Background: an optimization exercise with open tools, aiming at small area, a short achievable clock period and few clock cycles. Do not read the settings as production practice.
Where RTL was checked, it was by simulation tests only, not by an equivalence proof against the original.
The series may have gaps, and a smaller design here may also do less where the tests do not look.
Function not checked in runs 1 to 7: the RTL went through the layout flow alone.
Power and IR drop assume default switching activity.

==> config.mk <==
export PLATFORM = sky130hd
export DESIGN_NAME = CVP14
export DESIGN_NICKNAME = CVP14
export VERILOG_FILES = /design/flow/design.v
export SDC_FILE = /design/flow/constraint.sdc
export NUM_CORES = 8
export LEC_CHECK = 0
export CAP_MARGIN = 30
export CORE_MARGIN = 2
export CORE_UTILIZATION = 40
export SLEW_MARGIN = 30
==> design.v <==
module fadd_a(input [15:0] a, input [15:0] b, output [45:0] p);
  wire [4:0] ea = a[14:10], eb = b[14:10];
  wire sa = a[15], sb = b[15];
  wire [4:0] d = ea - eb;
  wire swap = (eb > ea);
  wire sub = sa ^ sb;
  wire [4:0] E0 = swap ? eb : ea;
  wire [10:0] ma = {|ea, a[9:0]}, mb = {|eb, b[9:0]};
  wire [10:0] mbig = swap ? mb : ma;
  wire [10:0] msml = swap ? ma : mb;
  wire [25:0] al = {msml, 15'b0} >> d;
  wire spec = (&ea) | (&eb);
  wire sign = spec ? ((&ea) ? sa : sb) : (swap ? sb : sa);
  assign p = {spec, sign, E0, sub, mbig, al, sub & (|al[14:0])};
endmodule
module fadd_b(input [45:0] p, output [23:0] q);
  wire spec = p[45], sign = p[44];
  wire [4:0] E0 = p[43:39];
  wire sub = p[38];
  wire [10:0] mbig = p[37:27];
  wire [25:0] al = p[26:1];
  wire borrow = p[0];
  wire [14:0] x = al[14:0];
  wire [11:0] yv = {sub, al[25:15] ^ {11{sub}}};
  wire [12:0] sum = {1'b0, mbig, 1'b1} + {yv, sub & ~borrow};
  wire [11:0] hi = sum[12:1];
  wire z13 = (x[12:0] == 13'd0);
  wire o13 = (x[12:0] == 13'h1FFF);
  wire c14 = ~x[13] & z13;
  wire s13 = sub ? (~x[13] ^ z13) : x[13];
  wire s14 = sub ? (~x[14] ^ c14) : x[14];
  wire or121 = sub ? ~(z13 | o13) : (|x[12:1]);
  wire and121 = sub ? ((x[12:0] == 13'd1) | (x[12:0] == 13'd2)) : (&x[12:1]);
  assign q = {spec, sign, E0, hi, s14, s13, or121, and121, x[0]};
endmodule
module fadd_c(input [23:0] p, output [15:0] y);
  wire spec = p[23], sign = p[22];
  wire [4:0] E0 = p[21:17];
  wire [13:0] H = p[16:3];      
  wire or121 = p[2], and121 = p[1], s0 = p[0];
  wire [11:0] U = H[13:2];      
  wire s14 = H[1], s13 = H[0];
  wire or13_1 = s13 | or121;
  wire or13_0 = s13 | or121 | s0;
  wire or12_0 = or121 | s0;
  wire all14_0 = s14 & s13 & and121 & s0;
  wire all14_1 = s14 & s13 & and121;
  wire [4:0] Ep1 = E0 + 5'd1, Ep2 = E0 + 5'd2, Ep3 = E0 + 5'd3;
  wire e28 = (E0 >= 5'd28), e29 = (E0 >= 5'd29), e30 = (E0 == 5'd30);
  wire cZ = (U == 12'd0);
  wire cO = U[11];
  wire cN = ~U[11] & U[10];
  wire [9:0] frO = U[10:1];
  wire condO = U[0] & (s14 | or13_1 | U[1]);
  wire cyO = U[0] & all14_1;
  wire all1O = &frO, zeroO = (frO == 10'd0);
  wire [9:0] frOi = frO + 10'd1;
  wire [9:0] frN = U[9:0];
  wire condN = s14 & (or13_0 | U[0]);
  wire cyN = all14_0;
  wire all1N = &frN, zeroN = (frN == 10'd0);
  wire [9:0] frNi = frN + 10'd1;
  reg [3:0] lz;
  always @(*)
    casez (U[9:0])
      10'b1?????????: lz = 4'd1;
      10'b01????????: lz = 4'd2;
      10'b001???????: lz = 4'd3;
      10'b0001??????: lz = 4'd4;
      10'b00001?????: lz = 4'd5;
      10'b000001????: lz = 4'd6;
      10'b0000001???: lz = 4'd7;
      10'b00000001??: lz = 4'd8;
      10'b000000001?: lz = 4'd9;
      default:        lz = 4'd10;
    endcase
  wire [11:0] X = {U[9:0], s14, s13} << (lz - 4'd1);
  wire [9:0] frL = X[10:1];
  wire condL = U[9] & s13 & (or12_0 | s14);
  wire bumpL = condL & (U[8:0] == 9'd0) & ~s14;
  reg [4:0] EL;
  always @(*)
    casez (U[9:0])
      10'b1?????????: EL = bumpL ? E0 : E0 - 5'd1;
      10'b01????????: EL = E0 - 5'd2;
      10'b001???????: EL = E0 - 5'd3;
      10'b0001??????: EL = E0 - 5'd4;
      10'b00001?????: EL = E0 - 5'd5;
      10'b000001????: EL = E0 - 5'd6;
      10'b0000001???: EL = E0 - 5'd7;
      10'b00000001??: EL = E0 - 5'd8;
      10'b000000001?: EL = E0 - 5'd9;
      default:        EL = E0 - 5'd10;
    endcase
  reg [4:0] E; reg [9:0] F; reg ovf;
  always @(*) begin
    if (cZ) begin
      E = all14_0 ? 5'd22 : 5'd0; F = 10'd0; ovf = 1'b0;
    end else if (cO) begin
      if (cyO & all1O) begin E = Ep3; F = 10'd0; ovf = e28; end
      else if (condO & zeroO & ~cyO) begin E = Ep2; F = frO; ovf = e29; end
      else begin E = Ep1; F = cyO ? frOi : frO; ovf = e30; end
    end else if (cN) begin
      if (cyN & all1N) begin E = Ep2; F = 10'd0; ovf = e29; end
      else if (condN & zeroN & ~cyN) begin E = Ep1; F = frN; ovf = e30; end
      else begin E = E0; F = cyN ? frNi : frN; ovf = 1'b0; end
    end else begin
      E = EL; F = frL; ovf = 1'b0;
    end
  end
  assign y = (spec | ovf) ? {sign, 5'b11111, 10'd0} : {sign, E, F};
endmodule
module fmul_a(input [15:0] a, input [15:0] b, output [66:0] p);
  wire [4:0] ea = a[14:10], eb = b[14:10];
  wire zero = (ea == 5'd0 && a[9:0] == 10'd0) || (eb == 5'd0 && b[9:0] == 10'd0);
  wire [10:0] ma = {1'b1, a[9:0]}, mb = {1'b1, b[9:0]};
  wire [13:0] pp0 = ma * mb[2:0];
  wire [13:0] pp1 = ma * mb[5:3];
  wire [13:0] pp2 = ma * mb[8:6];
  wire [12:0] pp3 = ma * mb[10:9];
  wire ga = ea > 5'd15, gb = eb > 5'd15;
  wire [4:0] ea1 = ea - 5'd15, eb1 = eb - 5'd15;
  reg [5:0] s0, s1;
  always @(*) begin
    if (ga & gb) begin
      s0 = {1'b0, ea1} + {1'b0, eb1};
      s1 = {1'b0, ea1} + {1'b0, eb1} + 6'd1;
    end else if (ga) begin
      s0 = {1'b0, ea1} - {1'b0, eb};
      s1 = s0;
    end else if (gb) begin
      s0 = {1'b0, eb1} - {1'b0, ea};
      s1 = s0;
    end else begin
      s0 = 6'b110001;
      s1 = 6'b110001;
    end
  end
  wire [5:0] t0 = s0 + 6'd15, t1 = s1 + 6'd15;
  wire [4:0] x0 = t0[5] ? 5'b11111 : t0[4:0];
  wire [4:0] x1 = t1[5] ? 5'b11111 : t1[4:0];
  assign p = {zero, a[15] ^ b[15], x1, x0, pp3, pp2, pp1, pp0};
endmodule
module fmul_b(input [66:0] p, output [23:0] q);
  wire [21:0] prod = {p[54:42], 9'd0} + {2'd0, p[41:28], 6'd0} + {5'd0, p[27:14], 3'd0} + {8'd0, p[13:0]};
  assign q = {p[66:55], prod[21:10]};
endmodule
module fmul_c(input [23:0] p, output [15:0] y);
  wire zero = p[23], sign = p[22];
  wire [4:0] x1 = p[21:17], x0 = p[16:12];
  wire [11:0] ph = p[11:0];    
  assign y = zero ? 16'd0 : (ph[11] ? {sign, x1, ph[10:1]} : {sign, x0, ph[9:0]});
endmodule
module ScalarRegFile (clk, rst, ra1, ra2, rd1, rd2,
                      bw_en, bw_hi, bw_dst, bw_data,
                      ww_lo, ww_hi, ww_dst, ww_data, r7_en, r7_data);
  input clk, rst;
  input [2:0] ra1, ra2;
  output [15:0] rd1, rd2;
  input bw_en, bw_hi;
  input [2:0] bw_dst;
  input [7:0] bw_data;
  input ww_lo, ww_hi;
  input [2:0] ww_dst;
  input [15:0] ww_data;
  input r7_en;
  input [15:0] r7_data;
  wire [15:0] regs [0:7];
  assign rd1 = regs[ra1];
  assign rd2 = regs[ra2];
  genvar g;
  generate
    for (g = 0; g < 8; g = g + 1) begin : entry
      reg [15:0] q;
      assign regs[g] = q;
      always @(posedge clk)
        if (rst)
          q <= 16'h0000;
        else begin
          if (ww_lo && ww_dst == g)              q[7:0] <= ww_data[7:0];
          else if (g == 7 && r7_en)              q[7:0] <= r7_data[7:0];
          else if (bw_en && !bw_hi && bw_dst == g) q[7:0] <= bw_data;
          if (ww_hi && ww_dst == g)              q[15:8] <= ww_data[15:8];
          else if (g == 7 && r7_en)              q[15:8] <= r7_data[15:8];
          else if (bw_en && bw_hi && bw_dst == g)  q[15:8] <= bw_data;
        end
    end
  endgenerate
endmodule
module VectorRegFile (clk, we_l, wd_l, we_a, wd_a, heads);
  input clk;
  input [7:0] we_l, we_a;
  input [15:0] wd_l, wd_a;
  output [127:0] heads;
  genvar g;
  generate
    for (g = 0; g < 8; g = g + 1) begin : entry
      reg [255:0] q;
      wire [255:0] rot = {q[15:0], q[255:16]};
      always @(posedge clk)
        q <= {rot[255:240], we_l[g] ? wd_l : rot[239:224], rot[223:192],
              we_a[g] ? wd_a : rot[191:176], rot[175:0]};
      assign heads[16*g +: 16] = q[15:0];
    end
  endgenerate
endmodule
module CVP14(output [15:0] Addr, output RD, output WR, output V, output [15:0] dataOut,
             input Reset, input Clk1, input [15:0] DataIn);
localparam QD = 4;                   
localparam FQ = 11;                  
localparam MU_IDLE = 2'd0, MU_VLD = 2'd1, MU_VSTW = 2'd2, MU_VSTR = 2'd3;
localparam AU_VADD = 2'd0, AU_VDOT = 2'd1, AU_SMUL = 2'd2;
function ok_add;
  input [15:0] x;
  ok_add = (x[14:0] == 15'd0) | (x[14:10] >= 5'd10 && x[14:10] <= 5'd27);
endfunction
function [4:0] emax;
  input [4:0] m;
  input [15:0] x;
  emax = (x[14:10] > m) ? x[14:10] : m;
endfunction
function [4:0] lim_of;
  input [4:0] m;
  lim_of = (m == 5'd31) ? 5'd0 : ((m <= 5'd14) ? 5'd30 : 5'd44 - m);   
endfunction
function ok_mul;
  input [4:0] lim, e;
  ok_mul = (lim != 5'd0) & (e <= lim);
endfunction
reg [3:0] ph;                        
reg [7:0] zf;                        
reg [7:0] sa;                        
reg [4:0] mx [0:7];                  
reg [4:0] lm [0:7];                  
reg [15:0] addr_q, dout_q;
reg rd_q, wr_q, v_q, vflag;
reg [15:0] q [0:QD-1];
reg [2:0] qn;                        
reg [15:0] ir_pc, fpc;
reg f_act;                           
wire [15:0] ir = q[0];
wire ir_v = (qn != 3'd0);
reg [1:0] mu_st;
reg [3:0] mu_cnt;
reg [15:0] base;
reg [2:0] mu_reg;
reg ld_now, ld_last;                 
reg l_oka;
reg [4:0] l_mx;
reg [15:0] ld1;
reg ld1_v;
reg [2:0] ld1_r;
reg sl_v, sl_safe;
reg [1:0] sl_op;
reg [2:0] sl_ra, sl_rb, sl_rd;
reg [15:0] sl_sc;
reg rd_busy, rd_act, vdot_wait, rd_us;
reg [1:0] rd_op;
reg [2:0] rd_ra, rd_rb, rd_rd;
reg [3:0] rd_cnt;
reg [4:1] sv, sfirst, slast, sus;
reg [1:0] sop [1:4];
reg [2:0] srd [1:4];
reg [15:0] x1, y1;
reg [45:0] fa_p;
reg [23:0] fb_p;
reg [66:0] ma_p;
reg [23:0] mb_p;
reg [15:0] wres;
reg a_oka;
reg [4:0] a_mx;
reg ldf_v, ldf_oka;                  
reg [2:0] ldf_r;
reg [4:0] ldf_mx;
reg f5_v, f5_oka;                    
reg [2:0] f5_rd;
reg [4:0] f5_mx;
reg us_busy, us_fin, us_vdot, ovf;
reg [15:0] us_pc;
reg [15:0] fq [0:FQ-1];
reg [3:0] fq_wp, fq_rp, fq_cnt;
reg [15:0] np;                       
reg np_v;
reg [15:0] acc;
reg [4:0] acc_k;
reg [1:0] acc_st;                    
reg vd_pend, vd_wlo, vd_whi, vd_wr;
reg [2:0] vd_rd;
reg [45:0] ca_p;
reg [23:0] cb_p;
integer k;
wire [3:0] op = ir[15:12];
wire is_vadd = (op == 4'd0);
wire is_vdot = (op == 4'd1);
wire is_smul = (op == 4'd2);
wire is_sst  = (op == 4'd3);
wire is_vld  = (op == 4'd4);
wire is_vst  = (op == 4'd5);
wire is_sll  = (op == 4'd6);
wire is_slh  = (op == 4'd7);
wire is_j    = (op == 4'd8);
wire is_au = is_vadd | is_vdot | is_smul;
wire is_mu = is_sst | is_vld | is_vst;
wire [2:0] f_d = ir[11:9], f_a = ir[8:6], f_b = ir[5:3];
wire [15:0] rx, ry;
wire [127:0] heads;
wire redirect = us_fin & ovf;
wire blocking = us_busy & ~(us_fin & ~ovf);           
wire s4_vec = sv[4] & (sop[4] != AU_VDOT);
function pend_w;
  input [2:0] r;
  pend_w = rd_busy & (rd_op != AU_VDOT) & (rd_rd == r);
endfunction
function au_wpend;
  input [2:0] r;
  au_wpend = (rd_busy & (rd_op != AU_VDOT) & (rd_rd == r)) |
             (sv[1] & (sop[1] != AU_VDOT) & (srd[1] == r)) |
             (sv[2] & (sop[2] != AU_VDOT) & (srd[2] == r)) |
             (sv[3] & (sop[3] != AU_VDOT) & (srd[3] == r)) |
             (s4_vec & (srd[4] == r)) | (f5_v & (f5_rd == r));
endfunction
function sl_w;
  input [2:0] r;
  sl_w = sl_v & (sl_op != AU_VDOT) & (sl_rd == r);
endfunction
function sl_r;
  input [2:0] r;
  sl_r = sl_v & ((sl_ra == r) | ((sl_op != AU_SMUL) & (sl_rb == r)));
endfunction
function flags_pend;
  input [2:0] r;
  flags_pend = au_wpend(r) | sl_w(r) | (ldf_v & (ldf_r == r));
endfunction
function pend_s;
  input [2:0] r;
  pend_s = (vd_pend & (vd_rd == r)) | (sl_v & (sl_op == AU_VDOT) & (sl_rd == r));
endfunction
wire mu_free = (mu_st == MU_IDLE);
wire vld_act = (mu_st == MU_VLD) | ld_now;            
wire sl_haz = (vld_act & (mu_reg == sl_ra | (mu_reg == sl_rb & (sl_op != AU_SMUL)))) |
              ((mu_st == MU_VSTW) & (mu_reg == sl_rd) & (sl_op != AU_VDOT));
wire wait_rd_d = vdot_wait & (rd_ra == f_d | rd_rb == f_d);
wire sl_start = sl_v & ~rd_busy & ~sl_haz & ((sl_op != AU_VDOT) | ~vd_pend);
wire issue_safe = is_vadd ? (sa[f_a] & sa[f_b]) :
                  is_vdot ? ok_mul(lm[f_a], mx[f_b]) :
                            ok_mul(lm[f_a], ry[14:10]);
reg issue_ok;
always @(*) begin
  if (is_au)       issue_ok = (~sl_v | sl_start) & (~is_smul | ~pend_s(f_b)) &
                              (issue_safe | ~(flags_pend(f_a) | (~is_smul & flags_pend(f_b))));
  else if (is_vld) issue_ok = mu_free & ~pend_s(f_a) & ~pend_w(f_d) & ~wait_rd_d & ~sl_r(f_d) & ~sl_w(f_d);
  else if (is_vst) issue_ok = mu_free & ~ld_now & ~pend_s(f_a) & ~pend_w(f_d) & ~sl_w(f_d);
  else if (is_sst) issue_ok = mu_free & ~pend_s(f_a) & ~pend_s(f_d);
  else if (is_sll | is_slh) issue_ok = ~(sl_v & (sl_op == AU_VDOT) & (sl_rd == f_d));
  else issue_ok = 1'b1;
end
wire issue = ir_v & ~blocking & ~redirect & issue_ok;
wire au_issue = issue & is_au;
wire mu_issue = issue & is_mu;
wire sll_vd = issue & is_sll & vd_pend & (vd_rd == f_d);
wire slh_vd = issue & is_slh & vd_pend & (vd_rd == f_d);
wire r7_en = redirect & ~(us_vdot & vd_rd == 3'd7);
wire r7_vd = r7_en & vd_pend & (vd_rd == 3'd7);
ScalarRegFile srf(.clk(Clk1), .rst(Reset),
                  .ra1(f_a), .ra2(is_smul ? f_b : f_d), .rd1(rx), .rd2(ry),
                  .bw_en(issue & (is_sll | is_slh)), .bw_hi(is_slh), .bw_dst(f_d), .bw_data(ir[7:0]),
                  .ww_lo(vd_wr & vd_wlo & ~sll_vd), .ww_hi(vd_wr & vd_whi & ~slh_vd),
                  .ww_dst(vd_rd), .ww_data(acc),
                  .r7_en(r7_en), .r7_data(us_pc));
wire [7:0] we_l = ld1_v ? (8'd1 << ld1_r) : 8'd0;
wire [7:0] we_a = s4_vec ? (8'd1 << srd[4]) : 8'd0;
VectorRegFile vrf(.clk(Clk1), .we_l(we_l), .wd_l(ld1), .we_a(we_a), .wd_a(wres), .heads(heads));
wire [2:0] sel_a = rd_busy ? rd_ra : sl_ra;
wire [2:0] sel_b = rd_busy ? rd_rb : sl_rb;
wire [2:0] sel_c = mu_free ? f_d : mu_reg;
wire [15:0] va = zf[sel_a] ? 16'd0 : heads[16*sel_a +: 16];
wire [15:0] vb = zf[sel_b] ? 16'd0 : heads[16*sel_b +: 16];
wire [15:0] vc = zf[sel_c] ? 16'd0 : heads[16*sel_c +: 16];
wire [1:0] i_op = is_vadd ? AU_VADD : (is_vdot ? AU_VDOT : AU_SMUL);
wire sl_vdot = (sl_op == AU_VDOT);
wire first_read = (sl_start & (~sl_vdot | ph == 4'd0)) | (vdot_wait & ph == 4'd0);
wire read_now = first_read | rd_act;
wire read_last = rd_act & (rd_cnt == 4'd15);
wire [1:0] cur_op = sl_start ? sl_op : rd_op;
wire [2:0] cur_rd = sl_start ? sl_rd : rd_rd;
wire [45:0] fa_pn;
wire [23:0] fb_pn;
wire [66:0] ma_pn;
wire [23:0] mb_pn;
wire [15:0] fc_y, mc_y;
fadd_a ua1(.a(x1), .b(y1), .p(fa_pn));
fadd_b ua2(.p(fa_p), .q(fb_pn));
fadd_c ua3(.p(fb_p), .y(fc_y));
fmul_a um1(.a(x1), .b(y1), .p(ma_pn));
fmul_b um2(.p(ma_p), .q(mb_pn));
fmul_c um3(.p(mb_p), .y(mc_y));
always @(posedge Clk1) begin
  if (Reset) begin
    rd_busy <= 1'b0; rd_act <= 1'b0; vdot_wait <= 1'b0; sl_v <= 1'b0;
    sv <= 4'd0;
    us_busy <= 1'b0; us_fin <= 1'b0; ovf <= 1'b0;
  end else begin
    if (us_fin) begin us_fin <= 1'b0; us_busy <= 1'b0; end
    else if (sv[4] & slast[4] & sus[4]) us_fin <= 1'b1;
    if (sl_start) sl_v <= 1'b0;
    if (au_issue) begin
      sl_v <= 1'b1;
      sl_op <= i_op; sl_ra <= f_a; sl_rb <= f_b; sl_rd <= f_d; sl_safe <= issue_safe; sl_sc <= ry;
      if (~issue_safe) begin
        us_busy <= 1'b1; us_vdot <= is_vdot; us_pc <= ir_pc; ovf <= 1'b0;
      end
    end
    if (sl_start) begin
      rd_busy <= 1'b1;
      rd_op <= sl_op; rd_ra <= sl_ra; rd_rb <= sl_rb; rd_rd <= sl_rd; rd_us <= ~sl_safe;
      vdot_wait <= sl_vdot & (ph != 4'd0);
    end
    if (vdot_wait & ph == 4'd0) vdot_wait <= 1'b0;
    if (first_read) begin rd_act <= 1'b1; rd_cnt <= 4'd1; end
    else if (rd_act) begin rd_cnt <= rd_cnt + 4'd1; if (rd_cnt == 4'd15) rd_act <= 1'b0; end
    if (read_last) rd_busy <= 1'b0;
    sv <= {sv[3:1], read_now};
    if (sv[4] & (wres == 16'h7C00)) ovf <= 1'b1;
  end
end
always @(posedge Clk1) begin
  if (read_now) begin
    x1 <= va;
    if (cur_op != AU_SMUL) y1 <= vb;
    else if (sl_start) y1 <= sl_sc;
  end
  sfirst <= {sfirst[3:1], first_read};
  slast <= {slast[3:1], read_last};
  sus <= {sus[3:1], sl_start ? ~sl_safe : rd_us};
  sop[1] <= cur_op; sop[2] <= sop[1]; sop[3] <= sop[2]; sop[4] <= sop[3];
  srd[1] <= cur_rd; srd[2] <= srd[1]; srd[3] <= srd[2]; srd[4] <= srd[3];
  fa_p <= fa_pn;
  fb_p <= fb_pn;
  ma_p <= ma_pn;
  mb_p <= mb_pn;
  wres <= (sop[3] == AU_VADD) ? fc_y : mc_y;
  if (s4_vec) begin
    a_oka <= (a_oka | sfirst[4]) & ok_add(wres);
    a_mx <= emax(sfirst[4] ? 5'd0 : a_mx, wres);
  end
end
wire push = sv[4] & (sop[4] == AU_VDOT);
wire fq_has = (fq_cnt != 4'd0);
wire step = vd_pend & np_v & (acc_st == 2'd0) & (acc_k != 5'd16);
wire np_load_q = step & fq_has;                        
wire np_load_p = push & (step ? ~fq_has : ~np_v);       
wire fq_push = push & ~np_load_p;
wire [45:0] ca_pn;
wire [23:0] cb_pn;
wire [15:0] cc_y;
fadd_a uc1(.a(acc), .b(np), .p(ca_pn));
fadd_b uc2(.p(ca_p), .q(cb_pn));
fadd_c uc3(.p(cb_p), .y(cc_y));
always @(posedge Clk1) begin
  if (Reset) begin
    vd_pend <= 1'b0; acc_st <= 2'd0; vd_wr <= 1'b0; np_v <= 1'b0;
  end else begin
    if (sll_vd | r7_vd) vd_wlo <= 1'b0;
    if (slh_vd | r7_vd) vd_whi <= 1'b0;
    if (sl_start & sl_vdot) begin
      vd_pend <= 1'b1; vd_rd <= sl_rd; vd_wlo <= 1'b1; vd_whi <= 1'b1;
      acc_k <= 5'd0; fq_cnt <= 4'd0; fq_wp <= 4'd0; fq_rp <= 4'd0; np_v <= 1'b0;
    end else begin
      if (fq_push) fq_wp <= (fq_wp == FQ - 1) ? 4'd0 : fq_wp + 4'd1;
      if (np_load_q) fq_rp <= (fq_rp == FQ - 1) ? 4'd0 : fq_rp + 4'd1;
      fq_cnt <= fq_cnt + {3'd0, fq_push} - {3'd0, np_load_q};
      if (step) acc_k <= acc_k + 5'd1;
      if (np_load_q | np_load_p) np_v <= 1'b1;
      else if (step) np_v <= 1'b0;
    end
    acc_st <= {acc_st[0], step & (acc_k != 5'd0)};
    vd_wr <= acc_st[1] & (acc_k == 5'd16);
    if (vd_wr) vd_pend <= 1'b0;
  end
end
always @(posedge Clk1) begin
  if (fq_push) fq[fq_wp] <= wres;
  if (np_load_q) np <= fq[fq_rp];
  else if (np_load_p) np <= wres;
  ca_p <= ca_pn;
  cb_p <= cb_pn;
  if (step & (acc_k == 5'd0)) acc <= np;
  else if (acc_st[1]) acc <= cc_y;
end
wire [3:0] eoff0 = is_vld ? ph + 4'd1 : 4'd0;
wire [6:0] soff = {ir[5], ir[5:0]} + {3'd0, eoff0};
wire [15:0] addr_now = rx + {{9{soff[6]}}, soff};
wire [15:0] base_now = rx + {{10{ir[5]}}, ir[5:0]};
reg n_mu_port, n_mu_rd, n_mu_wr, n_ld, n_ld_last, n_first;
reg [15:0] n_dout;
reg [3:0] n_eoff, n_mu_cnt;
reg [1:0] n_mu_st;
always @(*) begin
  n_mu_port = 1'b0; n_mu_rd = 1'b0; n_mu_wr = 1'b0; n_ld = 1'b0; n_ld_last = 1'b0;
  n_first = 1'b0; n_eoff = 4'd0; n_dout = vc;
  n_mu_st = mu_st; n_mu_cnt = mu_cnt;
  case (mu_st)
    MU_IDLE:
      if (mu_issue) begin
        n_first = 1'b1;
        if (is_vld) begin
          n_mu_port = 1'b1; n_mu_rd = 1'b1; n_ld = 1'b1;
          n_mu_st = MU_VLD; n_mu_cnt = 4'd1;
        end else if (is_sst) begin
          n_mu_port = 1'b1; n_mu_wr = 1'b1; n_dout = ry;
        end else if (ph == 4'd0) begin
          n_mu_port = 1'b1; n_mu_wr = 1'b1; n_mu_st = MU_VSTR;
        end else
          n_mu_st = MU_VSTW;
      end
    MU_VLD: begin
      n_mu_port = 1'b1; n_mu_rd = 1'b1; n_ld = 1'b1; n_eoff = ph + 4'd1;
      n_mu_cnt = mu_cnt + 4'd1;
      if (mu_cnt == 4'd15) begin n_mu_st = MU_IDLE; n_ld_last = 1'b1; end
    end
    MU_VSTW:
      if (ph == 4'd0) begin
        n_mu_port = 1'b1; n_mu_wr = 1'b1; n_mu_st = MU_VSTR;
      end
    MU_VSTR: begin
      n_mu_port = 1'b1; n_mu_wr = 1'b1; n_eoff = ph;
      if (ph == 4'd15) n_mu_st = MU_IDLE;
    end
  endcase
end
wire [15:0] n_mu_addr = n_first ? addr_now : base + {12'd0, n_eoff};
wire flush = redirect | (issue & is_j);
wire [15:0] jt = ir_pc + {{4{ir[11]}}, ir[11:0]};
wire [15:0] jt1 = ir_pc + {{4{ir[11]}}, ir[11:0]} + 16'd1;
wire [15:0] target = redirect ? 16'hFFF0 : jt;
wire [15:0] target1 = redirect ? 16'hFFF1 : jt1;
wire [15:0] fpc1 = fpc + 16'd1;
wire arrive = f_act & ~flush;
wire [2:0] qn_a = qn + {2'd0, arrive};                
wire [2:0] qn_b = qn - {2'd0, ~arrive};               
wire [2:0] n_qn = flush ? 3'd0 : (issue ? qn_b : qn_a);
wire room_a = (qn_a != QD);
wire n_f_act = ~n_mu_port & (issue | flush | room_a);
wire [15:0] fetch_addr = flush ? target : fpc;
wire n_vflag = redirect | (vflag & ~issue);
always @(posedge Clk1) begin
  if (Reset) begin
    ph <= 4'd0;
    zf <= 8'hFF; sa <= 8'hFF;
    for (k = 0; k < 8; k = k + 1) begin mx[k] <= 5'd0; lm[k] <= 5'd30; end
    ldf_v <= 1'b0;
    qn <= 3'd0; ir_pc <= 16'd0; fpc <= 16'd1; f_act <= 1'b1;
    addr_q <= 16'd0; rd_q <= 1'b1; wr_q <= 1'b0; v_q <= 1'b0; vflag <= 1'b0;
    mu_st <= MU_IDLE; ld_now <= 1'b0; ld_last <= 1'b0; ld1_v <= 1'b0;
    f5_v <= 1'b0;
  end else begin
    ph <= ph + 4'd1;
    qn <= n_qn;
    ir_pc <= flush ? target : (issue ? ir_pc + 16'd1 : ir_pc);
    fpc <= flush ? (n_f_act ? target1 : target) : (n_f_act ? fpc1 : fpc);
    f_act <= n_f_act;
    addr_q <= n_mu_port ? n_mu_addr : fetch_addr;
    rd_q <= n_mu_port ? n_mu_rd : n_f_act;
    wr_q <= n_mu_port & n_mu_wr;
    vflag <= n_vflag;
    v_q <= n_vflag & ~n_mu_port & n_f_act;    
    mu_st <= n_mu_st; mu_cnt <= n_mu_cnt;
    ld_now <= n_ld; ld_last <= n_ld_last;
    ld1_v <= ld_now; ld1_r <= mu_reg;
    if (ld_now) begin
      l_oka <= l_oka & ok_add(DataIn);
      l_mx <= emax(l_mx, DataIn);
    end
    if (ld_last) zf[mu_reg] <= 1'b0;
    ldf_v <= ld_last & ~au_wpend(mu_reg) & ~sl_w(mu_reg);
    ldf_r <= mu_reg;
    ldf_oka <= l_oka & ok_add(DataIn);
    ldf_mx <= emax(l_mx, DataIn);
    if (ldf_v & ~au_wpend(ldf_r) & ~sl_w(ldf_r)) begin
      sa[ldf_r] <= ldf_oka;
      mx[ldf_r] <= ldf_mx;
      lm[ldf_r] <= lim_of(ldf_mx);
    end
    f5_v <= s4_vec & slast[4];
    f5_rd <= srd[4];
    f5_oka <= (a_oka | sfirst[4]) & ok_add(wres);
    f5_mx <= emax(sfirst[4] ? 5'd0 : a_mx, wres);
    if (f5_v & ~((rd_busy & (rd_op != AU_VDOT) & (rd_rd == f5_rd)) |
                 (sv[1] & (sop[1] != AU_VDOT) & (srd[1] == f5_rd)) |
                 (sv[2] & (sop[2] != AU_VDOT) & (srd[2] == f5_rd)) |
                 (sv[3] & (sop[3] != AU_VDOT) & (srd[3] == f5_rd)) |
                 (s4_vec & (srd[4] == f5_rd)) |
                 (vld_act & (mu_reg == f5_rd)) | (ld1_v & (ld1_r == f5_rd)) | sl_w(f5_rd))) begin
      sa[f5_rd] <= f5_oka;
      mx[f5_rd] <= f5_mx;
      lm[f5_rd] <= lim_of(f5_mx);
    end
    if (read_last & (rd_op != AU_VDOT)) zf[rd_rd] <= 1'b0;
    if (mu_issue & is_vld) begin
      sa[f_d] <= 1'b0; mx[f_d] <= 5'd31; lm[f_d] <= 5'd0;
      l_oka <= 1'b1; l_mx <= 5'd0;
    end
    if (au_issue & ~is_vdot) begin
      sa[f_d] <= 1'b0; mx[f_d] <= 5'd31; lm[f_d] <= 5'd0;
    end
  end
end
wire [QD-1:0] at_a = arrive ? (1 << qn) : {QD{1'b0}};
wire [QD-1:0] at_b = arrive ? (1 << (qn - 3'd1)) : {QD{1'b0}};
always @(posedge Clk1) begin
  for (k = 0; k < QD; k = k + 1)
    if (issue ? at_b[k] : at_a[k]) q[k] <= DataIn;
    else if (issue && k < QD - 1) q[k] <= q[k + 1];
end
always @(posedge Clk1) begin
  if (mu_issue) begin base <= base_now; mu_reg <= f_d; end
  dout_q <= n_dout;
  ld1 <= DataIn;
end
assign Addr = addr_q;
assign RD = rd_q;
assign WR = wr_q;
assign V = v_q;
assign dataOut = dout_q;
endmodule
==> constraint.sdc <==
create_clock -name core_clock -period 20.0 [get_ports {Clk1}]
set_input_delay 4.0000 -clock core_clock [delete_from_list [all_inputs] [get_ports {Clk1}]]
set_output_delay 4.0000 -clock core_clock [all_outputs]
set_load 0.01 [all_outputs]
==> run.sh <==
#!/bin/bash
# synth_recipe.tcl (not shown) runs the flow's synth.tcl, then flattens the netlist and writes it again
# the make line also repeats each setting of config.mk as NAME=value (left out here)
make -C /OpenROAD-flow-scripts/flow DESIGN_CONFIG=/design/flow/config.mk WORK_HOME=/design/flow/orfs CLKGATE_MAP_FILE= SYNTH_SCRIPT=/design/flow/synth_recipe.tcl finish
==> summary.txt, run 1 <==
Max Buffers Root-to-Sink -> 4
Routability congestion estimate from global placement -> 0.9170
Outcome -> complete, no violations
Actual slew at the worst max-slew pin -> 1.084 ns
Overall via count from detail_route -> 68.83k
Via-to-Cell Ratio -> 5.361
Net Count, Synth -> 9,372
Required @ worst endpoint -> 20.56 ns
Flip-flop count of the largest register, all copies and words added -> 2,048
Pre-Repair DR Iteration Count -> 9
CTS tree -> done
Top cell type by total area after synthesis -> sky130_fd_sc_hd__dfxtp_1
Mapped Cells -> 8,985
Post-synthesis sequential area ratio -> 61.53%
Critical path type -> flop to flop
Cell chain of the critical path -> nand2b_1, nor3_2, buf_4, mux2i_4, buf_4, nand3_1, o221a_2, ha_1, nand3_1, a21oi_1, a211oi_1, o32ai_1, o31ai_2, a311o_1, buf_4, and3_4, buf_4, nor2_4, a32oi_4, mux2_2
Worst setup slack for register-to-register paths -> 12.45 ns
Cell family contributing the most delay on the critical path -> compound AO/OA/AOI/OAI gates
Total congestion overflow after global routing -> 0
Kind of end point of the critical path -> flop
Wire length after detailed routing -> 298,200 um
Number of global-route vias before repair -> 67.94k
DRC -> 0
Max capacitance violation total -> 0
Registers with the highest flip-flop counts -> vrf.entry.q (2048), fq (176), srf.entry.q (128)
Data arrival time of the critical path -> 8.11 ns
Worst relative slew slack -> 27.71%
Area share of the largest cell type after synthesis -> 49.34%
CP bufs+invs -> 4
Clock buffer count from CTS -> 307
Initial core utilization -> 40.11%
Antenna Violating Nets Remaining -> 0
## run 1: synth_stat cells (all sizes together), types with 16 or more instances
cell type and instances:
nand3 179, nand2b 50, o31ai 25, mux2 339, nand2 800, and2 60
nor4 63, mux2i 273, a21o 64, fa 64, mux4 176, a211oi 133
nand3b 16, o21ai 342, a222oi 49, and3 54, buf 102, dfxtp 2672
a21oi 376, o21a 35, inv 260, o22a 23, a31oi 43, nor2 502
o22ai 47, xnor2 219, o211ai 34, or3 37, o221ai 41, a22oi 33
edfxtp 440, a21boi 27, nand4 60, clkbuf 354, o2bb2ai 16, ha 305
xor2 198, a2111oi 20, o21bai 20, nor2b 57, a311oi 16, nor3 113
a221oi 38, a32o 17
## run 1: stage by stage
step | cell area (sq um) | hold slack, ns | total power (W) | std cells
finish | 123200 | 0.2632 | 0.01977 | 12840
global route | 123200 | 0.2593 | 0.02078 | 12840
CTS | 123100 | 0.2544 | 0.01985 | 12830
detailed placement | 113000 | 0.3121 | 0.01407 | 12290
global placement | 112800 | 0.3095 | 0.01398 | 12280
floorplan | 108400 | 0.3096 | 0.01192 | 8985
## run 1: path summary, 6_finish.rpt
kind / startpoint / end / depth (start not counted)
max: q[0][13]$_DFFE_PN_ / q[1][0]$_DFFE_PP_ / 20
min: vrf.entry[6].q[238]$_DFF_P_ / vrf.entry[6].q[222]$_DFF_P_ / 0
max reg2reg: q[0][13]$_DFFE_PN_ / q[1][0]$_DFFE_PP_ / 20
min reg2reg: vrf.entry[6].q[238]$_DFF_P_ / vrf.entry[6].q[222]$_DFF_P_ / 0
## run 1: logic make-up after synthesis
kind of cell / share of synthesized area (%)
simple gates: 8.770
compound gates: 9.305
buf+inv: 2.590
xor+xnor: 3.369
fa+ha+maj: 4.702
mux: 9.736
flops: 61.53
## run 1: power breakdown
part / internal, W / switching (W) / total (W)
Sequential: 0.00711 / 0.000620 / 0.00773
Combinational: 0.00233 / 0.00396 / 0.00629
Clock: 0.00334 / 0.00242 / 0.00576
## run 1: layout by cell type, fill, tap and decap left out, drive strengths merged, types with 133 or more instances in the layout
master	synthesis	layout
clkbuf	354	418
dfxtp	2672	2672
nand2	800	800
mux2i	273	273
mux4	176	176
buf	102	139
o21ai	342	342
nand3	179	179
nor2	502	502
xnor2	219	219
a21oi	376	376
a211oi	133	133
xor2	198	198
edfxtp	440	440
ha	305	305
mux2	339	339
inv	260	284
## run 1: area by class of cell
class / instances / area share [%]
well taps: 3570 / 3.625
diodes: 5 / 0.01015
repair buffers: 190 / 1.331
clock buffers: 418 / 7.080
flip-flops and latches: 3112 / 54.13
clock inverters: 127 / 1.134
multi-input cells: 5154 / 31.88
inverters: 263 / 0.8021
## run 1: routing by layer
layer,part of all wire [%],vias to the layer above,track usage [%]
li1,-,31940,-
met1,44,33970,28.82
met2,45,2361,33.28
met3,6.4,554,3.652
met4,3.9,2,8.397
met5,0.0044,-,0
Run 1, sequential cells grouped by signal name:
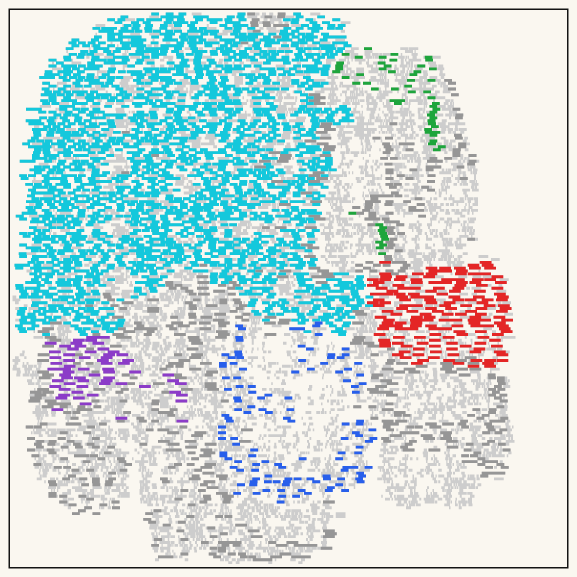
signal	colour	placed flops
ma_p	green	63
fq	red	176
vrf.entry.q	cyan	2,048
q	purple	64
srf.entry.q	blue	128
post-layout util: 45.59%
sequential portion of the cell area: 54.13%
seq pwr: 0.00773 W
sequential cell area: 66,710 sq um

Run 1, pin placement:
Pins as bars across the die edge, other pins in grey.
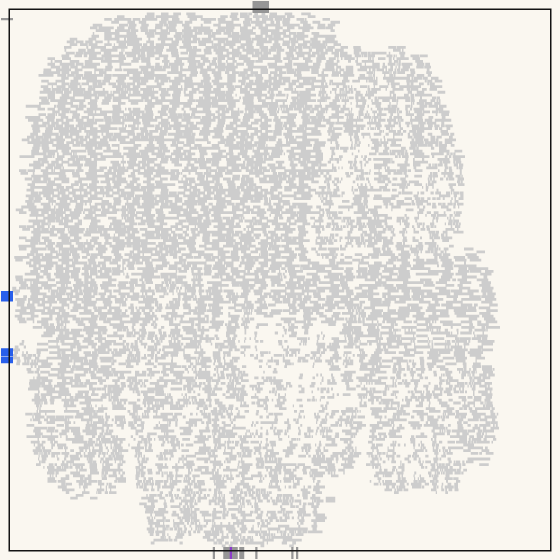
port	colour	pins	direction	edge
DataIn	blue	16	input	left
V	purple	1	output	bottom
height of the chip: 524.6 um
chip width: 524.6 um

Run 1, power grid:
Pins as bars on the die edge. Tap cells in grey.
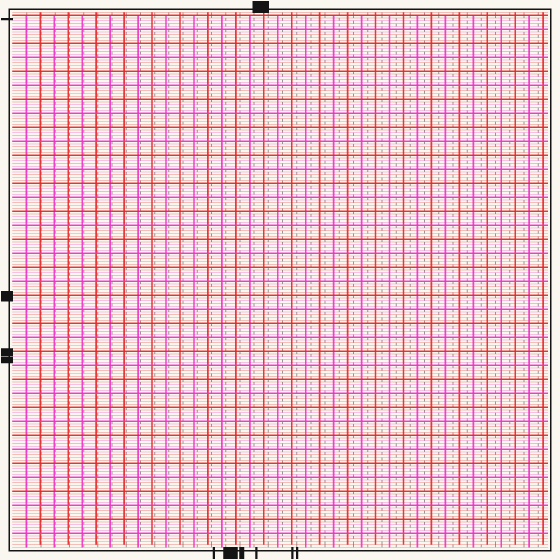
net	colour
VSS	magenta
VDD	red
signal pins	53
tap cells	3,570
met4 straps	38
rows	191
met1 rails	192
Std-Cell Core Area: 270,300 sq um
worst IR drop on VDD: 0.1300 mV

Run 1, signal wires on met2:
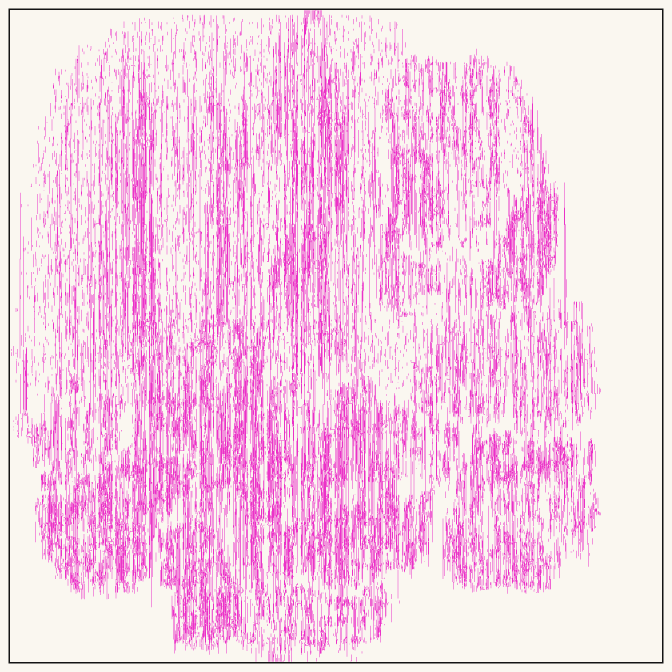

==> run 2, diff against run 1 <==
--- a/config.mk
+++ b/config.mk
@@ -7,5 +7,5 @@
 export LEC_CHECK = 0
-export CAP_MARGIN = 30
+export CAP_MARGIN = 80
 export CORE_MARGIN = 2
 export CORE_UTILIZATION = 40
-export SLEW_MARGIN = 30
+export SLEW_MARGIN = 80
Run 2, signal wires on met2:
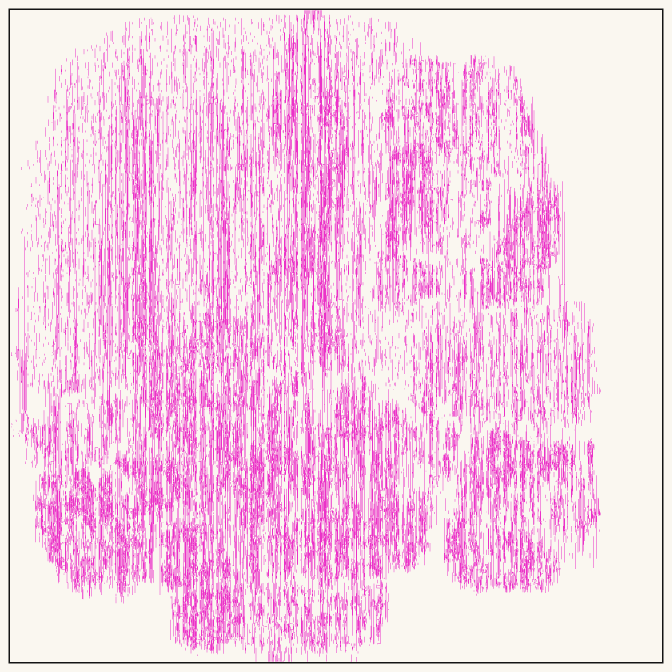
main direction	vertical
wire length on this layer	139 mm
longest straight run	209 um
share of all routed wire	45%
overall via count from detail_route: 71.74k
GRT met2 Usage: 34.28%
wire length after detailed routing: 306,300 um

Run 2, sequential cells grouped by signal name:
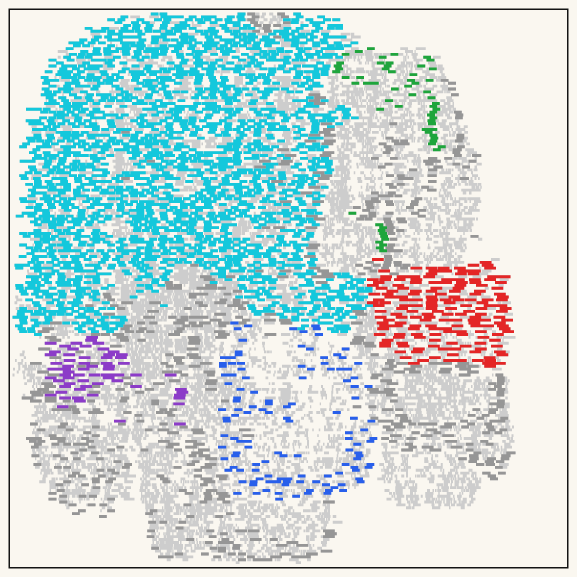
sequential cell area: 66,940 sq um
sequential portion of the cell area: 50.08%
seq pwr: 0.00760 W
post-layout util: 49.45%

==> run 2 against run 1 <==
- still clean
- global-route usage grew 0.53 points
- die area is the same
- area after synthesis is the same
- non-clock buffer count grew 599
- hold slack gained 0.0030 ns
- critical path type unchanged
==> summary.txt, run 2 <==
Outcome -> complete, no violations
Flip-flop count of the largest register, all copies and words added -> 2,048 (unchanged)
Worst hold path stage count -> 0 (unchanged)
Max Buffers Root-to-Sink -> 4 (unchanged)
Post-synthesis sequential area ratio -> 61.53% (unchanged)
CTS tree -> done
Area share of the largest cell type after synthesis -> 49.34% (unchanged)
Data arrival time of the critical path -> 7.56 ns (-0.55 ns)
Worst IR drop on VDD -> 0.1179 mV (-9.3%)
Worst min-delay path startpoint -> vrf.entry[5].q[143]$_DFF_P_
Sink Count -> 3,112
Mapped Cells -> 8,985 (unchanged)
Commonest non-fill, non-tap cells in the layout -> sky130_fd_sc_hd__dfxtp_1 (2,563), sky130_fd_sc_hd__nand2_1 (769), sky130_fd_sc_hd__edfxtp_1 (440)
Std-Cell Core Area -> 270,300 sq um (unchanged)
Final Instance Area -> 133,700 sq um (+8.5%)
Critical Path Start -> q[0][13]$_DFFE_PN_
Commonest cells in the netlist -> sky130_fd_sc_hd__dfxtp_1 (2,672), sky130_fd_sc_hd__nand2_1 (800), sky130_fd_sc_hd__nor2_1 (501)
Top cell type by total area after synthesis -> sky130_fd_sc_hd__dfxtp_1
Kind of end point of the critical path -> flop
Internal power -> 0.01369 W (+7.1%)
Antenna Violating Nets Remaining -> 0 (unchanged)
Post-CTS Hold Fix Bufs -> 0
Most frequent cell after synthesis -> sky130_fd_sc_hd__dfxtp_1
Pre-Repair DR Iteration Count -> 10 (+1)
Hold endpoint -> vrf.entry[5].q[127]$_DFF_P_
Worst r2r dst -> q[2][0]$_DFFE_PP_
Power share of the combinational group -> 36.9% (+5.1 points)
Chip width -> 524.6 um (unchanged)
DRC -> 0 (unchanged)
Worst setup slack for register-to-register paths -> 13.00 ns (+0.55 ns)
Number of cells traversed by the worst register-to-register path -> 29 (+45%)
Switching portion of total power -> 35.79% (+0.43 points)
Clock group share of total power -> 27.4% (-1.7 points)
Total congestion overflow after global routing -> 0 (unchanged)
Register share of total power -> 35.7% (-3.4 points)
Height of the chip -> 524.6 um (unchanged)
GR peak layer -> met2
Net Count, Synth -> 9,372 (unchanged)
Met1 Use GR -> 29.22% (+0.40 points)
Via-to-Cell Ratio -> 5.336 (-0.46%)
Initial core utilization -> 40.11% (unchanged)
Reg-to-reg critical path startpoint -> q[0][13]$_DFFE_PN_
Actual slew at the worst max-slew pin -> 0.3579 ns (-0.7265 ns)
DP Area -> 121,900 sq um (+7.9%)
Required @ worst endpoint -> 20.56 ns (about the same)
Power after layout -> 0.02132 W (+7.8%)
Max capacitance violation total -> 0 (unchanged)
Registers with the highest flip-flop counts -> vrf.entry.q (2048), fq (176), srf.entry.q (128)
Commonest non-fill, non-tap cell in the layout -> sky130_fd_sc_hd__dfxtp_1
Number of global-route vias before repair -> 71.92k (+5.9%)
==> run 2: cell count changes in the layout (fill, tap and decap cells not counted), sizes merged, moves of 2 or more <==
cell,previous run,this run
clkbuf,418,442
clkdlybuf4s25,0,10
bufinv,20,22
clkinv,66,69
clkdlybuf4s15,0,49
clkinvlp,20,18
clkdlybuf4s18,0,66
buf,139,579
clkdlybuf4s50,51,66
diode,5,2
==> run 2: worst max-delay path by stage <==
stage | endpoint | slack, ns | cells after the start
floorplan | sl_op[0]$_SDFFCE_PP0P_ | 13.34 | 22
global placement | q[3][9]$_DFFE_PP_ | 12.46 | 20
detailed placement | q[2][1]$_DFFE_PP_ | 13.05 | 29
CTS | q[2][1]$_DFFE_PP_ | 13.00 | 29
global route | srf.entry[3].q[2]$_SDFFE_PP0P_ | 12.69 | 33
finish | q[2][0]$_DFFE_PP_ | 13.00 | 29
==> run 2: final cells by class <==
class / instances / area share [%]
timing repair buffer: 789 / 5.397
tap: 3570 / 3.342
clock buffer: 424 / 6.637
inverter: 263 / 0.7639
multi-input combinational: 5154 / 32.68
clock inverter: 130 / 1.090
antenna: 2 / 0.003745
sequential: 3112 / 50.08
==> run 2: through the flow <==
step | worst slack, ns | util, % | hold WS [ns]
after CTS | 13.00 | 48.92 | 0.2512
after floorplan | 13.34 | - | 0.3096
after global placement | 12.46 | 41.75 | 0.3095
after detailed placement | 13.05 | 45.10 | 0.3121
final | 13.00 | 49.45 | 0.2663
after global routing | 12.69 | 49.45 | 0.2517
==> run 2: cell families (layout without fill, tap and decap cells) <==
group	after synthesis	after routing	synth area share, %
flops	3112	3112	61.53
simple gates	2063	2063	8.770
compound gates	1517	1517	9.305
mux	788	788	9.736
buf+inv	719	1606	2.590
xor+xnor	417	417	3.369
fa+ha+maj	369	369	4.702
other cells	0	2	0
==> run 2: metal layers <==
layer / wire length [um] / share of wire (%)
met2: 139100 / 45
met4: 13720 / 4.5
met3: 19080 / 6.2
met5: 42 / 0.014
met1: 134400 / 44
==> run 2: worst max-delay path: cells and delay by family (launching register included) <==
kind	cells	cell delay [ns]
buf+inv	13	2.61
compound gates	7	1.60
simple gates	6	1.01
mux	2	0.65
flops	1	0.45
fa+ha+maj	1	0.35
==> run 2: power by group through the flow <==
stage	Combinational, W	Sequential [W]	Clock, W
after floorplan	0.00443	0.00748	0
after global placement	0.00614	0.00784	0
after detailed placement	0.00746	0.00773	0
after CTS	0.00750	0.00760	0.00594
after global routing	0.00847	0.00766	0.00621
final	0.00787	0.00760	0.00585
Run 2, pin placement:
Pins as bars across the die edge, other pins in grey.
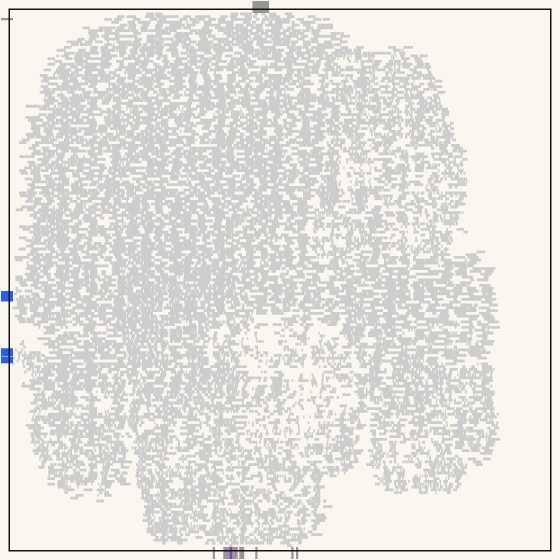

==> run 3, diff against run 2 <==
--- a/design.v
+++ b/design.v
@@ -252,3 +252,4 @@
 reg [2:0] ld1_r;
-reg sl_v, sl_safe;
+reg sl_v, sl_wlo, sl_whi;
+reg [15:0] sl_pc;
 reg [1:0] sl_op;
@@ -307,3 +308,3 @@
 wire redirect = us_fin & ovf;
-wire blocking = us_busy & ~(us_fin & ~ovf);           
+wire blocking_us = us_busy & ~(us_fin & ~ovf);        
 wire s4_vec = sv[4] & (sop[4] != AU_VDOT);
@@ -331,3 +332,3 @@
   input [2:0] r;
-  flags_pend = au_wpend(r) | sl_w(r) | (ldf_v & (ldf_r == r));
+  flags_pend = au_wpend(r) | ((vld_act | ldf_v) & (mu_reg == r)) | (ldf_v & (ldf_r == r));
 endfunction
@@ -335,3 +336,4 @@
   input [2:0] r;
-  pend_s = (vd_pend & (vd_rd == r)) | (sl_v & (sl_op == AU_VDOT) & (sl_rd == r));
+  pend_s = (vd_pend & (vd_wlo | vd_whi) & (vd_rd == r)) |
+           (sl_v & (sl_op == AU_VDOT) & (sl_wlo | sl_whi) & (sl_rd == r));
 endfunction
@@ -342,10 +344,11 @@
 wire wait_rd_d = vdot_wait & (rd_ra == f_d | rd_rb == f_d);
-wire sl_start = sl_v & ~rd_busy & ~sl_haz & ((sl_op != AU_VDOT) | ~vd_pend);
-wire issue_safe = is_vadd ? (sa[f_a] & sa[f_b]) :
-                  is_vdot ? ok_mul(lm[f_a], mx[f_b]) :
-                            ok_mul(lm[f_a], ry[14:10]);
+wire sl_safe = (sl_op == AU_VADD) ? (sa[sl_ra] & sa[sl_rb]) :
+               (sl_op == AU_VDOT) ? ok_mul(lm[sl_ra], mx[sl_rb]) :
+                                    ok_mul(lm[sl_ra], sl_sc[14:10]);
+wire sl_fp = flags_pend(sl_ra) | ((sl_op != AU_SMUL) & flags_pend(sl_rb));
+wire blocking = blocking_us | (sl_v & ~sl_safe);
+wire sl_start = sl_v & ~rd_busy & ~sl_haz & ((sl_op != AU_VDOT) | ~vd_pend) & (sl_safe | ~sl_fp);
 reg issue_ok;
 always @(*) begin
-  if (is_au)       issue_ok = (~sl_v | sl_start) & (~is_smul | ~pend_s(f_b)) &
-                              (issue_safe | ~(flags_pend(f_a) | (~is_smul & flags_pend(f_b))));
+  if (is_au)       issue_ok = (~sl_v | sl_start) & (~is_smul | ~pend_s(f_b));
   else if (is_vld) issue_ok = mu_free & ~pend_s(f_a) & ~pend_w(f_d) & ~wait_rd_d & ~sl_r(f_d) & ~sl_w(f_d);
@@ -353,3 +356,2 @@
   else if (is_sst) issue_ok = mu_free & ~pend_s(f_a) & ~pend_s(f_d);
-  else if (is_sll | is_slh) issue_ok = ~(sl_v & (sl_op == AU_VDOT) & (sl_rd == f_d));
   else issue_ok = 1'b1;
@@ -361,2 +363,4 @@
 wire slh_vd = issue & is_slh & vd_pend & (vd_rd == f_d);
+wire sll_sl = issue & is_sll & sl_v & (sl_op == AU_VDOT) & (sl_rd == f_d);
+wire slh_sl = issue & is_slh & sl_v & (sl_op == AU_VDOT) & (sl_rd == f_d);
 wire r7_en = redirect & ~(us_vdot & vd_rd == 3'd7);
@@ -405,8 +409,8 @@
     if (sl_start) sl_v <= 1'b0;
+    if (sll_sl) sl_wlo <= 1'b0;
+    if (slh_sl) sl_whi <= 1'b0;
     if (au_issue) begin
       sl_v <= 1'b1;
-      sl_op <= i_op; sl_ra <= f_a; sl_rb <= f_b; sl_rd <= f_d; sl_safe <= issue_safe; sl_sc <= ry;
-      if (~issue_safe) begin
-        us_busy <= 1'b1; us_vdot <= is_vdot; us_pc <= ir_pc; ovf <= 1'b0;
-      end
+      sl_op <= i_op; sl_ra <= f_a; sl_rb <= f_b; sl_rd <= f_d; sl_sc <= ry; sl_pc <= ir_pc;
+      sl_wlo <= 1'b1; sl_whi <= 1'b1;
     end
@@ -415,2 +419,5 @@
       rd_op <= sl_op; rd_ra <= sl_ra; rd_rb <= sl_rb; rd_rd <= sl_rd; rd_us <= ~sl_safe;
+      if (~sl_safe) begin
+        us_busy <= 1'b1; us_vdot <= sl_vdot; us_pc <= sl_pc; ovf <= 1'b0;
+      end
       vdot_wait <= sl_vdot & (ph != 4'd0);
@@ -465,3 +472,3 @@
     if (sl_start & sl_vdot) begin
-      vd_pend <= 1'b1; vd_rd <= sl_rd; vd_wlo <= 1'b1; vd_whi <= 1'b1;
+      vd_pend <= 1'b1; vd_rd <= sl_rd; vd_wlo <= sl_wlo & ~sll_sl; vd_whi <= sl_whi & ~slh_sl;
       acc_k <= 5'd0; fq_cnt <= 4'd0; fq_wp <= 4'd0; fq_rp <= 4'd0; np_v <= 1'b0;
@@ -602,4 +609,4 @@
     end
-    if (au_issue & ~is_vdot) begin
-      sa[f_d] <= 1'b0; mx[f_d] <= 5'd31; lm[f_d] <= 5'd0;
+    if (sl_start & ~sl_vdot) begin
+      sa[sl_rd] <= 1'b0; mx[sl_rd] <= 5'd31; lm[sl_rd] <= 5'd0;
     end
--- a/config.mk
+++ b/config.mk
@@ -7,5 +7,5 @@
 export LEC_CHECK = 0
-export CAP_MARGIN = 80
+export CAP_MARGIN = 30
 export CORE_MARGIN = 2
 export CORE_UTILIZATION = 40
-export SLEW_MARGIN = 80
+export SLEW_MARGIN = 30
Run 3, pin placement:
Pins as bars across the die edge, other pins in grey.
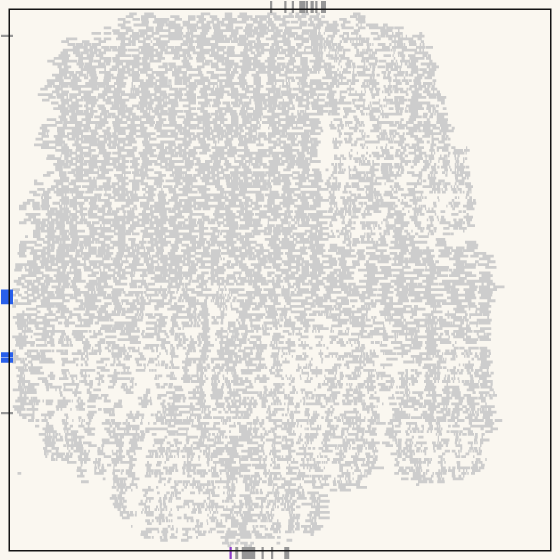
port	colour	pins	direction	edge
V	purple	1	output	bottom
DataIn	blue	16	input	left
all pins by edge	21 bottom, 18 left, 14 top
height of the chip: 527.4 um
PortBufs: 52

Run 3, power grid:
Pins as bars on the die edge. Tap cells in grey.
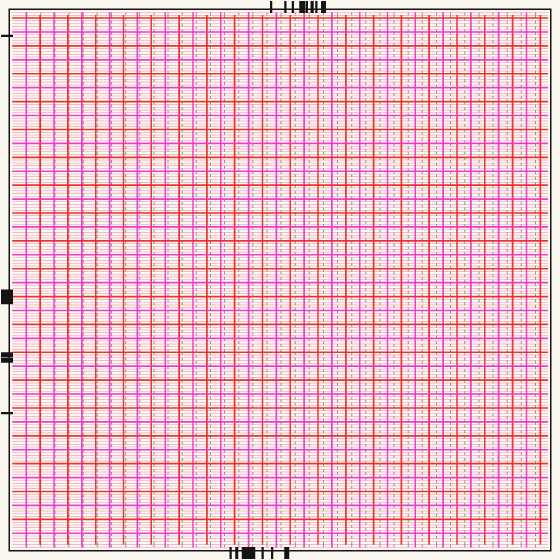
Std-Cell Core Area: 273,100 sq um
worst IR drop on VDD: 0.1090 mV
chip width: 527.4 um

==> run 3 against run 2 <==
- still clean on timing, DRC and antenna
- combinational power is about 30% lower
- via count is 1.7% lower
- core utilization is 3.9 points lower
- global-route usage is 0.59 points lower
- wire length is 2.0% lower
- die area is 1.1% higher
- worst setup slack better by 0.047 ns
==> summary.txt, run 3 <==
Initial core utilization -> 40.12% (about the same)
Data arrival time of the critical path -> 7.64 ns (+0.08 ns)
Registers with the highest flip-flop counts -> vrf.entry.q (2048), fq (176), srf.entry.q (128)
Met2 Wirelength -> 135,900 um (-2.3%)
Worst min-delay path startpoint -> vrf.entry[6].q[85]$_DFF_P_
Worst r2r dst -> fpc[7]$_SDFFE_PP0P_
Flip-flop count of the largest register, all copies and words added -> 2,048 (unchanged)
Hold endpoint -> vrf.entry[6].q[69]$_DFF_P_
Metal-1 WL -> 133,900 um (-0.41%)
Internal power -> 0.01252 W (-8.5%)
Via-to-Cell Ratio -> 5.399 (+1.2%)
Overall via count from detail_route -> 70.51k (-1.7%)
Most frequent cell after synthesis -> sky130_fd_sc_hd__dfxtp_1
Max capacitance violation total -> 0 (unchanged)
Commonest non-fill, non-tap cell in the layout -> sky130_fd_sc_hd__dfxtp_1
Kind of end point of the critical path -> flop
Switching portion of total power -> 34.17% (-1.6 points)
Wire length after detailed routing -> 300,200 um (-2.0%)
Outcome -> complete, no violations
Pre-Repair DR Iteration Count -> 7 (-3)
Antenna Violating Nets Remaining -> 0 (unchanged)
Power share of the combinational group -> 29.0% (-7.9 points)
Power after layout -> 0.01902 W (-11%)
Post-synthesis sequential area ratio -> 61.34% (-0.19 points)
Worst hold path stage count -> 0 (unchanged)
run 3: changes by cell type after synthesis, moves of 36 or more:
cell / previous run / this run
sky130_fd_sc_hd__mux2i_1: 273 / 139
sky130_fd_sc_hd__nor2_1: 501 / 590
sky130_fd_sc_hd__a311oi_1: 16 / 83
sky130_fd_sc_hd__a21oi_1: 376 / 436
sky130_fd_sc_hd__a211oi_1: 133 / 81
sky130_fd_sc_hd__nor3_1: 111 / 161
sky130_fd_sc_hd__a222oi_1: 49 / 0
sky130_fd_sc_hd__nand3_1: 179 / 226
sky130_fd_sc_hd__nor3b_1: 15 / 62
sky130_fd_sc_hd__clkbuf_1: 354 / 390
run 3: cell type report:
class	instances	area [sq um]
well taps	3589	4491
flip-flops and latches	3129	67220
diodes	7	17.52
multi-input cells	5319	39770
fillers	24210	148600
clock inverters	128	1478
repair buffers	197	1705
inverters	268	1008
clock buffers	423	8811
run 3: worst max path at each step:
stage / startpoint / end / slack (ns)
2_1_floorplan: Reset / flop / 13.76
3_3_place_gp: flop / fpc[7]$_SDFFE_PP0P_ / 13.05
3_5_place_dp: Reset / lm[1][0]$_SDFFE_PP0P_ / 12.94
4_1_cts: flop / fpc[7]$_SDFFE_PP0P_ / 12.95
5_1_grt: flop / fpc[7]$_SDFFE_PP0P_ / 12.57
6_report: flop / fpc[7]$_SDFFE_PP0P_ / 13.05
run 3: routing by layer:
metal,track usage [%],vias to the layer above
met5,0,-
met4,7.229,4
met3,3.603,553
met2,33.35,2592
met1,29.04,34770
li1,-,32590
run 3: metrics by stage:
stage / util, % / setup WS [ns] / area [sq um] / hold WS [ns]
after detailed placement: 41.79 / 12.94 / 114100 / 0.3121
after CTS: 45.55 / 12.95 / 124400 / 0.2388
after global placement: 41.72 / 13.05 / 114000 / 0.3097
after floorplan: - / 13.76 / 109600 / 0.3096
final: 45.58 / 13.05 / 124500 / 0.2501
after global routing: 45.57 / 12.57 / 124500 / 0.2335
run 3: power by group through the flow:
stage	logic [W]	clock network, W	registers (W)
after floorplan	0.00386	0	0.00744
after global placement	0.00538	0	0.00777
after detailed placement	0.00547	0	0.00778
after CTS	0.00550	0.00596	0.00765
after global routing	0.00602	0.00621	0.00771
final	0.00552	0.00585	0.00765
run 3: cells by family (layout without fill, tap and decap cells):
logic type / after synthesis / count (layout) / share of synthesized area, %
AO/OA/AOI/OAI: 1537 / 1537 / 9.173
other: 0 / 7 / 0
flip-flops: 3129 / 3129 / 61.34
adder cells (fa/ha/maj): 372 / 372 / 4.686
AND/OR/NAND/NOR: 2312 / 2312 / 9.840
XOR/XNOR: 409 / 409 / 3.269
buffers and inverters: 763 / 1016 / 2.702
multiplexers: 689 / 689 / 8.988
Run 3, top view of the die:
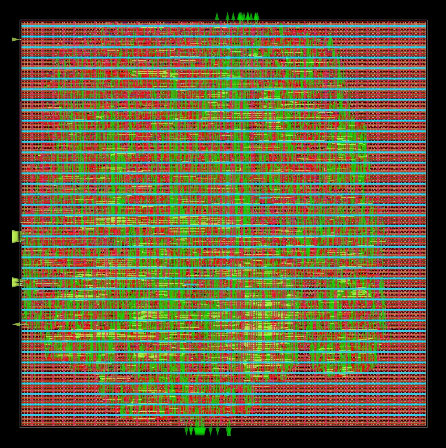

==> run 4, diff against run 3 <==
--- a/config.mk
+++ b/config.mk
@@ -7,5 +7,5 @@
 export LEC_CHECK = 0
-export CAP_MARGIN = 30
+export CAP_MARGIN = 80
 export CORE_MARGIN = 2
 export CORE_UTILIZATION = 40
-export SLEW_MARGIN = 30
+export SLEW_MARGIN = 80
Run 4, top view of the die:
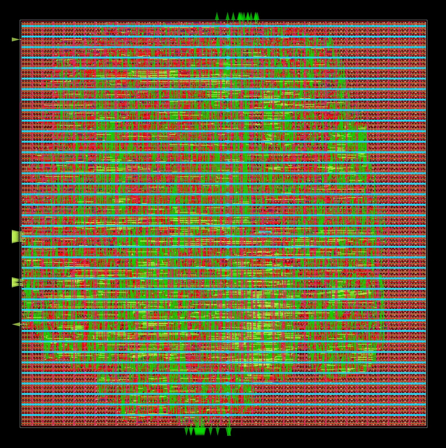
die area: 278,100 sq um
post-layout util: 49.31%
Final Instance Area: 134,700 sq um

Run 4, pin placement:
Pins as bars across the die edge, other pins in grey.
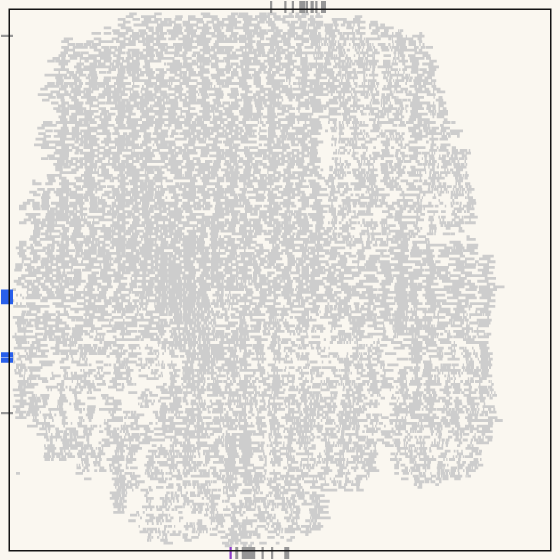
port	colour	pins	direction	edge
DataIn	blue	16	input	left
V	purple	1	output	bottom

==> run 4 against run 3 <==
- combinational power increased by 26%
- synthesized cell count unchanged
- flip-flop and latch count unchanged
- power increased by 6.6%
- global-route usage increased by 0.47 points
- core utilization increased by 3.7 points
- worst setup slack improved by 0.43 ns
- maximum frequency increased by 6.6%
- critical path type unchanged
- largest cell class unchanged
==> summary.txt, run 4 <==
Switching portion of total power -> 34.47% (+0.30 points)
Number of max-slew violations in the final report -> 0
Worst relative slew slack -> 78.88%
Power after layout -> 0.02028 W (+6.6%)
Post-detailed-placement half-perimeter wirelength -> 219,100 um
Kind of end point of the critical path -> flop
Std-Cell Core Area -> 273,100 sq um (unchanged)
Internal power -> 0.01329 W (+6.1%)
Pre-Repair DR Iteration Count -> 8 (+1)
Commonest non-fill, non-tap cell in the layout -> sky130_fd_sc_hd__dfxtp_1
Via-to-Cell Ratio -> 5.339 (-1.1%)
Critical Path Start -> q[0][14]$_DFFE_PP_
Outcome -> complete, no violations
Wire length after detailed routing -> 306,400 um (+2.0%)
Antenna Violating Nets Remaining -> 0 (unchanged)
Final-layout fill cell count -> 23.32k (-3.7%)
PortBufs -> 52 (unchanged)
Initial core utilization -> 40.12% (unchanged)
Worst r2r dst -> addr_q[15]$_SDFF_PP0_
Post-synthesis sequential area ratio -> 61.34% (unchanged)
Capture point of the worst path -> addr_q[15]$_SDFF_PP0_
Chip width -> 527.4 um (unchanged)
Worst IR drop on VDD -> 0.09084 mV (-17%)
Top achievable clock speed -> 0.1533 GHz
Data arrival time of the critical path -> 7.25 ns (-0.39 ns)
Post-placement setup slack -> 13.48 ns (+0.5408 ns)
Flip-flop count of the largest register, all copies and words added -> 2,048 (unchanged)
Most frequent cell after synthesis -> sky130_fd_sc_hd__dfxtp_1
Power share of the combinational group -> 34.2% (+5.2 points)
Max capacitance violation total -> 0 (unchanged)
Registers with the highest flip-flop counts -> vrf.entry.q (2048), fq (176), srf.entry.q (128)
Fin worst setup slack -> 13.48 ns (+0.4310 ns)
run 4: routing by layer:
| layer | vias up | wire (um) | track usage, % |
|---|---|---|---|
| li1 | 33810 | - | - |
| met1 | 35970 | 136100 | 29.66 |
| met2 | 2533 | 140800 | 34.41 |
| met3 | 572 | 19140 | 3.349 |
| met4 | 2 | 10340 | 7.310 |
| met5 | - | 13 | 0 |
run 4: through the flow:
stage | cell area (sq um) | util (%) | hold slack, ns | std cells
6_report | 134700 | 49.31 | 0.2616 | 13650
5_1_grt | 134700 | 49.31 | 0.2467 | 13650
4_1_cts | 133500 | 48.88 | 0.2490 | 13610
3_3_place_gp | 114000 | 41.72 | 0.3097 | 12490
2_1_floorplan | 109600 | - | 0.3096 | 9211
3_5_place_dp | 123200 | 45.12 | 0.3120 | 13060
run 4: final cells by class:
type | count | area (sq um) | share of cell area (%)
Inverter | 268 | 1025 | 0.7608
Multi-Input combinational cell | 5319 | 43630 | 32.39
Sequential cell | 3129 | 67450 | 50.08
Tap cell | 3589 | 4491 | 3.334
Antenna cell | 3 | 7.507 | 0.005574
Timing Repair Buffer | 790 | 7820 | 5.806
Clock buffer | 430 | 9002 | 6.684
Clock inverter | 123 | 1271 | 0.9438
run 4: power groups by stage:
stage          logic (W)  registers (W)  clock network, W
6_report         0.00693        0.00753           0.00582
5_1_grt          0.00747        0.00758           0.00618
4_1_cts          0.00670        0.00753           0.00593
3_5_place_dp     0.00665        0.00766                 0
3_3_place_gp     0.00538        0.00777                 0
2_1_floorplan    0.00386        0.00744                 0
run 4: critical path, delay by kind of cell (launching register included):
family	cells	cell delay (ns)
xor+xnor	1	0.22
simple gates	5	0.92
compound gates	8	1.62
buf+inv	6	2.38
fa+ha+maj	3	0.95
flops	1	0.34
run 4: how the worst min path moves through the flow:
| stage | depth (start not counted) | startpoint | endpoint | slack [ns] |
|---|---|---|---|---|
| 2_1_floorplan | 0 | ca_p[39]$_DFF_P_ | cb_p[17]$_DFF_P_ | 0.31 |
| 3_3_place_gp | 0 | vrf.entry[4].q[126]$_DFF_P_ | vrf.entry[4].q[110]$_DFF_P_ | 0.31 |
| 3_5_place_dp | 0 | fa_p[40]$_DFF_P_ | fb_p[18]$_DFF_P_ | 0.31 |
| 4_1_cts | 0 | vrf.entry[6].q[69]$_DFF_P_ | vrf.entry[6].q[53]$_DFF_P_ | 0.25 |
| 5_1_grt | 0 | vrf.entry[5].q[46]$_DFF_P_ | vrf.entry[5].q[30]$_DFF_P_ | 0.25 |
| 6_report | 0 | vrf.entry[6].q[69]$_DFF_P_ | vrf.entry[6].q[53]$_DFF_P_ | 0.26 |
run 4: kinds of logic after synthesis:
group / after synthesis / share of synthesized area (%)
flip-flops: 3129 / 61.34
XOR/XNOR: 409 / 3.269
adder cells (fa/ha/maj): 372 / 4.686
multiplexers: 689 / 8.988
AO/OA/AOI/OAI: 1537 / 9.173
buffers and inverters: 763 / 2.702
AND/OR/NAND/NOR: 2312 / 9.840
Run 4, sequential cells grouped by signal name:
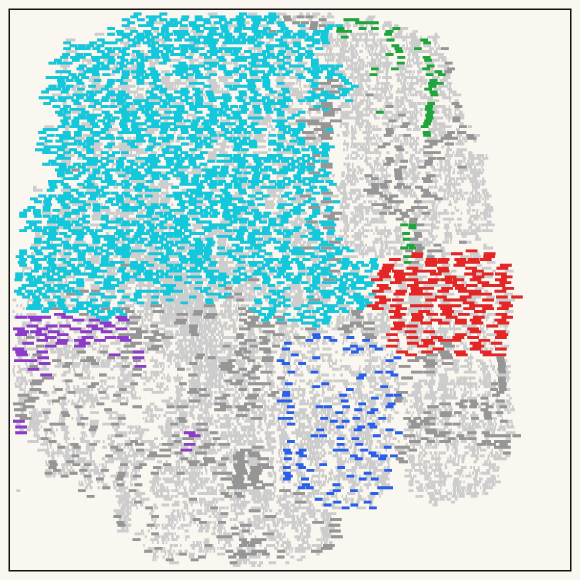

==> run 5, diff against run 4 <==
--- a/design.v
+++ b/design.v
@@ -253,2 +253,3 @@
 reg sl_v, sl_wlo, sl_whi;
+reg sl_known, sl_safe_q, sl_fp_q;    
 reg [15:0] sl_pc;
@@ -348,7 +349,8 @@
 wire sl_fp = flags_pend(sl_ra) | ((sl_op != AU_SMUL) & flags_pend(sl_rb));
-wire blocking = blocking_us | (sl_v & ~sl_safe);
-wire sl_start = sl_v & ~rd_busy & ~sl_haz & ((sl_op != AU_VDOT) | ~vd_pend) & (sl_safe | ~sl_fp);
+wire sl_ok = sl_known & sl_safe_q;
+wire blocking = blocking_us | (sl_v & ~sl_ok);
+wire sl_start = sl_v & sl_known & ~rd_busy & ~sl_haz & ((sl_op != AU_VDOT) | ~vd_pend) & (sl_safe_q | ~sl_fp_q);
 reg issue_ok;
 always @(*) begin
-  if (is_au)       issue_ok = (~sl_v | sl_start) & (~is_smul | ~pend_s(f_b));
+  if (is_au)       issue_ok = ~sl_v & (~is_smul | ~pend_s(f_b));
   else if (is_vld) issue_ok = mu_free & ~pend_s(f_a) & ~pend_w(f_d) & ~wait_rd_d & ~sl_r(f_d) & ~sl_w(f_d);
@@ -370,3 +372,3 @@
                   .bw_en(issue & (is_sll | is_slh)), .bw_hi(is_slh), .bw_dst(f_d), .bw_data(ir[7:0]),
-                  .ww_lo(vd_wr & vd_wlo & ~sll_vd), .ww_hi(vd_wr & vd_whi & ~slh_vd),
+                  .ww_lo(vd_wr & vd_wlo & ~sll_vd & ~r7_vd), .ww_hi(vd_wr & vd_whi & ~slh_vd & ~r7_vd),
                   .ww_dst(vd_rd), .ww_data(acc),
@@ -409,2 +411,5 @@
     if (sl_start) sl_v <= 1'b0;
+    sl_known <= sl_v & ~sl_start;
+    sl_safe_q <= sl_safe;
+    sl_fp_q <= sl_fp;
     if (sll_sl) sl_wlo <= 1'b0;
@@ -418,4 +423,4 @@
       rd_busy <= 1'b1;
-      rd_op <= sl_op; rd_ra <= sl_ra; rd_rb <= sl_rb; rd_rd <= sl_rd; rd_us <= ~sl_safe;
-      if (~sl_safe) begin
+      rd_op <= sl_op; rd_ra <= sl_ra; rd_rb <= sl_rb; rd_rd <= sl_rd; rd_us <= ~sl_safe_q;
+      if (~sl_safe_q) begin
         us_busy <= 1'b1; us_vdot <= sl_vdot; us_pc <= sl_pc; ovf <= 1'b0;
@@ -440,3 +445,3 @@
   slast <= {slast[3:1], read_last};
-  sus <= {sus[3:1], sl_start ? ~sl_safe : rd_us};
+  sus <= {sus[3:1], sl_start ? ~sl_safe_q : rd_us};
   sop[1] <= cur_op; sop[2] <= sop[1]; sop[3] <= sop[2]; sop[4] <= sop[3];
--- a/config.mk
+++ b/config.mk
@@ -7,5 +7,5 @@
 export LEC_CHECK = 0
-export CAP_MARGIN = 80
+export CAP_MARGIN = 30
 export CORE_MARGIN = 2
 export CORE_UTILIZATION = 40
-export SLEW_MARGIN = 80
+export SLEW_MARGIN = 30
Run 5, sequential cells grouped by signal name:
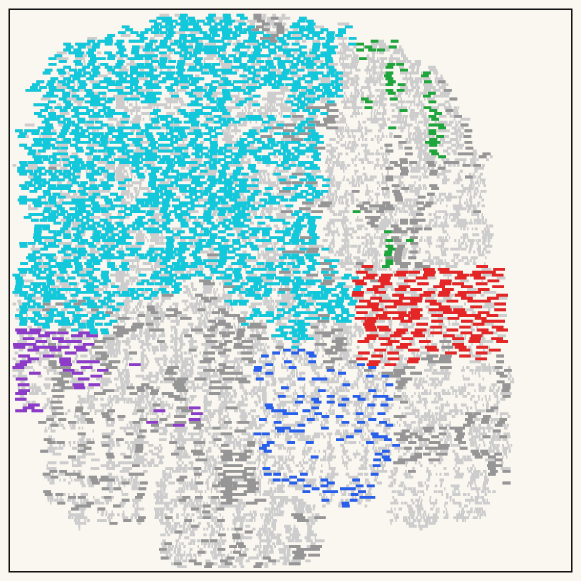
signal	colour	placed flops
srf.entry.q	blue	128
fq	red	176
q	purple	64
ma_p	green	63
vrf.entry.q	cyan	2,048
not coloured	653
sequential cell area: 67,310 sq um
post-layout util: 45.77%
sequential portion of the cell area: 53.75%
seq pwr: 0.00731 W

==> run 5 against run 4 <==
- still clean
- first-iteration DRC count rose by 7.1%
- hold slack improved by 0.017 ns
- worst setup slack better by 0.17 ns
- clock skew shrank 0.026 ns
- power decreased by 13%
- clock power rose by 2%
- count of clock-buffer cells in the layout grew 7
- die area increased by 0.46%
- synthesized cell count increased by 1.6%
- flip-flop and latch count rose by 3
- critical path depth is 5 lower
- largest power group unchanged
- highest routed layer unchanged
==> summary.txt, run 5 <==
RSZ-0062 raised after global routing -> false
Worst IR drop on VDD -> 0.1087 mV (+20%)
Registers with the highest flip-flop counts -> vrf.entry.q (2048), fq (176), srf.entry.q (128)
Top achievable clock speed -> 0.1573 GHz (+2.6%)
Post-detailed-placement half-perimeter wirelength -> 203,700 um (-7.0%)
Outcome -> complete, no violations
Std-Cell Core Area -> 273,600 sq um (+0.18%)
Top-level port count -> 53
Data arrival time of the critical path -> 7.08 ns (-0.17 ns)
Worst relative slew slack -> 28.37% (-51 points)
PortBufs -> 52 (unchanged)
Flip-flop count of the largest register, all copies and words added -> 2,048 (unchanged)
Power after layout -> 0.01767 W (-13%)
Critical Path Start -> q[0][7]$_DFFE_PP_
Wire length after detailed routing -> 305,000 um (-0.45%)
Metal-1 WL -> 133,600 um (-1.8%)
Die area -> 279,400 sq um (+0.46%)
Initial core utilization -> 40.23% (+0.12 points)
Via-to-Cell Ratio -> 5.431 (+1.7%)
Worst setup slack for register-to-register paths -> 13.64 ns
Pre-Repair DR Iteration Count -> 9 (+1)
Most frequent cell after synthesis -> sky130_fd_sc_hd__dfxtp_1
Worst min-delay path startpoint -> vrf.entry[6].q[165]$_DFF_P_
Highest routed layer -> met5
Number of max-slew violations in the final report -> 0 (unchanged)
Met2 Wirelength -> 138,100 um (-1.9%)
Max capacitance violation total -> 0 (unchanged)
Antenna Violating Nets Remaining -> 0 (unchanged)
Hold endpoint -> vrf.entry[6].q[149]$_DFF_P_
Run 5, pin placement:
Pins as bars across the die edge, other pins in grey.
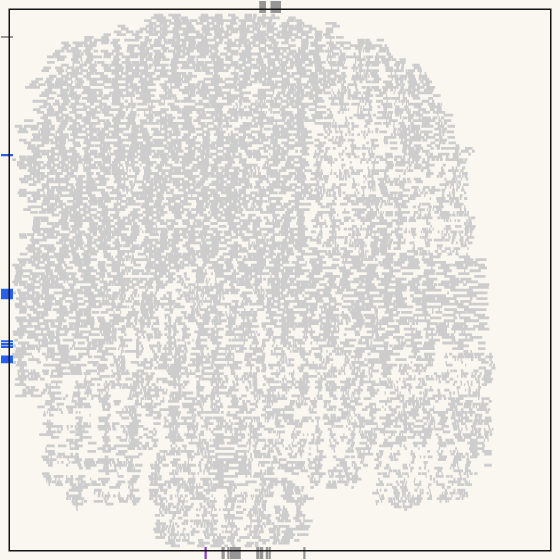
port	colour	pins	direction	edge
V	purple	1	output	bottom
DataIn	blue	16	input	left
height of the chip: 528.6 um
chip width: 528.6 um

[run 5: worst max path at each step]
| stage | end | slack [ns] | cells after the start |
|---|---|---|---|
| 2_1_floorplan | flop | 12.98 | 4 |
| 6_report | fpc[3]$_SDFFE_PP0P_ | 13.64 | 18 |
| 3_3_place_gp | rd_cnt[0]$_SDFFCE_PP1P_ | 12.93 | 5 |
| 3_5_place_dp | rd_cnt[1]$_SDFFCE_PP0P_ | 12.87 | 5 |
| 5_1_grt | fpc[3]$_SDFFE_PP0P_ | 13.35 | 18 |
| 4_1_cts | fpc[3]$_SDFFE_PP0P_ | 13.70 | 18 |
[run 5: area by class of cell]
type                    count  area, sq um
diodes                      7        17.52
clock buffers             437         9007
clock inverters           123         1500
fillers                 24470       148400
inverters                 272         1021
multi-input cells        5467        40220
flip-flops and latches   3132        67310
well taps                3589         4491
repair buffers            192         1659
[run 5: metal layers]
layer | vias up | GRT usage (%)
met5 | - | 0
met4 | 4 | 8.438
met3 | 665 | 3.600
met2 | 2758 | 33.87
met1 | 35140 | 28.82
li1 | 33230 | -
[run 5: metrics by stage]
| step | worst slack [ns] | area (sq um) | std cells | utilization [%] | hold slack (ns) |
|---|---|---|---|---|---|
| 2_1_floorplan | 12.98 | 110100 | 9356 | - | 0.3096 |
| 6_report | 13.64 | 125200 | 13220 | 45.77 | 0.2787 |
| 5_1_grt | 13.35 | 125200 | 13210 | 45.76 | 0.2800 |
| 3_3_place_gp | 12.93 | 114400 | 12640 | 41.81 | 0.3096 |
| 3_5_place_dp | 12.87 | 114600 | 12650 | 41.88 | 0.3121 |
| 4_1_cts | 13.70 | 125100 | 13210 | 45.72 | 0.2716 |
[run 5: kinds of logic after synthesis]
group / after synthesis / share of synthesized area, %
and+or+nand+nor: 2442 / 10.26
muxes: 675 / 8.322
AOI/OAI and AO/OA: 1571 / 9.678
xor gates and xnor gates: 407 / 3.238
buffers and inverters: 757 / 2.698
adders and majority gates: 372 / 4.665
DFF: 3132 / 61.14
[run 5: critical path, stage by stage, from the launching register on]
cell,delay [ns]
sky130_fd_sc_hd__edfxtp_1,0.48
sky130_fd_sc_hd__buf_4,0.61
sky130_fd_sc_hd__xor2_1,0.21
sky130_fd_sc_hd__o41ai_1,0.12
sky130_fd_sc_hd__a41o_1,0.27
sky130_fd_sc_hd__a2111oi_1,0.40
sky130_fd_sc_hd__a211o_1,0.35
sky130_fd_sc_hd__and3_1,0.70
sky130_fd_sc_hd__nor2_2,0.12
sky130_fd_sc_hd__nand2_1,0.41
sky130_fd_sc_hd__inv_1,0.12
sky130_fd_sc_hd__ha_1,0.21
sky130_fd_sc_hd__ha_1,0.29
sky130_fd_sc_hd__or4_1,0.61
sky130_fd_sc_hd__a21o_1,0.30
sky130_fd_sc_hd__nand2_1,0.38
sky130_fd_sc_hd__nor2_1,0.10
sky130_fd_sc_hd__o32a_1,0.34
sky130_fd_sc_hd__nor3_1,0.18
[run 5: where the power goes]
part,switching [W],internal [W],leakage [nW]
sequential,0.000370,0.00694,25.8
clock,0.00246,0.00348,5.16
combinational,0.00291,0.00151,18.0
total,0.00574,0.0119,49.0
Run 5, top view of the die:
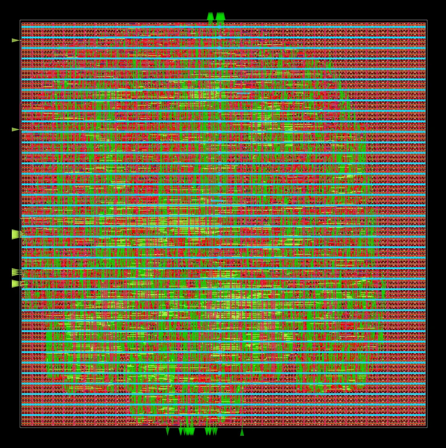

==> run 6, diff against run 5 <==
--- a/design.v
+++ b/design.v
@@ -505,28 +505,13 @@
 wire [15:0] base_now = rx + {{10{ir[5]}}, ir[5:0]};
-reg n_mu_port, n_mu_rd, n_mu_wr, n_ld, n_ld_last, n_first;
-reg [15:0] n_dout;
-reg [3:0] n_eoff, n_mu_cnt;
-reg [1:0] n_mu_st;
+reg c_port, c_rd, c_wr, c_ld, c_ld_last;
+reg [3:0] c_eoff, c_cnt;
+reg [1:0] c_st;
 always @(*) begin
-  n_mu_port = 1'b0; n_mu_rd = 1'b0; n_mu_wr = 1'b0; n_ld = 1'b0; n_ld_last = 1'b0;
-  n_first = 1'b0; n_eoff = 4'd0; n_dout = vc;
-  n_mu_st = mu_st; n_mu_cnt = mu_cnt;
+  c_port = 1'b0; c_rd = 1'b0; c_wr = 1'b0; c_ld = 1'b0; c_ld_last = 1'b0;
+  c_eoff = 4'd0; c_st = mu_st; c_cnt = mu_cnt;
   case (mu_st)
-    MU_IDLE:
-      if (mu_issue) begin
-        n_first = 1'b1;
-        if (is_vld) begin
-          n_mu_port = 1'b1; n_mu_rd = 1'b1; n_ld = 1'b1;
-          n_mu_st = MU_VLD; n_mu_cnt = 4'd1;
-        end else if (is_sst) begin
-          n_mu_port = 1'b1; n_mu_wr = 1'b1; n_dout = ry;
-        end else if (ph == 4'd0) begin
-          n_mu_port = 1'b1; n_mu_wr = 1'b1; n_mu_st = MU_VSTR;
-        end else
-          n_mu_st = MU_VSTW;
-      end
     MU_VLD: begin
-      n_mu_port = 1'b1; n_mu_rd = 1'b1; n_ld = 1'b1; n_eoff = ph + 4'd1;
-      n_mu_cnt = mu_cnt + 4'd1;
-      if (mu_cnt == 4'd15) begin n_mu_st = MU_IDLE; n_ld_last = 1'b1; end
+      c_port = 1'b1; c_rd = 1'b1; c_ld = 1'b1; c_eoff = ph + 4'd1;
+      c_cnt = mu_cnt + 4'd1;
+      if (mu_cnt == 4'd15) begin c_st = MU_IDLE; c_ld_last = 1'b1; end
     end
@@ -534,11 +519,23 @@
       if (ph == 4'd0) begin
-        n_mu_port = 1'b1; n_mu_wr = 1'b1; n_mu_st = MU_VSTR;
+        c_port = 1'b1; c_wr = 1'b1; c_st = MU_VSTR;
       end
     MU_VSTR: begin
-      n_mu_port = 1'b1; n_mu_wr = 1'b1; n_eoff = ph;
-      if (ph == 4'd15) n_mu_st = MU_IDLE;
+      c_port = 1'b1; c_wr = 1'b1; c_eoff = ph;
+      if (ph == 4'd15) c_st = MU_IDLE;
     end
+    default: ;
   endcase
 end
-wire [15:0] n_mu_addr = n_first ? addr_now : base + {12'd0, n_eoff};
+wire [15:0] c_addr = base + {12'd0, c_eoff};
+wire i_port = is_vld | is_sst | (is_vst & (ph == 4'd0));
+wire [1:0] i_st = is_vld ? MU_VLD : (is_vst ? ((ph == 4'd0) ? MU_VSTR : MU_VSTW) : MU_IDLE);
+wire n_mu_port = mu_issue ? i_port : c_port;
+wire n_mu_rd = mu_issue ? is_vld : c_rd;
+wire n_mu_wr = mu_issue ? (is_sst | is_vst) : c_wr;
+wire n_ld = mu_issue ? is_vld : c_ld;
+wire n_ld_last = ~mu_issue & c_ld_last;
+wire [1:0] n_mu_st = mu_issue ? i_st : c_st;
+wire [3:0] n_mu_cnt = mu_issue ? 4'd1 : c_cnt;
+wire [15:0] n_dout = (mu_issue & is_sst) ? ry : vc;
+wire [15:0] n_mu_addr = mu_issue ? addr_now : c_addr;
 wire flush = redirect | (issue & is_j);
@@ -554,3 +551,5 @@
 wire room_a = (qn_a != QD);
-wire n_f_act = ~n_mu_port & (issue | flush | room_a);
+wire f_if_issue = ~c_port & ~(is_mu & i_port);        
+wire f_no_issue = ~c_port & (redirect | room_a);
+wire n_f_act = issue ? f_if_issue : f_no_issue;
 wire [15:0] fetch_addr = flush ? target : fpc;
Run 6, top view of the die:
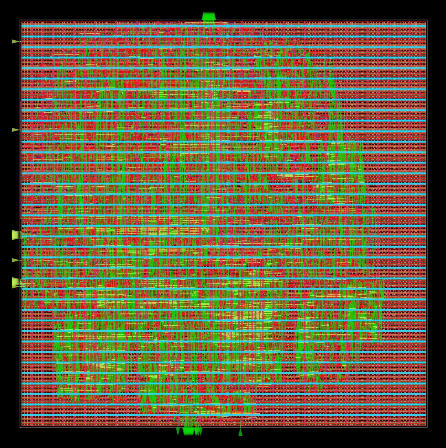
height of the chip: 527.3 um
top-level port count: 53

==> run 6 against run 5 <==
- hold slack is essentially flat
- via count decreased by 2.7%
- largest power group unchanged
- still clean on timing, DRC and antenna
- critical path type is now input port to flop
- non-clock buffer count fell by 15
- flip-flop and latch count is the same
- global-route usage shrank 0.78 points
==> summary.txt, run 6 <==
Type of element launching the critical path -> input port
Post-CTS Hold Fix Bufs -> 0
Worst setup slack for register-to-register paths -> 14.35 ns (+0.71 ns)
Number of global-route vias before repair -> 68.65k
Post-layout nets -> 9,563
Worst relative slew slack -> 28.08% (-0.29 points)
CTS tree -> done
Internal power -> 0.01194 W (about the same)
Register share of total power -> 42.4% (+1.0 points)
Post-detailed-placement half-perimeter wirelength -> 193,700 um (-4.9%)
Power share of the combinational group -> 23.8% (-1.2 points)
Worst hold margin -> 0.2788 ns (+0.00009700 ns)
Clock buffer count from CTS -> 307
PortBufs -> 52 (unchanged)
H-tree levels -> 5
Required @ worst endpoint -> 20.73 ns
Flip-flop count of the largest register, all copies and words added -> 2,048 (unchanged)
Hold endpoint -> vrf.entry[5].q[75]$_DFF_P_
Pre-Repair DR Iteration Count -> 7 (-2)
Number of max-slew violations in the final report -> 0 (unchanged)
Chip width -> 527.3 um (-0.24%)
Leading post-synthesis cells by cell area -> sky130_fd_sc_hd__dfxtp_1 (49%), sky130_fd_sc_hd__edfxtp_1 (13%), sky130_fd_sc_hd__mux4_2 (3.8%)
Switching power of the nets -> 0.005504 W (-4.0%)
Fin crit share -> 34.97%
Sink Count -> 3,132
Worst min-delay path startpoint -> vrf.entry[5].q[91]$_DFF_P_
Data arrival time of the critical path -> 7.73 ns (+0.65 ns)
Switching portion of total power -> 31.56% (-0.90 points)
Hold violation total from the final report -> 0
Number of cells traversed by the worst register-to-register path -> 18
Synth Register Bits -> 3,132
DR WL/cell -> 22.43 um
Reg-to-reg critical path startpoint -> q[0][15]$_DFFE_PP_
Top achievable clock speed -> 0.1430 GHz (-9.1%)
RSZ-0062 raised after global routing -> false
Wire length after detailed routing -> 291,900 um (-4.3%)
Initial core utilization -> 40.11% (-0.12 points)
YS warnings -> 9
Worst IR drop on VDD -> 0.1017 mV (-6.4%)
Worst hold path stage count -> 0
Via-to-Cell Ratio -> 5.367 (-1.2%)
Clock group share of total power -> 33.8% (+0.2 points)
DRC -> 0
Most frequent cell after synthesis -> sky130_fd_sc_hd__dfxtp_1
Routability congestion estimate from global placement -> 0.9097
Max capacitance violation total -> 0 (unchanged)
Outcome -> complete, no violations
Largest clock skew in the final design -> 0.07191 ns
Registers with the highest flip-flop counts -> vrf.entry.q (2048), fq (176), srf.entry.q (128)
Library cells used by synthesis -> 89
Post-CTS setup buffer count -> 0
Total congestion overflow after global routing -> 0
Antenna Violating Nets Remaining -> 0 (unchanged)
Std-Cell Core Area -> 273,100 sq um (-0.18%)
Tmin final -> 6.994 ns
Mean cell area of the mapped netlist -> 11.97 sq um
Die area -> 278,100 sq um (-0.48%)
Run 6, sequential cells grouped by signal name:
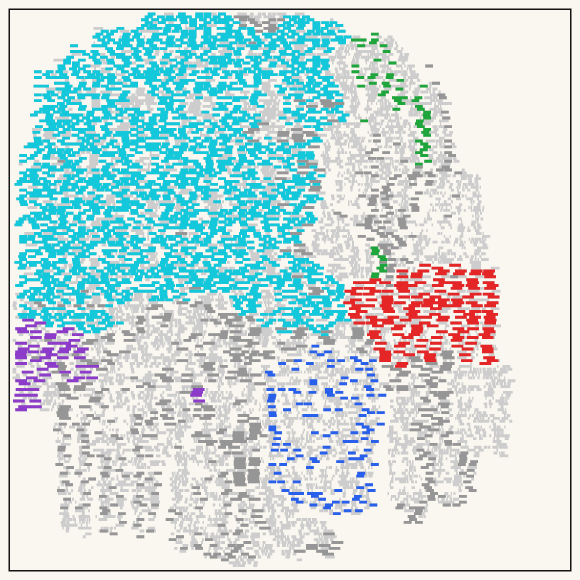
seq pwr: 0.00740 W
sequential cell area: 67,310 sq um
sequential portion of the cell area: 54.02%

==> run 6: changes by cell type after synthesis, moves of 34 or more <==
cell                       delta
sky130_fd_sc_hd__a211oi_1    +34
sky130_fd_sc_hd__a21oi_1     +45
sky130_fd_sc_hd__a222oi_1    -41
sky130_fd_sc_hd__a311oi_1    -37
sky130_fd_sc_hd__mux2i_1     +66
sky130_fd_sc_hd__nand2_1    -124
sky130_fd_sc_hd__nand3_1     -35
sky130_fd_sc_hd__nor3b_1     +34
sky130_fd_sc_hd__o221ai_1    -39
==> run 6: through the flow <==
| stage | instance area, sq um | util [%] | cells | total power (W) | worst slack [ns] |
|---|---|---|---|---|---|
| 2_1_floorplan | 109500 | - | 9150 | 0.01009 | 12.94 |
| 6_report | 124600 | 45.62 | 13010 | 0.01744 | 13.01 |
| 5_1_grt | 124600 | 45.62 | 13010 | 0.01820 | 12.92 |
| 3_5_place_dp | 114000 | 41.75 | 12450 | 0.01163 | 12.27 |
| 3_3_place_gp | 113900 | 41.70 | 12440 | 0.01155 | 12.32 |
| 4_1_cts | 124500 | 45.57 | 13000 | 0.01753 | 13.19 |
==> run 6: final cells by class <==
| type | count | area, sq um |
|---|---|---|
| clock buffer | 436 | 9016 |
| inverter | 266 | 998.5 |
| timing repair buffer | 177 | 1530 |
| antenna | 5 | 12.51 |
| sequential | 3132 | 67310 |
| multi-input combinational | 5289 | 39830 |
| clock inverter | 120 | 1423 |
| fill | 24130 | 148500 |
| tap | 3589 | 4491 |
==> run 6: logic make-up after synthesis <==
logic type | after synthesis | share of synthesized area [%]
DFF | 3132 | 61.44
and+or+nand+nor | 2206 | 9.302
AOI/OAI and AO/OA | 1525 | 9.122
muxes | 777 | 9.634
buffers and inverters | 729 | 2.546
xor gates and xnor gates | 409 | 3.270
adders and majority gates | 372 | 4.687
==> run 6: worst max-delay path by stage <==
stage | start | end | depth (start not counted)
final | Reset | flop | 7
after global routing | Reset | flop | 7
after CTS | Reset | flop | 7
after detailed placement | Reset | flop | 7
after global placement | Reset | flop | 7
after floorplan | Reset | flop | 4
==> run 6: layer usage <==
| layer | up-vias | wire, um | GRT usage (%) | share of wire (%) |
|---|---|---|---|---|
| met5 | - | 0 | 0 | 0 |
| met4 | 0 | 11100 | 7.514 | 3.8 |
| met3 | 587 | 18330 | 3.460 | 6.3 |
| met2 | 2446 | 132100 | 32.62 | 45 |
| met1 | 34390 | 130400 | 28.02 | 45 |
| li1 | 32430 | - | - | - |
==> run 6: power by group through the flow <==
| stage | Clock (W) | Sequential [W] | Combinational (W) |
|---|---|---|---|
| after floorplan | 0 | 0.00732 | 0.00276 |
| after global placement | 0 | 0.00752 | 0.00403 |
| after detailed placement | 0 | 0.00753 | 0.00409 |
| after CTS | 0.00601 | 0.00740 | 0.00412 |
| after global routing | 0.00627 | 0.00744 | 0.00449 |
| final | 0.00589 | 0.00740 | 0.00415 |
==> run 6: worst max-delay path, stage by stage <==
cell and delay [ns]:
sky130_fd_sc_hd__clkbuf_8 0.34, sky130_fd_sc_hd__buf_4 0.76, sky130_fd_sc_hd__buf_4 0.79, sky130_fd_sc_hd__buf_4 0.74, sky130_fd_sc_hd__nor2_1 0.14, sky130_fd_sc_hd__nor2_1 0.34, sky130_fd_sc_hd__mux2_2 0.38
Run 6, signal wires on met2:
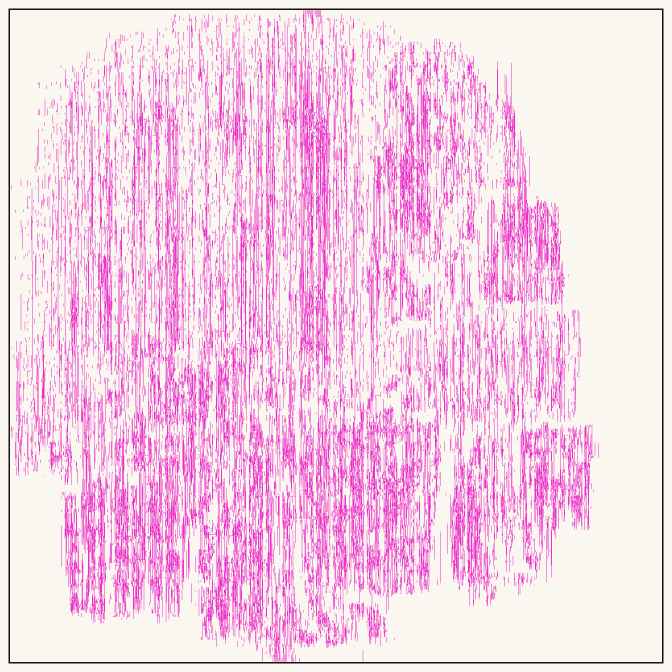

==> run 7, diff against run 6 <==
--- a/config.mk
+++ b/config.mk
@@ -7,5 +7,5 @@
 export LEC_CHECK = 0
-export CAP_MARGIN = 30
+export CAP_MARGIN = 50
 export CORE_MARGIN = 2
 export CORE_UTILIZATION = 40
-export SLEW_MARGIN = 30
+export SLEW_MARGIN = 50
Run 7, signal wires on met2:
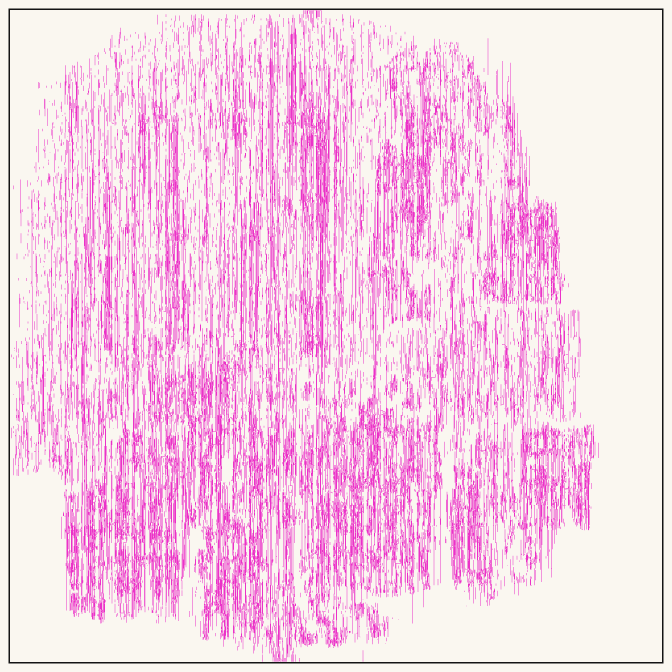
wire length after detailed routing: 292,800 um
overall via count from detail_route: 69.83k
GRT met2 Usage: 32.91%

Run 7, pin placement:
Pins as bars across the die edge, other pins in grey.
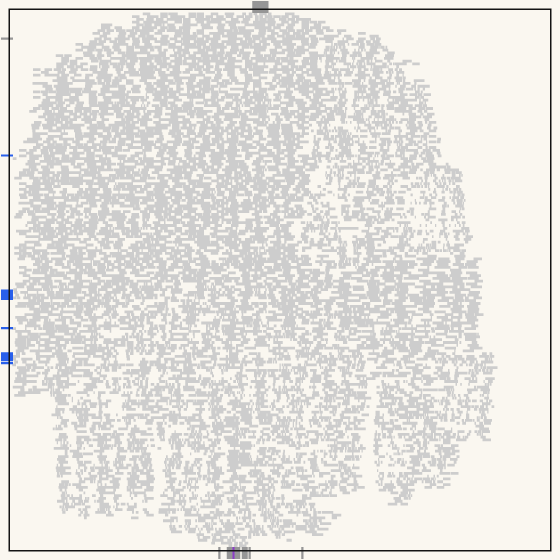
port	colour	pins	direction	edge
V	purple	1	output	bottom
DataIn	blue	16	input	left
all pins by edge	20 bottom, 17 left, 16 top
chip width: 527.3 um

==> run 7 against run 6 <==
- core utilization increased by 0.23 points
- still clean
- largest power group unchanged
- critical path type unchanged
- global-route usage increased by 0.093 points
- die area unchanged
- non-clock buffer count increased by 34
==> summary.txt, run 7 <==
Outcome -> complete, no violations
Leading post-synthesis cells by cell area -> sky130_fd_sc_hd__dfxtp_1 (49%), sky130_fd_sc_hd__edfxtp_1 (13%), sky130_fd_sc_hd__mux4_2 (3.8%)
Required @ worst endpoint -> 20.72 ns (about the same)
Number of max-slew violations in the final report -> 0 (unchanged)
Type of element launching the critical path -> input port
Via-to-Cell Ratio -> 5.353 (-0.25%)
Post-detailed-placement half-perimeter wirelength -> 194,600 um (+0.44%)
Worst min-delay path startpoint -> vrf.entry[5].q[235]$_DFF_P_
Worst hold path stage count -> 0 (unchanged)
Final-layout fill cell count -> 24.28k (+0.64%)
Std-Cell Core Area -> 273,100 sq um (unchanged)
Fin crit share -> 31.30% (-3.7 points)
Cell chain of the critical path -> clkbuf_8, buf_6, buf_6, buf_6, nor2_1, nor2_1, mux2_2
Largest stage delay on the critical path -> 0.58 ns (-0.21 ns)
Tmin final -> 6.259 ns (-0.7344 ns)
Antenna Violating Nets Remaining -> 0 (unchanged)
Worst hold margin -> 0.2532 ns (-0.02561 ns)
Adder and majority gate portion of the synthesized area -> 4.687% (unchanged)
Post-CTS Hold Fix Bufs -> 0 (unchanged)
Standard cell with the maximum stage delay on the critical path -> sky130_fd_sc_hd__buf_6
Pre-Repair DR Iteration Count -> 6 (-1)
Initial core utilization -> 40.11% (unchanged)
Fin worst setup slack -> 13.74 ns (+0.7344 ns)
Reg-to-reg critical path startpoint -> q[0][15]$_DFFE_PP_
Top-level port count -> 53 (unchanged)
H-tree levels -> 5 (unchanged)
Number of cells traversed by the worst register-to-register path -> 18 (unchanged)
Routability congestion estimate from global placement -> 0.9097 (unchanged)
Mean cell area of the mapped netlist -> 11.97 sq um (unchanged)
Synthesized-area fraction occupied by ao, oa, aoi and oai cells -> 9.122% (unchanged)
Cell total after placement -> 12.47k (+0.21%)
run 7: routing by layer:
metal	wire length (um)	track usage, %	part of all wire (%)	vias to the layer above
met5	13	0	0.0044	-
met3	18300	3.314	6.2	561
li1	-	-	-	32460
met4	10430	7.152	3.6	2
met1	130800	28.28	45	34390
met2	133200	32.91	46	2429
run 7: cell families after synthesis:
family	Yosys count
flops	3132
fa+ha+maj	372
compound gates	1525
buf+inv	729
xor+xnor	409
simple gates	2206
mux	777
run 7: worst max path at each step:
| stage | startpoint | to | depth (start not counted) |
|---|---|---|---|
| 3_5_place_dp | Reset | flop | 7 |
| 5_1_grt | Reset | flop | 7 |
| 6_report | Reset | flop | 7 |
| 3_3_place_gp | Reset | flop | 7 |
| 4_1_cts | Reset | flop | 7 |
| 2_1_floorplan | Reset | flop | 4 |
run 7: metrics by stage:
step / utilization, % / total power (W)
after floorplan: - / 0.01009
after global placement: 41.70 / 0.01155
after detailed placement: 41.93 / 0.01166
after CTS: 45.77 / 0.01759
after global routing: 45.84 / 0.01826
final: 45.85 / 0.01751
run 7: cell type report:
cell class | count | area, sq um | share of cell area [%]
flip-flops and latches | 3132 | 67330 | 53.76
multi-input cells | 5289 | 40060 | 31.99
clock buffers | 408 | 8753 | 6.990
well taps | 3589 | 4491 | 3.586
repair buffers | 211 | 1838 | 1.468
clock inverters | 142 | 1742 | 1.391
inverters | 266 | 999.7 | 0.7983
diodes | 8 | 20.02 | 0.01599
run 7: critical path, delay by kind of cell:
| kind | cells | cell delay, ns |
|---|---|---|
| buffers and inverters | 4 | 2.00 |
| multiplexers | 1 | 0.39 |
| AND/OR/NAND/NOR | 2 | 0.44 |
run 7: where the power goes:
group	switching (W)	internal (W)	leakage (nW)	total, W
combinational	0.00268	0.00150	17.7	0.00419
clock	0.00246	0.00347	5.18	0.00593
sequential	0.000404	0.00699	25.9	0.00739
total	0.00554	0.0120	48.8	0.0175
Run 7, top view of the die:
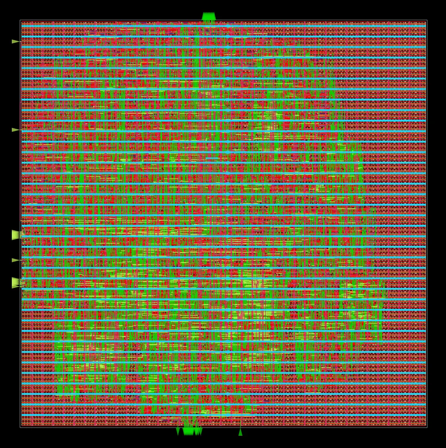

==> run 8, diff against run 7 <==
--- a/design.v
+++ b/design.v
@@ -229,2 +229,4 @@
 endfunction
+reg rst;
+always @(posedge Clk1) rst <= Reset;
 reg [3:0] ph;                        
@@ -250,3 +252,3 @@
 reg [15:0] ld1;
-reg ld1_v;
+reg ld1_v, ld_first, ld1_first, ld1_last;
 reg [2:0] ld1_r;
@@ -333,3 +335,3 @@
   input [2:0] r;
-  flags_pend = au_wpend(r) | ((vld_act | ldf_v) & (mu_reg == r)) | (ldf_v & (ldf_r == r));
+  flags_pend = au_wpend(r) | (vld_act & (mu_reg == r)) | (ld1_v & (ld1_r == r)) | (ldf_v & (ldf_r == r));
 endfunction
@@ -369,3 +371,3 @@
 wire r7_vd = r7_en & vd_pend & (vd_rd == 3'd7);
-ScalarRegFile srf(.clk(Clk1), .rst(Reset),
+ScalarRegFile srf(.clk(Clk1), .rst(rst),
                   .ra1(f_a), .ra2(is_smul ? f_b : f_d), .rd1(rx), .rd2(ry),
@@ -403,3 +405,3 @@
 always @(posedge Clk1) begin
-  if (Reset) begin
+  if (rst) begin
     rd_busy <= 1'b0; rd_act <= 1'b0; vdot_wait <= 1'b0; sl_v <= 1'b0;
@@ -471,3 +473,3 @@
 always @(posedge Clk1) begin
-  if (Reset) begin
+  if (rst) begin
     vd_pend <= 1'b0; acc_st <= 2'd0; vd_wr <= 1'b0; np_v <= 1'b0;
@@ -557,3 +559,3 @@
 always @(posedge Clk1) begin
-  if (Reset) begin
+  if (rst) begin
     ph <= 4'd0;
@@ -564,3 +566,3 @@
     addr_q <= 16'd0; rd_q <= 1'b1; wr_q <= 1'b0; v_q <= 1'b0; vflag <= 1'b0;
-    mu_st <= MU_IDLE; ld_now <= 1'b0; ld_last <= 1'b0; ld1_v <= 1'b0;
+    mu_st <= MU_IDLE; ld_now <= 1'b0; ld_last <= 1'b0; ld1_v <= 1'b0; ld1_last <= 1'b0;
     f5_v <= 1'b0;
@@ -580,11 +582,13 @@
     ld1_v <= ld_now; ld1_r <= mu_reg;
-    if (ld_now) begin
-      l_oka <= l_oka & ok_add(DataIn);
-      l_mx <= emax(l_mx, DataIn);
+    ld_first <= mu_issue & is_vld;
+    ld1_first <= ld_first; ld1_last <= ld_last;
+    if (ld1_v) begin
+      l_oka <= (l_oka | ld1_first) & ok_add(ld1);
+      l_mx <= emax(ld1_first ? 5'd0 : l_mx, ld1);
     end
     if (ld_last) zf[mu_reg] <= 1'b0;
-    ldf_v <= ld_last & ~au_wpend(mu_reg) & ~sl_w(mu_reg);
-    ldf_r <= mu_reg;
-    ldf_oka <= l_oka & ok_add(DataIn);
-    ldf_mx <= emax(l_mx, DataIn);
+    ldf_v <= ld1_last & ~au_wpend(ld1_r) & ~sl_w(ld1_r);
+    ldf_r <= ld1_r;
+    ldf_oka <= (l_oka | ld1_first) & ok_add(ld1);
+    ldf_mx <= emax(ld1_first ? 5'd0 : l_mx, ld1);
     if (ldf_v & ~au_wpend(ldf_r) & ~sl_w(ldf_r)) begin
@@ -611,3 +615,2 @@
       sa[f_d] <= 1'b0; mx[f_d] <= 5'd31; lm[f_d] <= 5'd0;
-      l_oka <= 1'b1; l_mx <= 5'd0;
     end
Run 8, top view of the die:
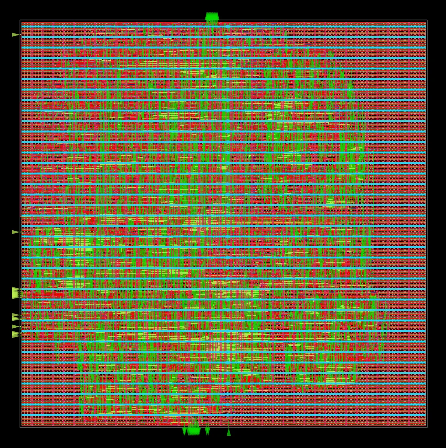
chip width: 528.1 um
wire length after detailed routing: 294,700 um
Final Instance Area: 125,600 sq um

Run 8, power grid:
Pins as bars on the die edge. Tap cells in grey.
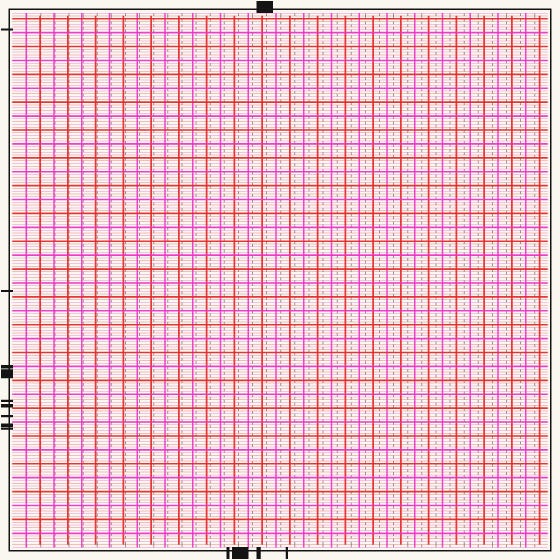
worst IR drop on VDD: 0.1190 mV
Std-Cell Core Area: 273,400 sq um
height of the chip: 528.1 um

==> run 8 against run 7 <==
- count of clock-buffer cells in the layout rose by 2
- wire length grew 0.66%
- global-route usage up 0.13 points
- hold slack better by 0.040 ns
- final area up 0.33%
- power is 2.6% higher
- area after synthesis up 0.28%
- flip-flop and latch count up 7
- worst setup slack improved by 0.52 ns
- core utilization is 0.11 points higher
- largest cell class unchanged
- highest routed layer is now met4
==> summary.txt, run 8 <==
Flip-flop count of the largest register, all copies and words added -> 2,048
Routability congestion estimate from global placement -> 0.9108 (+0.12%)
Top achievable clock speed -> 0.1741 GHz
Type of element launching the critical path -> flop
Number of cells traversed by the worst register-to-register path -> 19 (+1)
Critical path type -> flop to primary output
Leading post-synthesis cells by cell area -> sky130_fd_sc_hd__dfxtp_1 (49%), sky130_fd_sc_hd__edfxtp_1 (13%), sky130_fd_sc_hd__mux4_2 (3.9%)
Required @ worst endpoint -> 16.00 ns (-4.72 ns)
Standard cell with the maximum stage delay on the critical path -> sky130_fd_sc_hd__clkdlybuf4s50_1
Number of max-slew violations in the final report -> 0 (unchanged)
Clock buffer count from CTS -> 308
Critical Path Start -> dout_q[1]$_DFF_P_
Pre-Repair DR Iteration Count -> 9 (+3)
Worst hold path stage count -> 0 (unchanged)
Via-to-Cell Ratio -> 5.337 (-0.30%)
Cell chain of the critical path -> clkdlybuf4s50_1
Final setup violation count -> 0
Number of cell rows -> 192
Overall via count from detail_route -> 69.42k (-0.59%)
Largest stage delay on the critical path -> 0.54 ns (-0.04 ns)
CP bufs+invs -> 1 (-3)
Mean cell area of the mapped netlist -> 12.07 sq um (+0.81%)
Power after layout -> 0.01797 W (+2.6%)
Max capacitance violation total -> 0
Post-CTS Hold Fix Bufs -> 0 (unchanged)
Post-layout util -> 45.96% (+0.11 points)
Classification of the worst-slack hold path -> flop to flop
Post-CTS setup buffer count -> 0
Antenna Violating Nets Remaining -> 0 (unchanged)
Area of the multi-input gates -> 40,160 sq um (+0.25%)
Total power per unit cell area -> 143.0 nW/um^2
Cell area after synthesis -> 109,900 sq um
Top-level port count -> 53 (unchanged)
WP depth -> 1 (-6)
Total congestion overflow after global routing -> 0
Tmin final -> 5.743 ns (-0.5161 ns)
Fin crit share -> 28.72% (-2.6 points)
Outcome -> complete, no violations
Top flip-flop cell by instance count after synthesis -> sky130_fd_sc_hd__dfxtp_1
Final-layout fill cell count -> 24.30k (+0.070%)
Post-detailed-placement half-perimeter wirelength -> 198,700 um (+2.2%)
Reg-to-reg critical path startpoint -> q[0][11]$_DFFE_PP_
Worst min-delay path startpoint -> vrf.entry[6].q[41]$_DFF_P_
Initial core utilization -> 40.18% (+0.078 points)
Data arrival time of the critical path -> 1.74 ns
CTS tree -> done
H-tree levels -> 5 (unchanged)
Max Buffers Root-to-Sink -> 4
Sequential cell area -> 67,520 sq um (+0.28%)
Cell family contributing the most delay on the critical path -> buffers and inverters
Testbench counts for the RTL of run 8, summed over its fixed seeds: cycles 88,620.
==> run 8: cell types whose count changed after synthesis, moves of 22 or more <==
cell	before	now
sky130_fd_sc_hd__and3_1	45	69
sky130_fd_sc_hd__mux2_2	349	323
sky130_fd_sc_hd__a21oi_1	383	343
sky130_fd_sc_hd__nor3_1	141	111
sky130_fd_sc_hd__a211oi_1	159	124
sky130_fd_sc_hd__a22oi_1	24	48
sky130_fd_sc_hd__a222oi_1	3	48
sky130_fd_sc_hd__nor3b_1	62	19
sky130_fd_sc_hd__o211ai_1	61	26
sky130_fd_sc_hd__nand2_1	833	789
sky130_fd_sc_hd__o211a_1	5	27
==> run 8: cells by family (layout without fill, tap and decap cells) <==
kind of cell	after synthesis	count (layout)	share of synthesized area, %
multiplexers	749	749	9.394
buffers and inverters	735	1045	2.678
adder cells (fa/ha/maj)	368	368	4.629
flip-flops	3139	3139	61.44
AO/OA/AOI/OAI	1495	1495	9.122
XOR/XNOR	427	427	3.404
AND/OR/NAND/NOR	2189	2189	9.336
other	0	6	0
==> run 8: routing by layer <==
layer	up-vias	GRT usage, %	part of all wire (%)	wire length [um]
met2	2307	31.87	44	130400
met1	34270	29.31	46	134700
met5	-	0	0	0
li1	32340	-	-	-
met3	508	3.599	6.6	19350
met4	0	7.281	3.5	10290
==> run 8: worst register-to-register path: stages, from the launching register on <==
cell and delay (ns):
sky130_fd_sc_hd__edfxtp_1 0.36, sky130_fd_sc_hd__buf_4 0.27, sky130_fd_sc_hd__or3b_2 0.54, sky130_fd_sc_hd__a211oi_1 0.22, sky130_fd_sc_hd__nor2_1 0.11, sky130_fd_sc_hd__a31oi_1 0.40, sky130_fd_sc_hd__o21a_4 0.60, sky130_fd_sc_hd__nor2_2 0.06
sky130_fd_sc_hd__buf_4 0.27, sky130_fd_sc_hd__nor2_4 0.41, sky130_fd_sc_hd__nand2_1 0.24, sky130_fd_sc_hd__inv_1 0.10, sky130_fd_sc_hd__ha_1 0.14, sky130_fd_sc_hd__ha_1 0.25, sky130_fd_sc_hd__nor3_1 0.34, sky130_fd_sc_hd__nand3_4 0.20
sky130_fd_sc_hd__and2_4 0.31, sky130_fd_sc_hd__and4_1 0.22, sky130_fd_sc_hd__xnor2_1 0.12, sky130_fd_sc_hd__a221oi_1 0.23
==> run 8: per-stage QoR <==
stage / instances / cell area [sq um] / hold WS, ns / setup slack [ns]
floorplan: 9102 / 109900 / 0.3096 / 15.48
finish: 13010 / 125600 / 0.2927 / 14.26
global route: 13000 / 125600 / 0.2957 / 14.12
global placement: 12390 / 114200 / 0.3095 / 14.34
detailed placement: 12430 / 115000 / 0.3121 / 14.49
CTS: 12990 / 125500 / 0.2892 / 14.19
==> run 8: worst paths after layout <==
| kind | end | slack, ns |
|---|---|---|
| worst min register to register | vrf.entry[6].q[25]$_DFF_P_ | 0.29 |
| worst min-delay path | vrf.entry[6].q[25]$_DFF_P_ | 0.29 |
| worst max-delay path | dataOut[1] | 14.26 |
| worst max register to register | fpc[7]$_SDFFE_PP0P_ | 14.49 |
==> run 8: layout make-up <==
class,count,area share [%]
Tap cell,3589,3.574
Antenna cell,6,0.01195
Clock inverter,148,1.337
Inverter,255,0.7618
Multi-Input combinational cell,5228,31.96
Timing Repair Buffer,232,1.612
Sequential cell,3139,53.74
Clock buffer,410,7.000
==> run 8: power breakdown <==
part | leakage, nW | internal [W] | switching, W
sequential | 26.0 | 0.00706 | 0.000409
clock | 5.15 | 0.00347 | 0.00245
combinational | 17.6 | 0.00165 | 0.00292
total | 48.7 | 0.0122 | 0.00579
Run 8, sequential cells grouped by signal name:
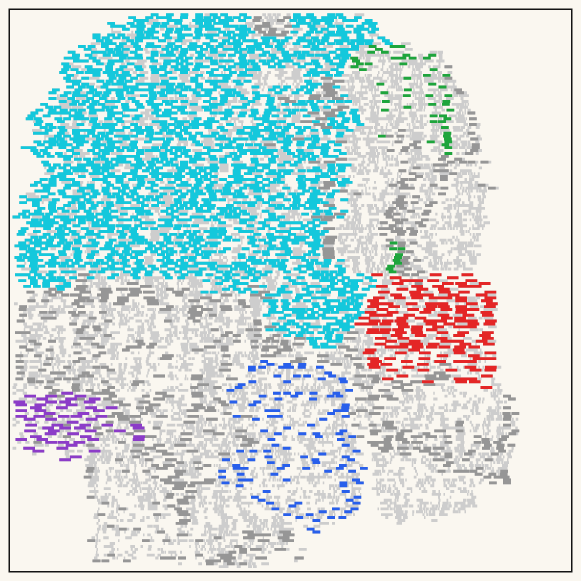

==> run 9, diff against run 8 <==
--- a/config.mk
+++ b/config.mk
@@ -7,5 +7,5 @@
 export LEC_CHECK = 0
-export CAP_MARGIN = 50
+export CAP_MARGIN = 30
 export CORE_MARGIN = 2
 export CORE_UTILIZATION = 40
-export SLEW_MARGIN = 50
+export SLEW_MARGIN = 30
Run 9, sequential cells grouped by signal name:
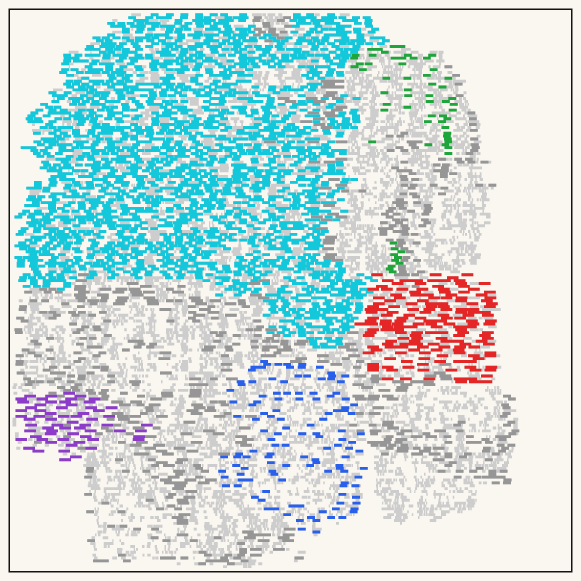
post-layout util: 45.75%
sequential portion of the cell area: 53.98%
sequential cell area: 67,500 sq um
seq pwr: 0.00748 W

Run 9, signal wires on met2:
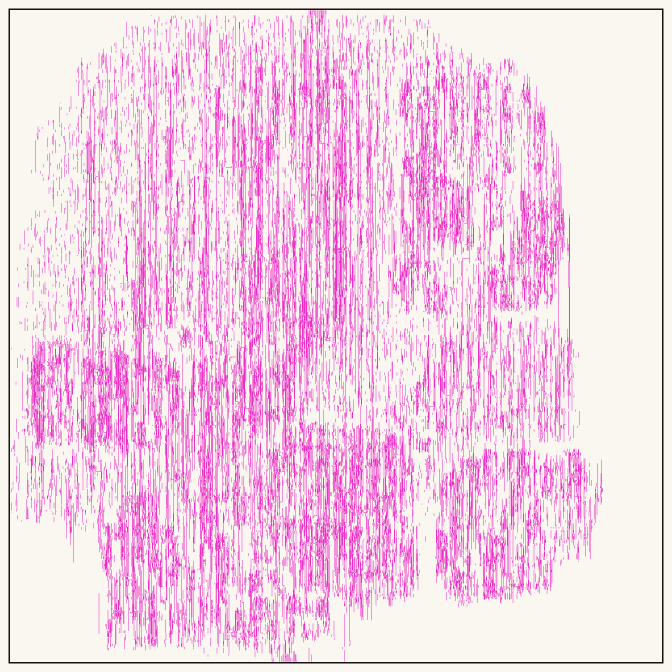
wire length after detailed routing: 295,200 um
GRT met2 Usage: 31.86%
overall via count from detail_route: 69.41k

==> run 9 against run 8 <==
- sequential share of layout area up 0.24 points
- clock power hardly changed
- critical path depth is the same
- via count is essentially flat
- wire length up 0.15%
- maximum frequency is 0.24% higher
- synthesized cell count unchanged
- area after synthesis unchanged
- power is 0.14% lower
- final area down 0.46%
- hold slack gained 0.0062 ns
- critical path type unchanged
- global-route usage about the same
==> summary.txt, run 9 <==
Pre-Repair DR Iteration Count -> 7 (-2)
H-tree levels -> 5 (unchanged)
Top-level port count -> 53 (unchanged)
Via-to-Cell Ratio -> 5.350 (+0.23%)
Standard cell with the maximum stage delay on the critical path -> sky130_fd_sc_hd__clkdlybuf4s50_1
Post-placement setup slack -> 14.32 ns (-0.1788 ns)
Fin crit share -> 28.65% (-0.069 points)
Max Buffers Root-to-Sink -> 4 (unchanged)
Top achievable clock speed -> 0.1745 GHz (+0.24%)
Post-detailed-placement half-perimeter wirelength -> 198,100 um (-0.34%)
Mean cell area of the mapped netlist -> 12.07 sq um (unchanged)
PortBufs -> 52
Number of global-route vias before repair -> 68.33k
Type of element launching the critical path -> flop
Max capacitance violation total -> 0 (unchanged)
Height of the chip -> 528.1 um (unchanged)
Cell area after synthesis -> 109,900 sq um (unchanged)
Post-CTS setup buffer count -> 0 (unchanged)
Fin worst setup slack -> 14.27 ns (+0.01380 ns)
CTS tree -> done
Cell family contributing the most delay on the critical path -> buffers and inverters
Worst IR drop on VDD -> 0.1309 mV (+10%)
Data arrival time of the critical path -> 1.73 ns (about the same)
Initial core utilization -> 40.18% (unchanged)
Outcome -> complete, no violations
Post-CTS Hold Fix Bufs -> 0 (unchanged)
Hold violation total from the final report -> 0
Std-Cell Core Area -> 273,400 sq um (unchanged)
Largest stage delay on the critical path -> 0.56 ns (+0.02 ns)
Chip width -> 528.1 um (unchanged)
Total congestion overflow after global routing -> 0 (unchanged)
Share of final-layout standard cells stronger than drive strength 1 -> 13.97%
Routability congestion estimate from global placement -> 0.9108 (unchanged)
Leading post-synthesis cells by cell area -> sky130_fd_sc_hd__dfxtp_1 (49%), sky130_fd_sc_hd__edfxtp_1 (13%), sky130_fd_sc_hd__mux4_2 (3.9%)
Required @ worst endpoint -> 16.00 ns (about the same)
DR WL/cell -> 22.75 um
Cell chain of the critical path -> clkdlybuf4s50_1
Post-layout nets -> 9,519
Clock buffer count from CTS -> 311 (+0.97%)
Critical path type -> flop to primary output
Top flip-flop cell by instance count after synthesis -> sky130_fd_sc_hd__dfxtp_1
Die area -> 278,900 sq um
Tmin final -> 5.729 ns (-0.01380 ns)
Final-layout fill cell count -> 24.35k (+0.21%)
Maximum number of pins on one net before global-route repair -> 124
Antenna Violating Nets Remaining -> 0 (unchanged)
Total power per unit cell area -> 143.5 nW/um^2 (+0.32%)
Number of max-slew violations in the final report -> 0 (unchanged)
Commonest non-fill, non-tap cells in the layout -> sky130_fd_sc_hd__dfxtp_1 (2,668), sky130_fd_sc_hd__nand2_1 (786), sky130_fd_sc_hd__nor2_1 (549)
Worst hold margin -> 0.2988 ns (+0.006161 ns)
Classification of the worst-slack hold path -> flop to flop
Clock slew seen by the registers of the worst setup and hold paths -> 0.06 ns
Flip-flop count of the largest register, all copies and words added -> 2,048 (unchanged)
CP bufs+invs -> 1 (unchanged)
Register with the highest flop count -> vrf.entry.q
Number of cell rows -> 192 (unchanged)
Kind of end point of the critical path -> primary output
## run 9: cell counts after synthesis
No cell type changed its count.
## run 9: cells by family after synthesis
| logic type | after synthesis | synth area share [%] |
|---|---|---|
| buffers and inverters | 735 | 2.678 |
| XOR/XNOR | 427 | 3.404 |
| multiplexers | 749 | 9.394 |
| adder cells (fa/ha/maj) | 368 | 4.629 |
| AND/OR/NAND/NOR | 2189 | 9.336 |
| AO/OA/AOI/OAI | 1495 | 9.122 |
| flip-flops | 3139 | 61.44 |
## run 9: area by class of cell
type / instances / area (sq um) / share of cell area [%]
Antenna cell: 8 / 20.02 / 0.01601
Clock buffer: 442 / 9228 / 7.378
Clock inverter: 115 / 1295 / 1.035
Inverter: 255 / 957.2 / 0.7653
Multi-Input combinational cell: 5228 / 39830 / 31.85
Sequential cell: 3139 / 67500 / 53.98
Tap cell: 3589 / 4491 / 3.591
Timing Repair Buffer: 198 / 1740 / 1.392
## run 9: metal layers
metal / up-vias / GRT usage [%] / wire length [um]
met1: 34380 / 29.08 / 135200
met3: 492 / 3.804 / 19340
met4: 2 / 7.389 / 10530
met5: - / 0 / 13
li1: 32270 / - / -
met2: 2259 / 31.86 / 130000
## run 9: power by group
part           internal (W)  switching [W]
Combinational       0.00163        0.00290
Clock               0.00350        0.00244
Sequential          0.00706       0.000418
Total                0.0122        0.00575
## run 9: path summary, 6_finish.rpt
kind                         startpoint                         end  slack [ns]  depth (start not counted)
max               addr_q[14]$_SDFF_PP0_                    Addr[14]       14.27                          1
min          vrf.entry[1].q[63]$_DFF_P_  vrf.entry[1].q[47]$_DFF_P_        0.30                          0
max reg2reg        rd_busy$_SDFFE_PP0P_         fpc[7]$_SDFFE_PP0P_       14.29                         17
min reg2reg  vrf.entry[1].q[63]$_DFF_P_  vrf.entry[1].q[47]$_DFF_P_        0.30                          0
## run 9: per-stage QoR
stage	power [W]	cells	instance area (sq um)	util (%)
finish	0.01794	12970	125100	45.75
global route	0.01874	12970	125000	45.74
CTS	0.01804	12960	124900	45.69
detailed placement	0.01210	12400	114400	41.84
global placement	0.01202	12390	114200	41.76
floorplan	0.01047	9102	109900	-

## what the ideal ports hide
In the flow no input, the clock included, has a driving cell. The finished layouts below were timed again as built, in two steps. Step 1 assumes that a clkbuf_16 drives the clock port and a buf_2 every other input. Step 2, shift: input delay + t, output delay - t, t = (earliest + latest rising clock arrival at the registers) / 2. This alone moves slack from input paths to output paths. a / b / c = ideal / step 1 / step 2; a / b = the first two.
| run | t (ns) | slack for setup (ns) | worst setup path after step 2 | cell pins on the clock port's net |
|---|---|---|---|---|
| run 1 | 0.925 | 12.449 / 12.449 / 12.449 | register to register | 1 |
| run 2 | 0.930 | 12.999 / 12.999 / 12.999 | register to register | 1 |
| run 3 | 0.928 | 13.046 / 13.046 / 12.877 | input to register | 1 |
| run 4 | 0.940 | 13.477 / 13.477 / 13.343 | input to register | 1 |
| run 5 | 0.936 | 13.643 / 13.643 / 12.789 | input to register | 1 |
| run 6 | 0.919 | 13.006 / 13.045 / 12.126 | input to register | 1 |
| run 7 | 0.910 | 13.741 / 13.780 / 12.869 | input to register | 1 |
| run 8 | 0.926 | 14.257 / 14.167 / 14.486 | register to register | 1 |
| run 9 | 0.920 | 14.271 / 14.182 / 14.288 | register to register | 1 |
After both steps every run listed still meets setup and hold. The setup slack of run 6, which loses most, moves by +0.039 ns with the drivers and by -0.880 ns with both steps.
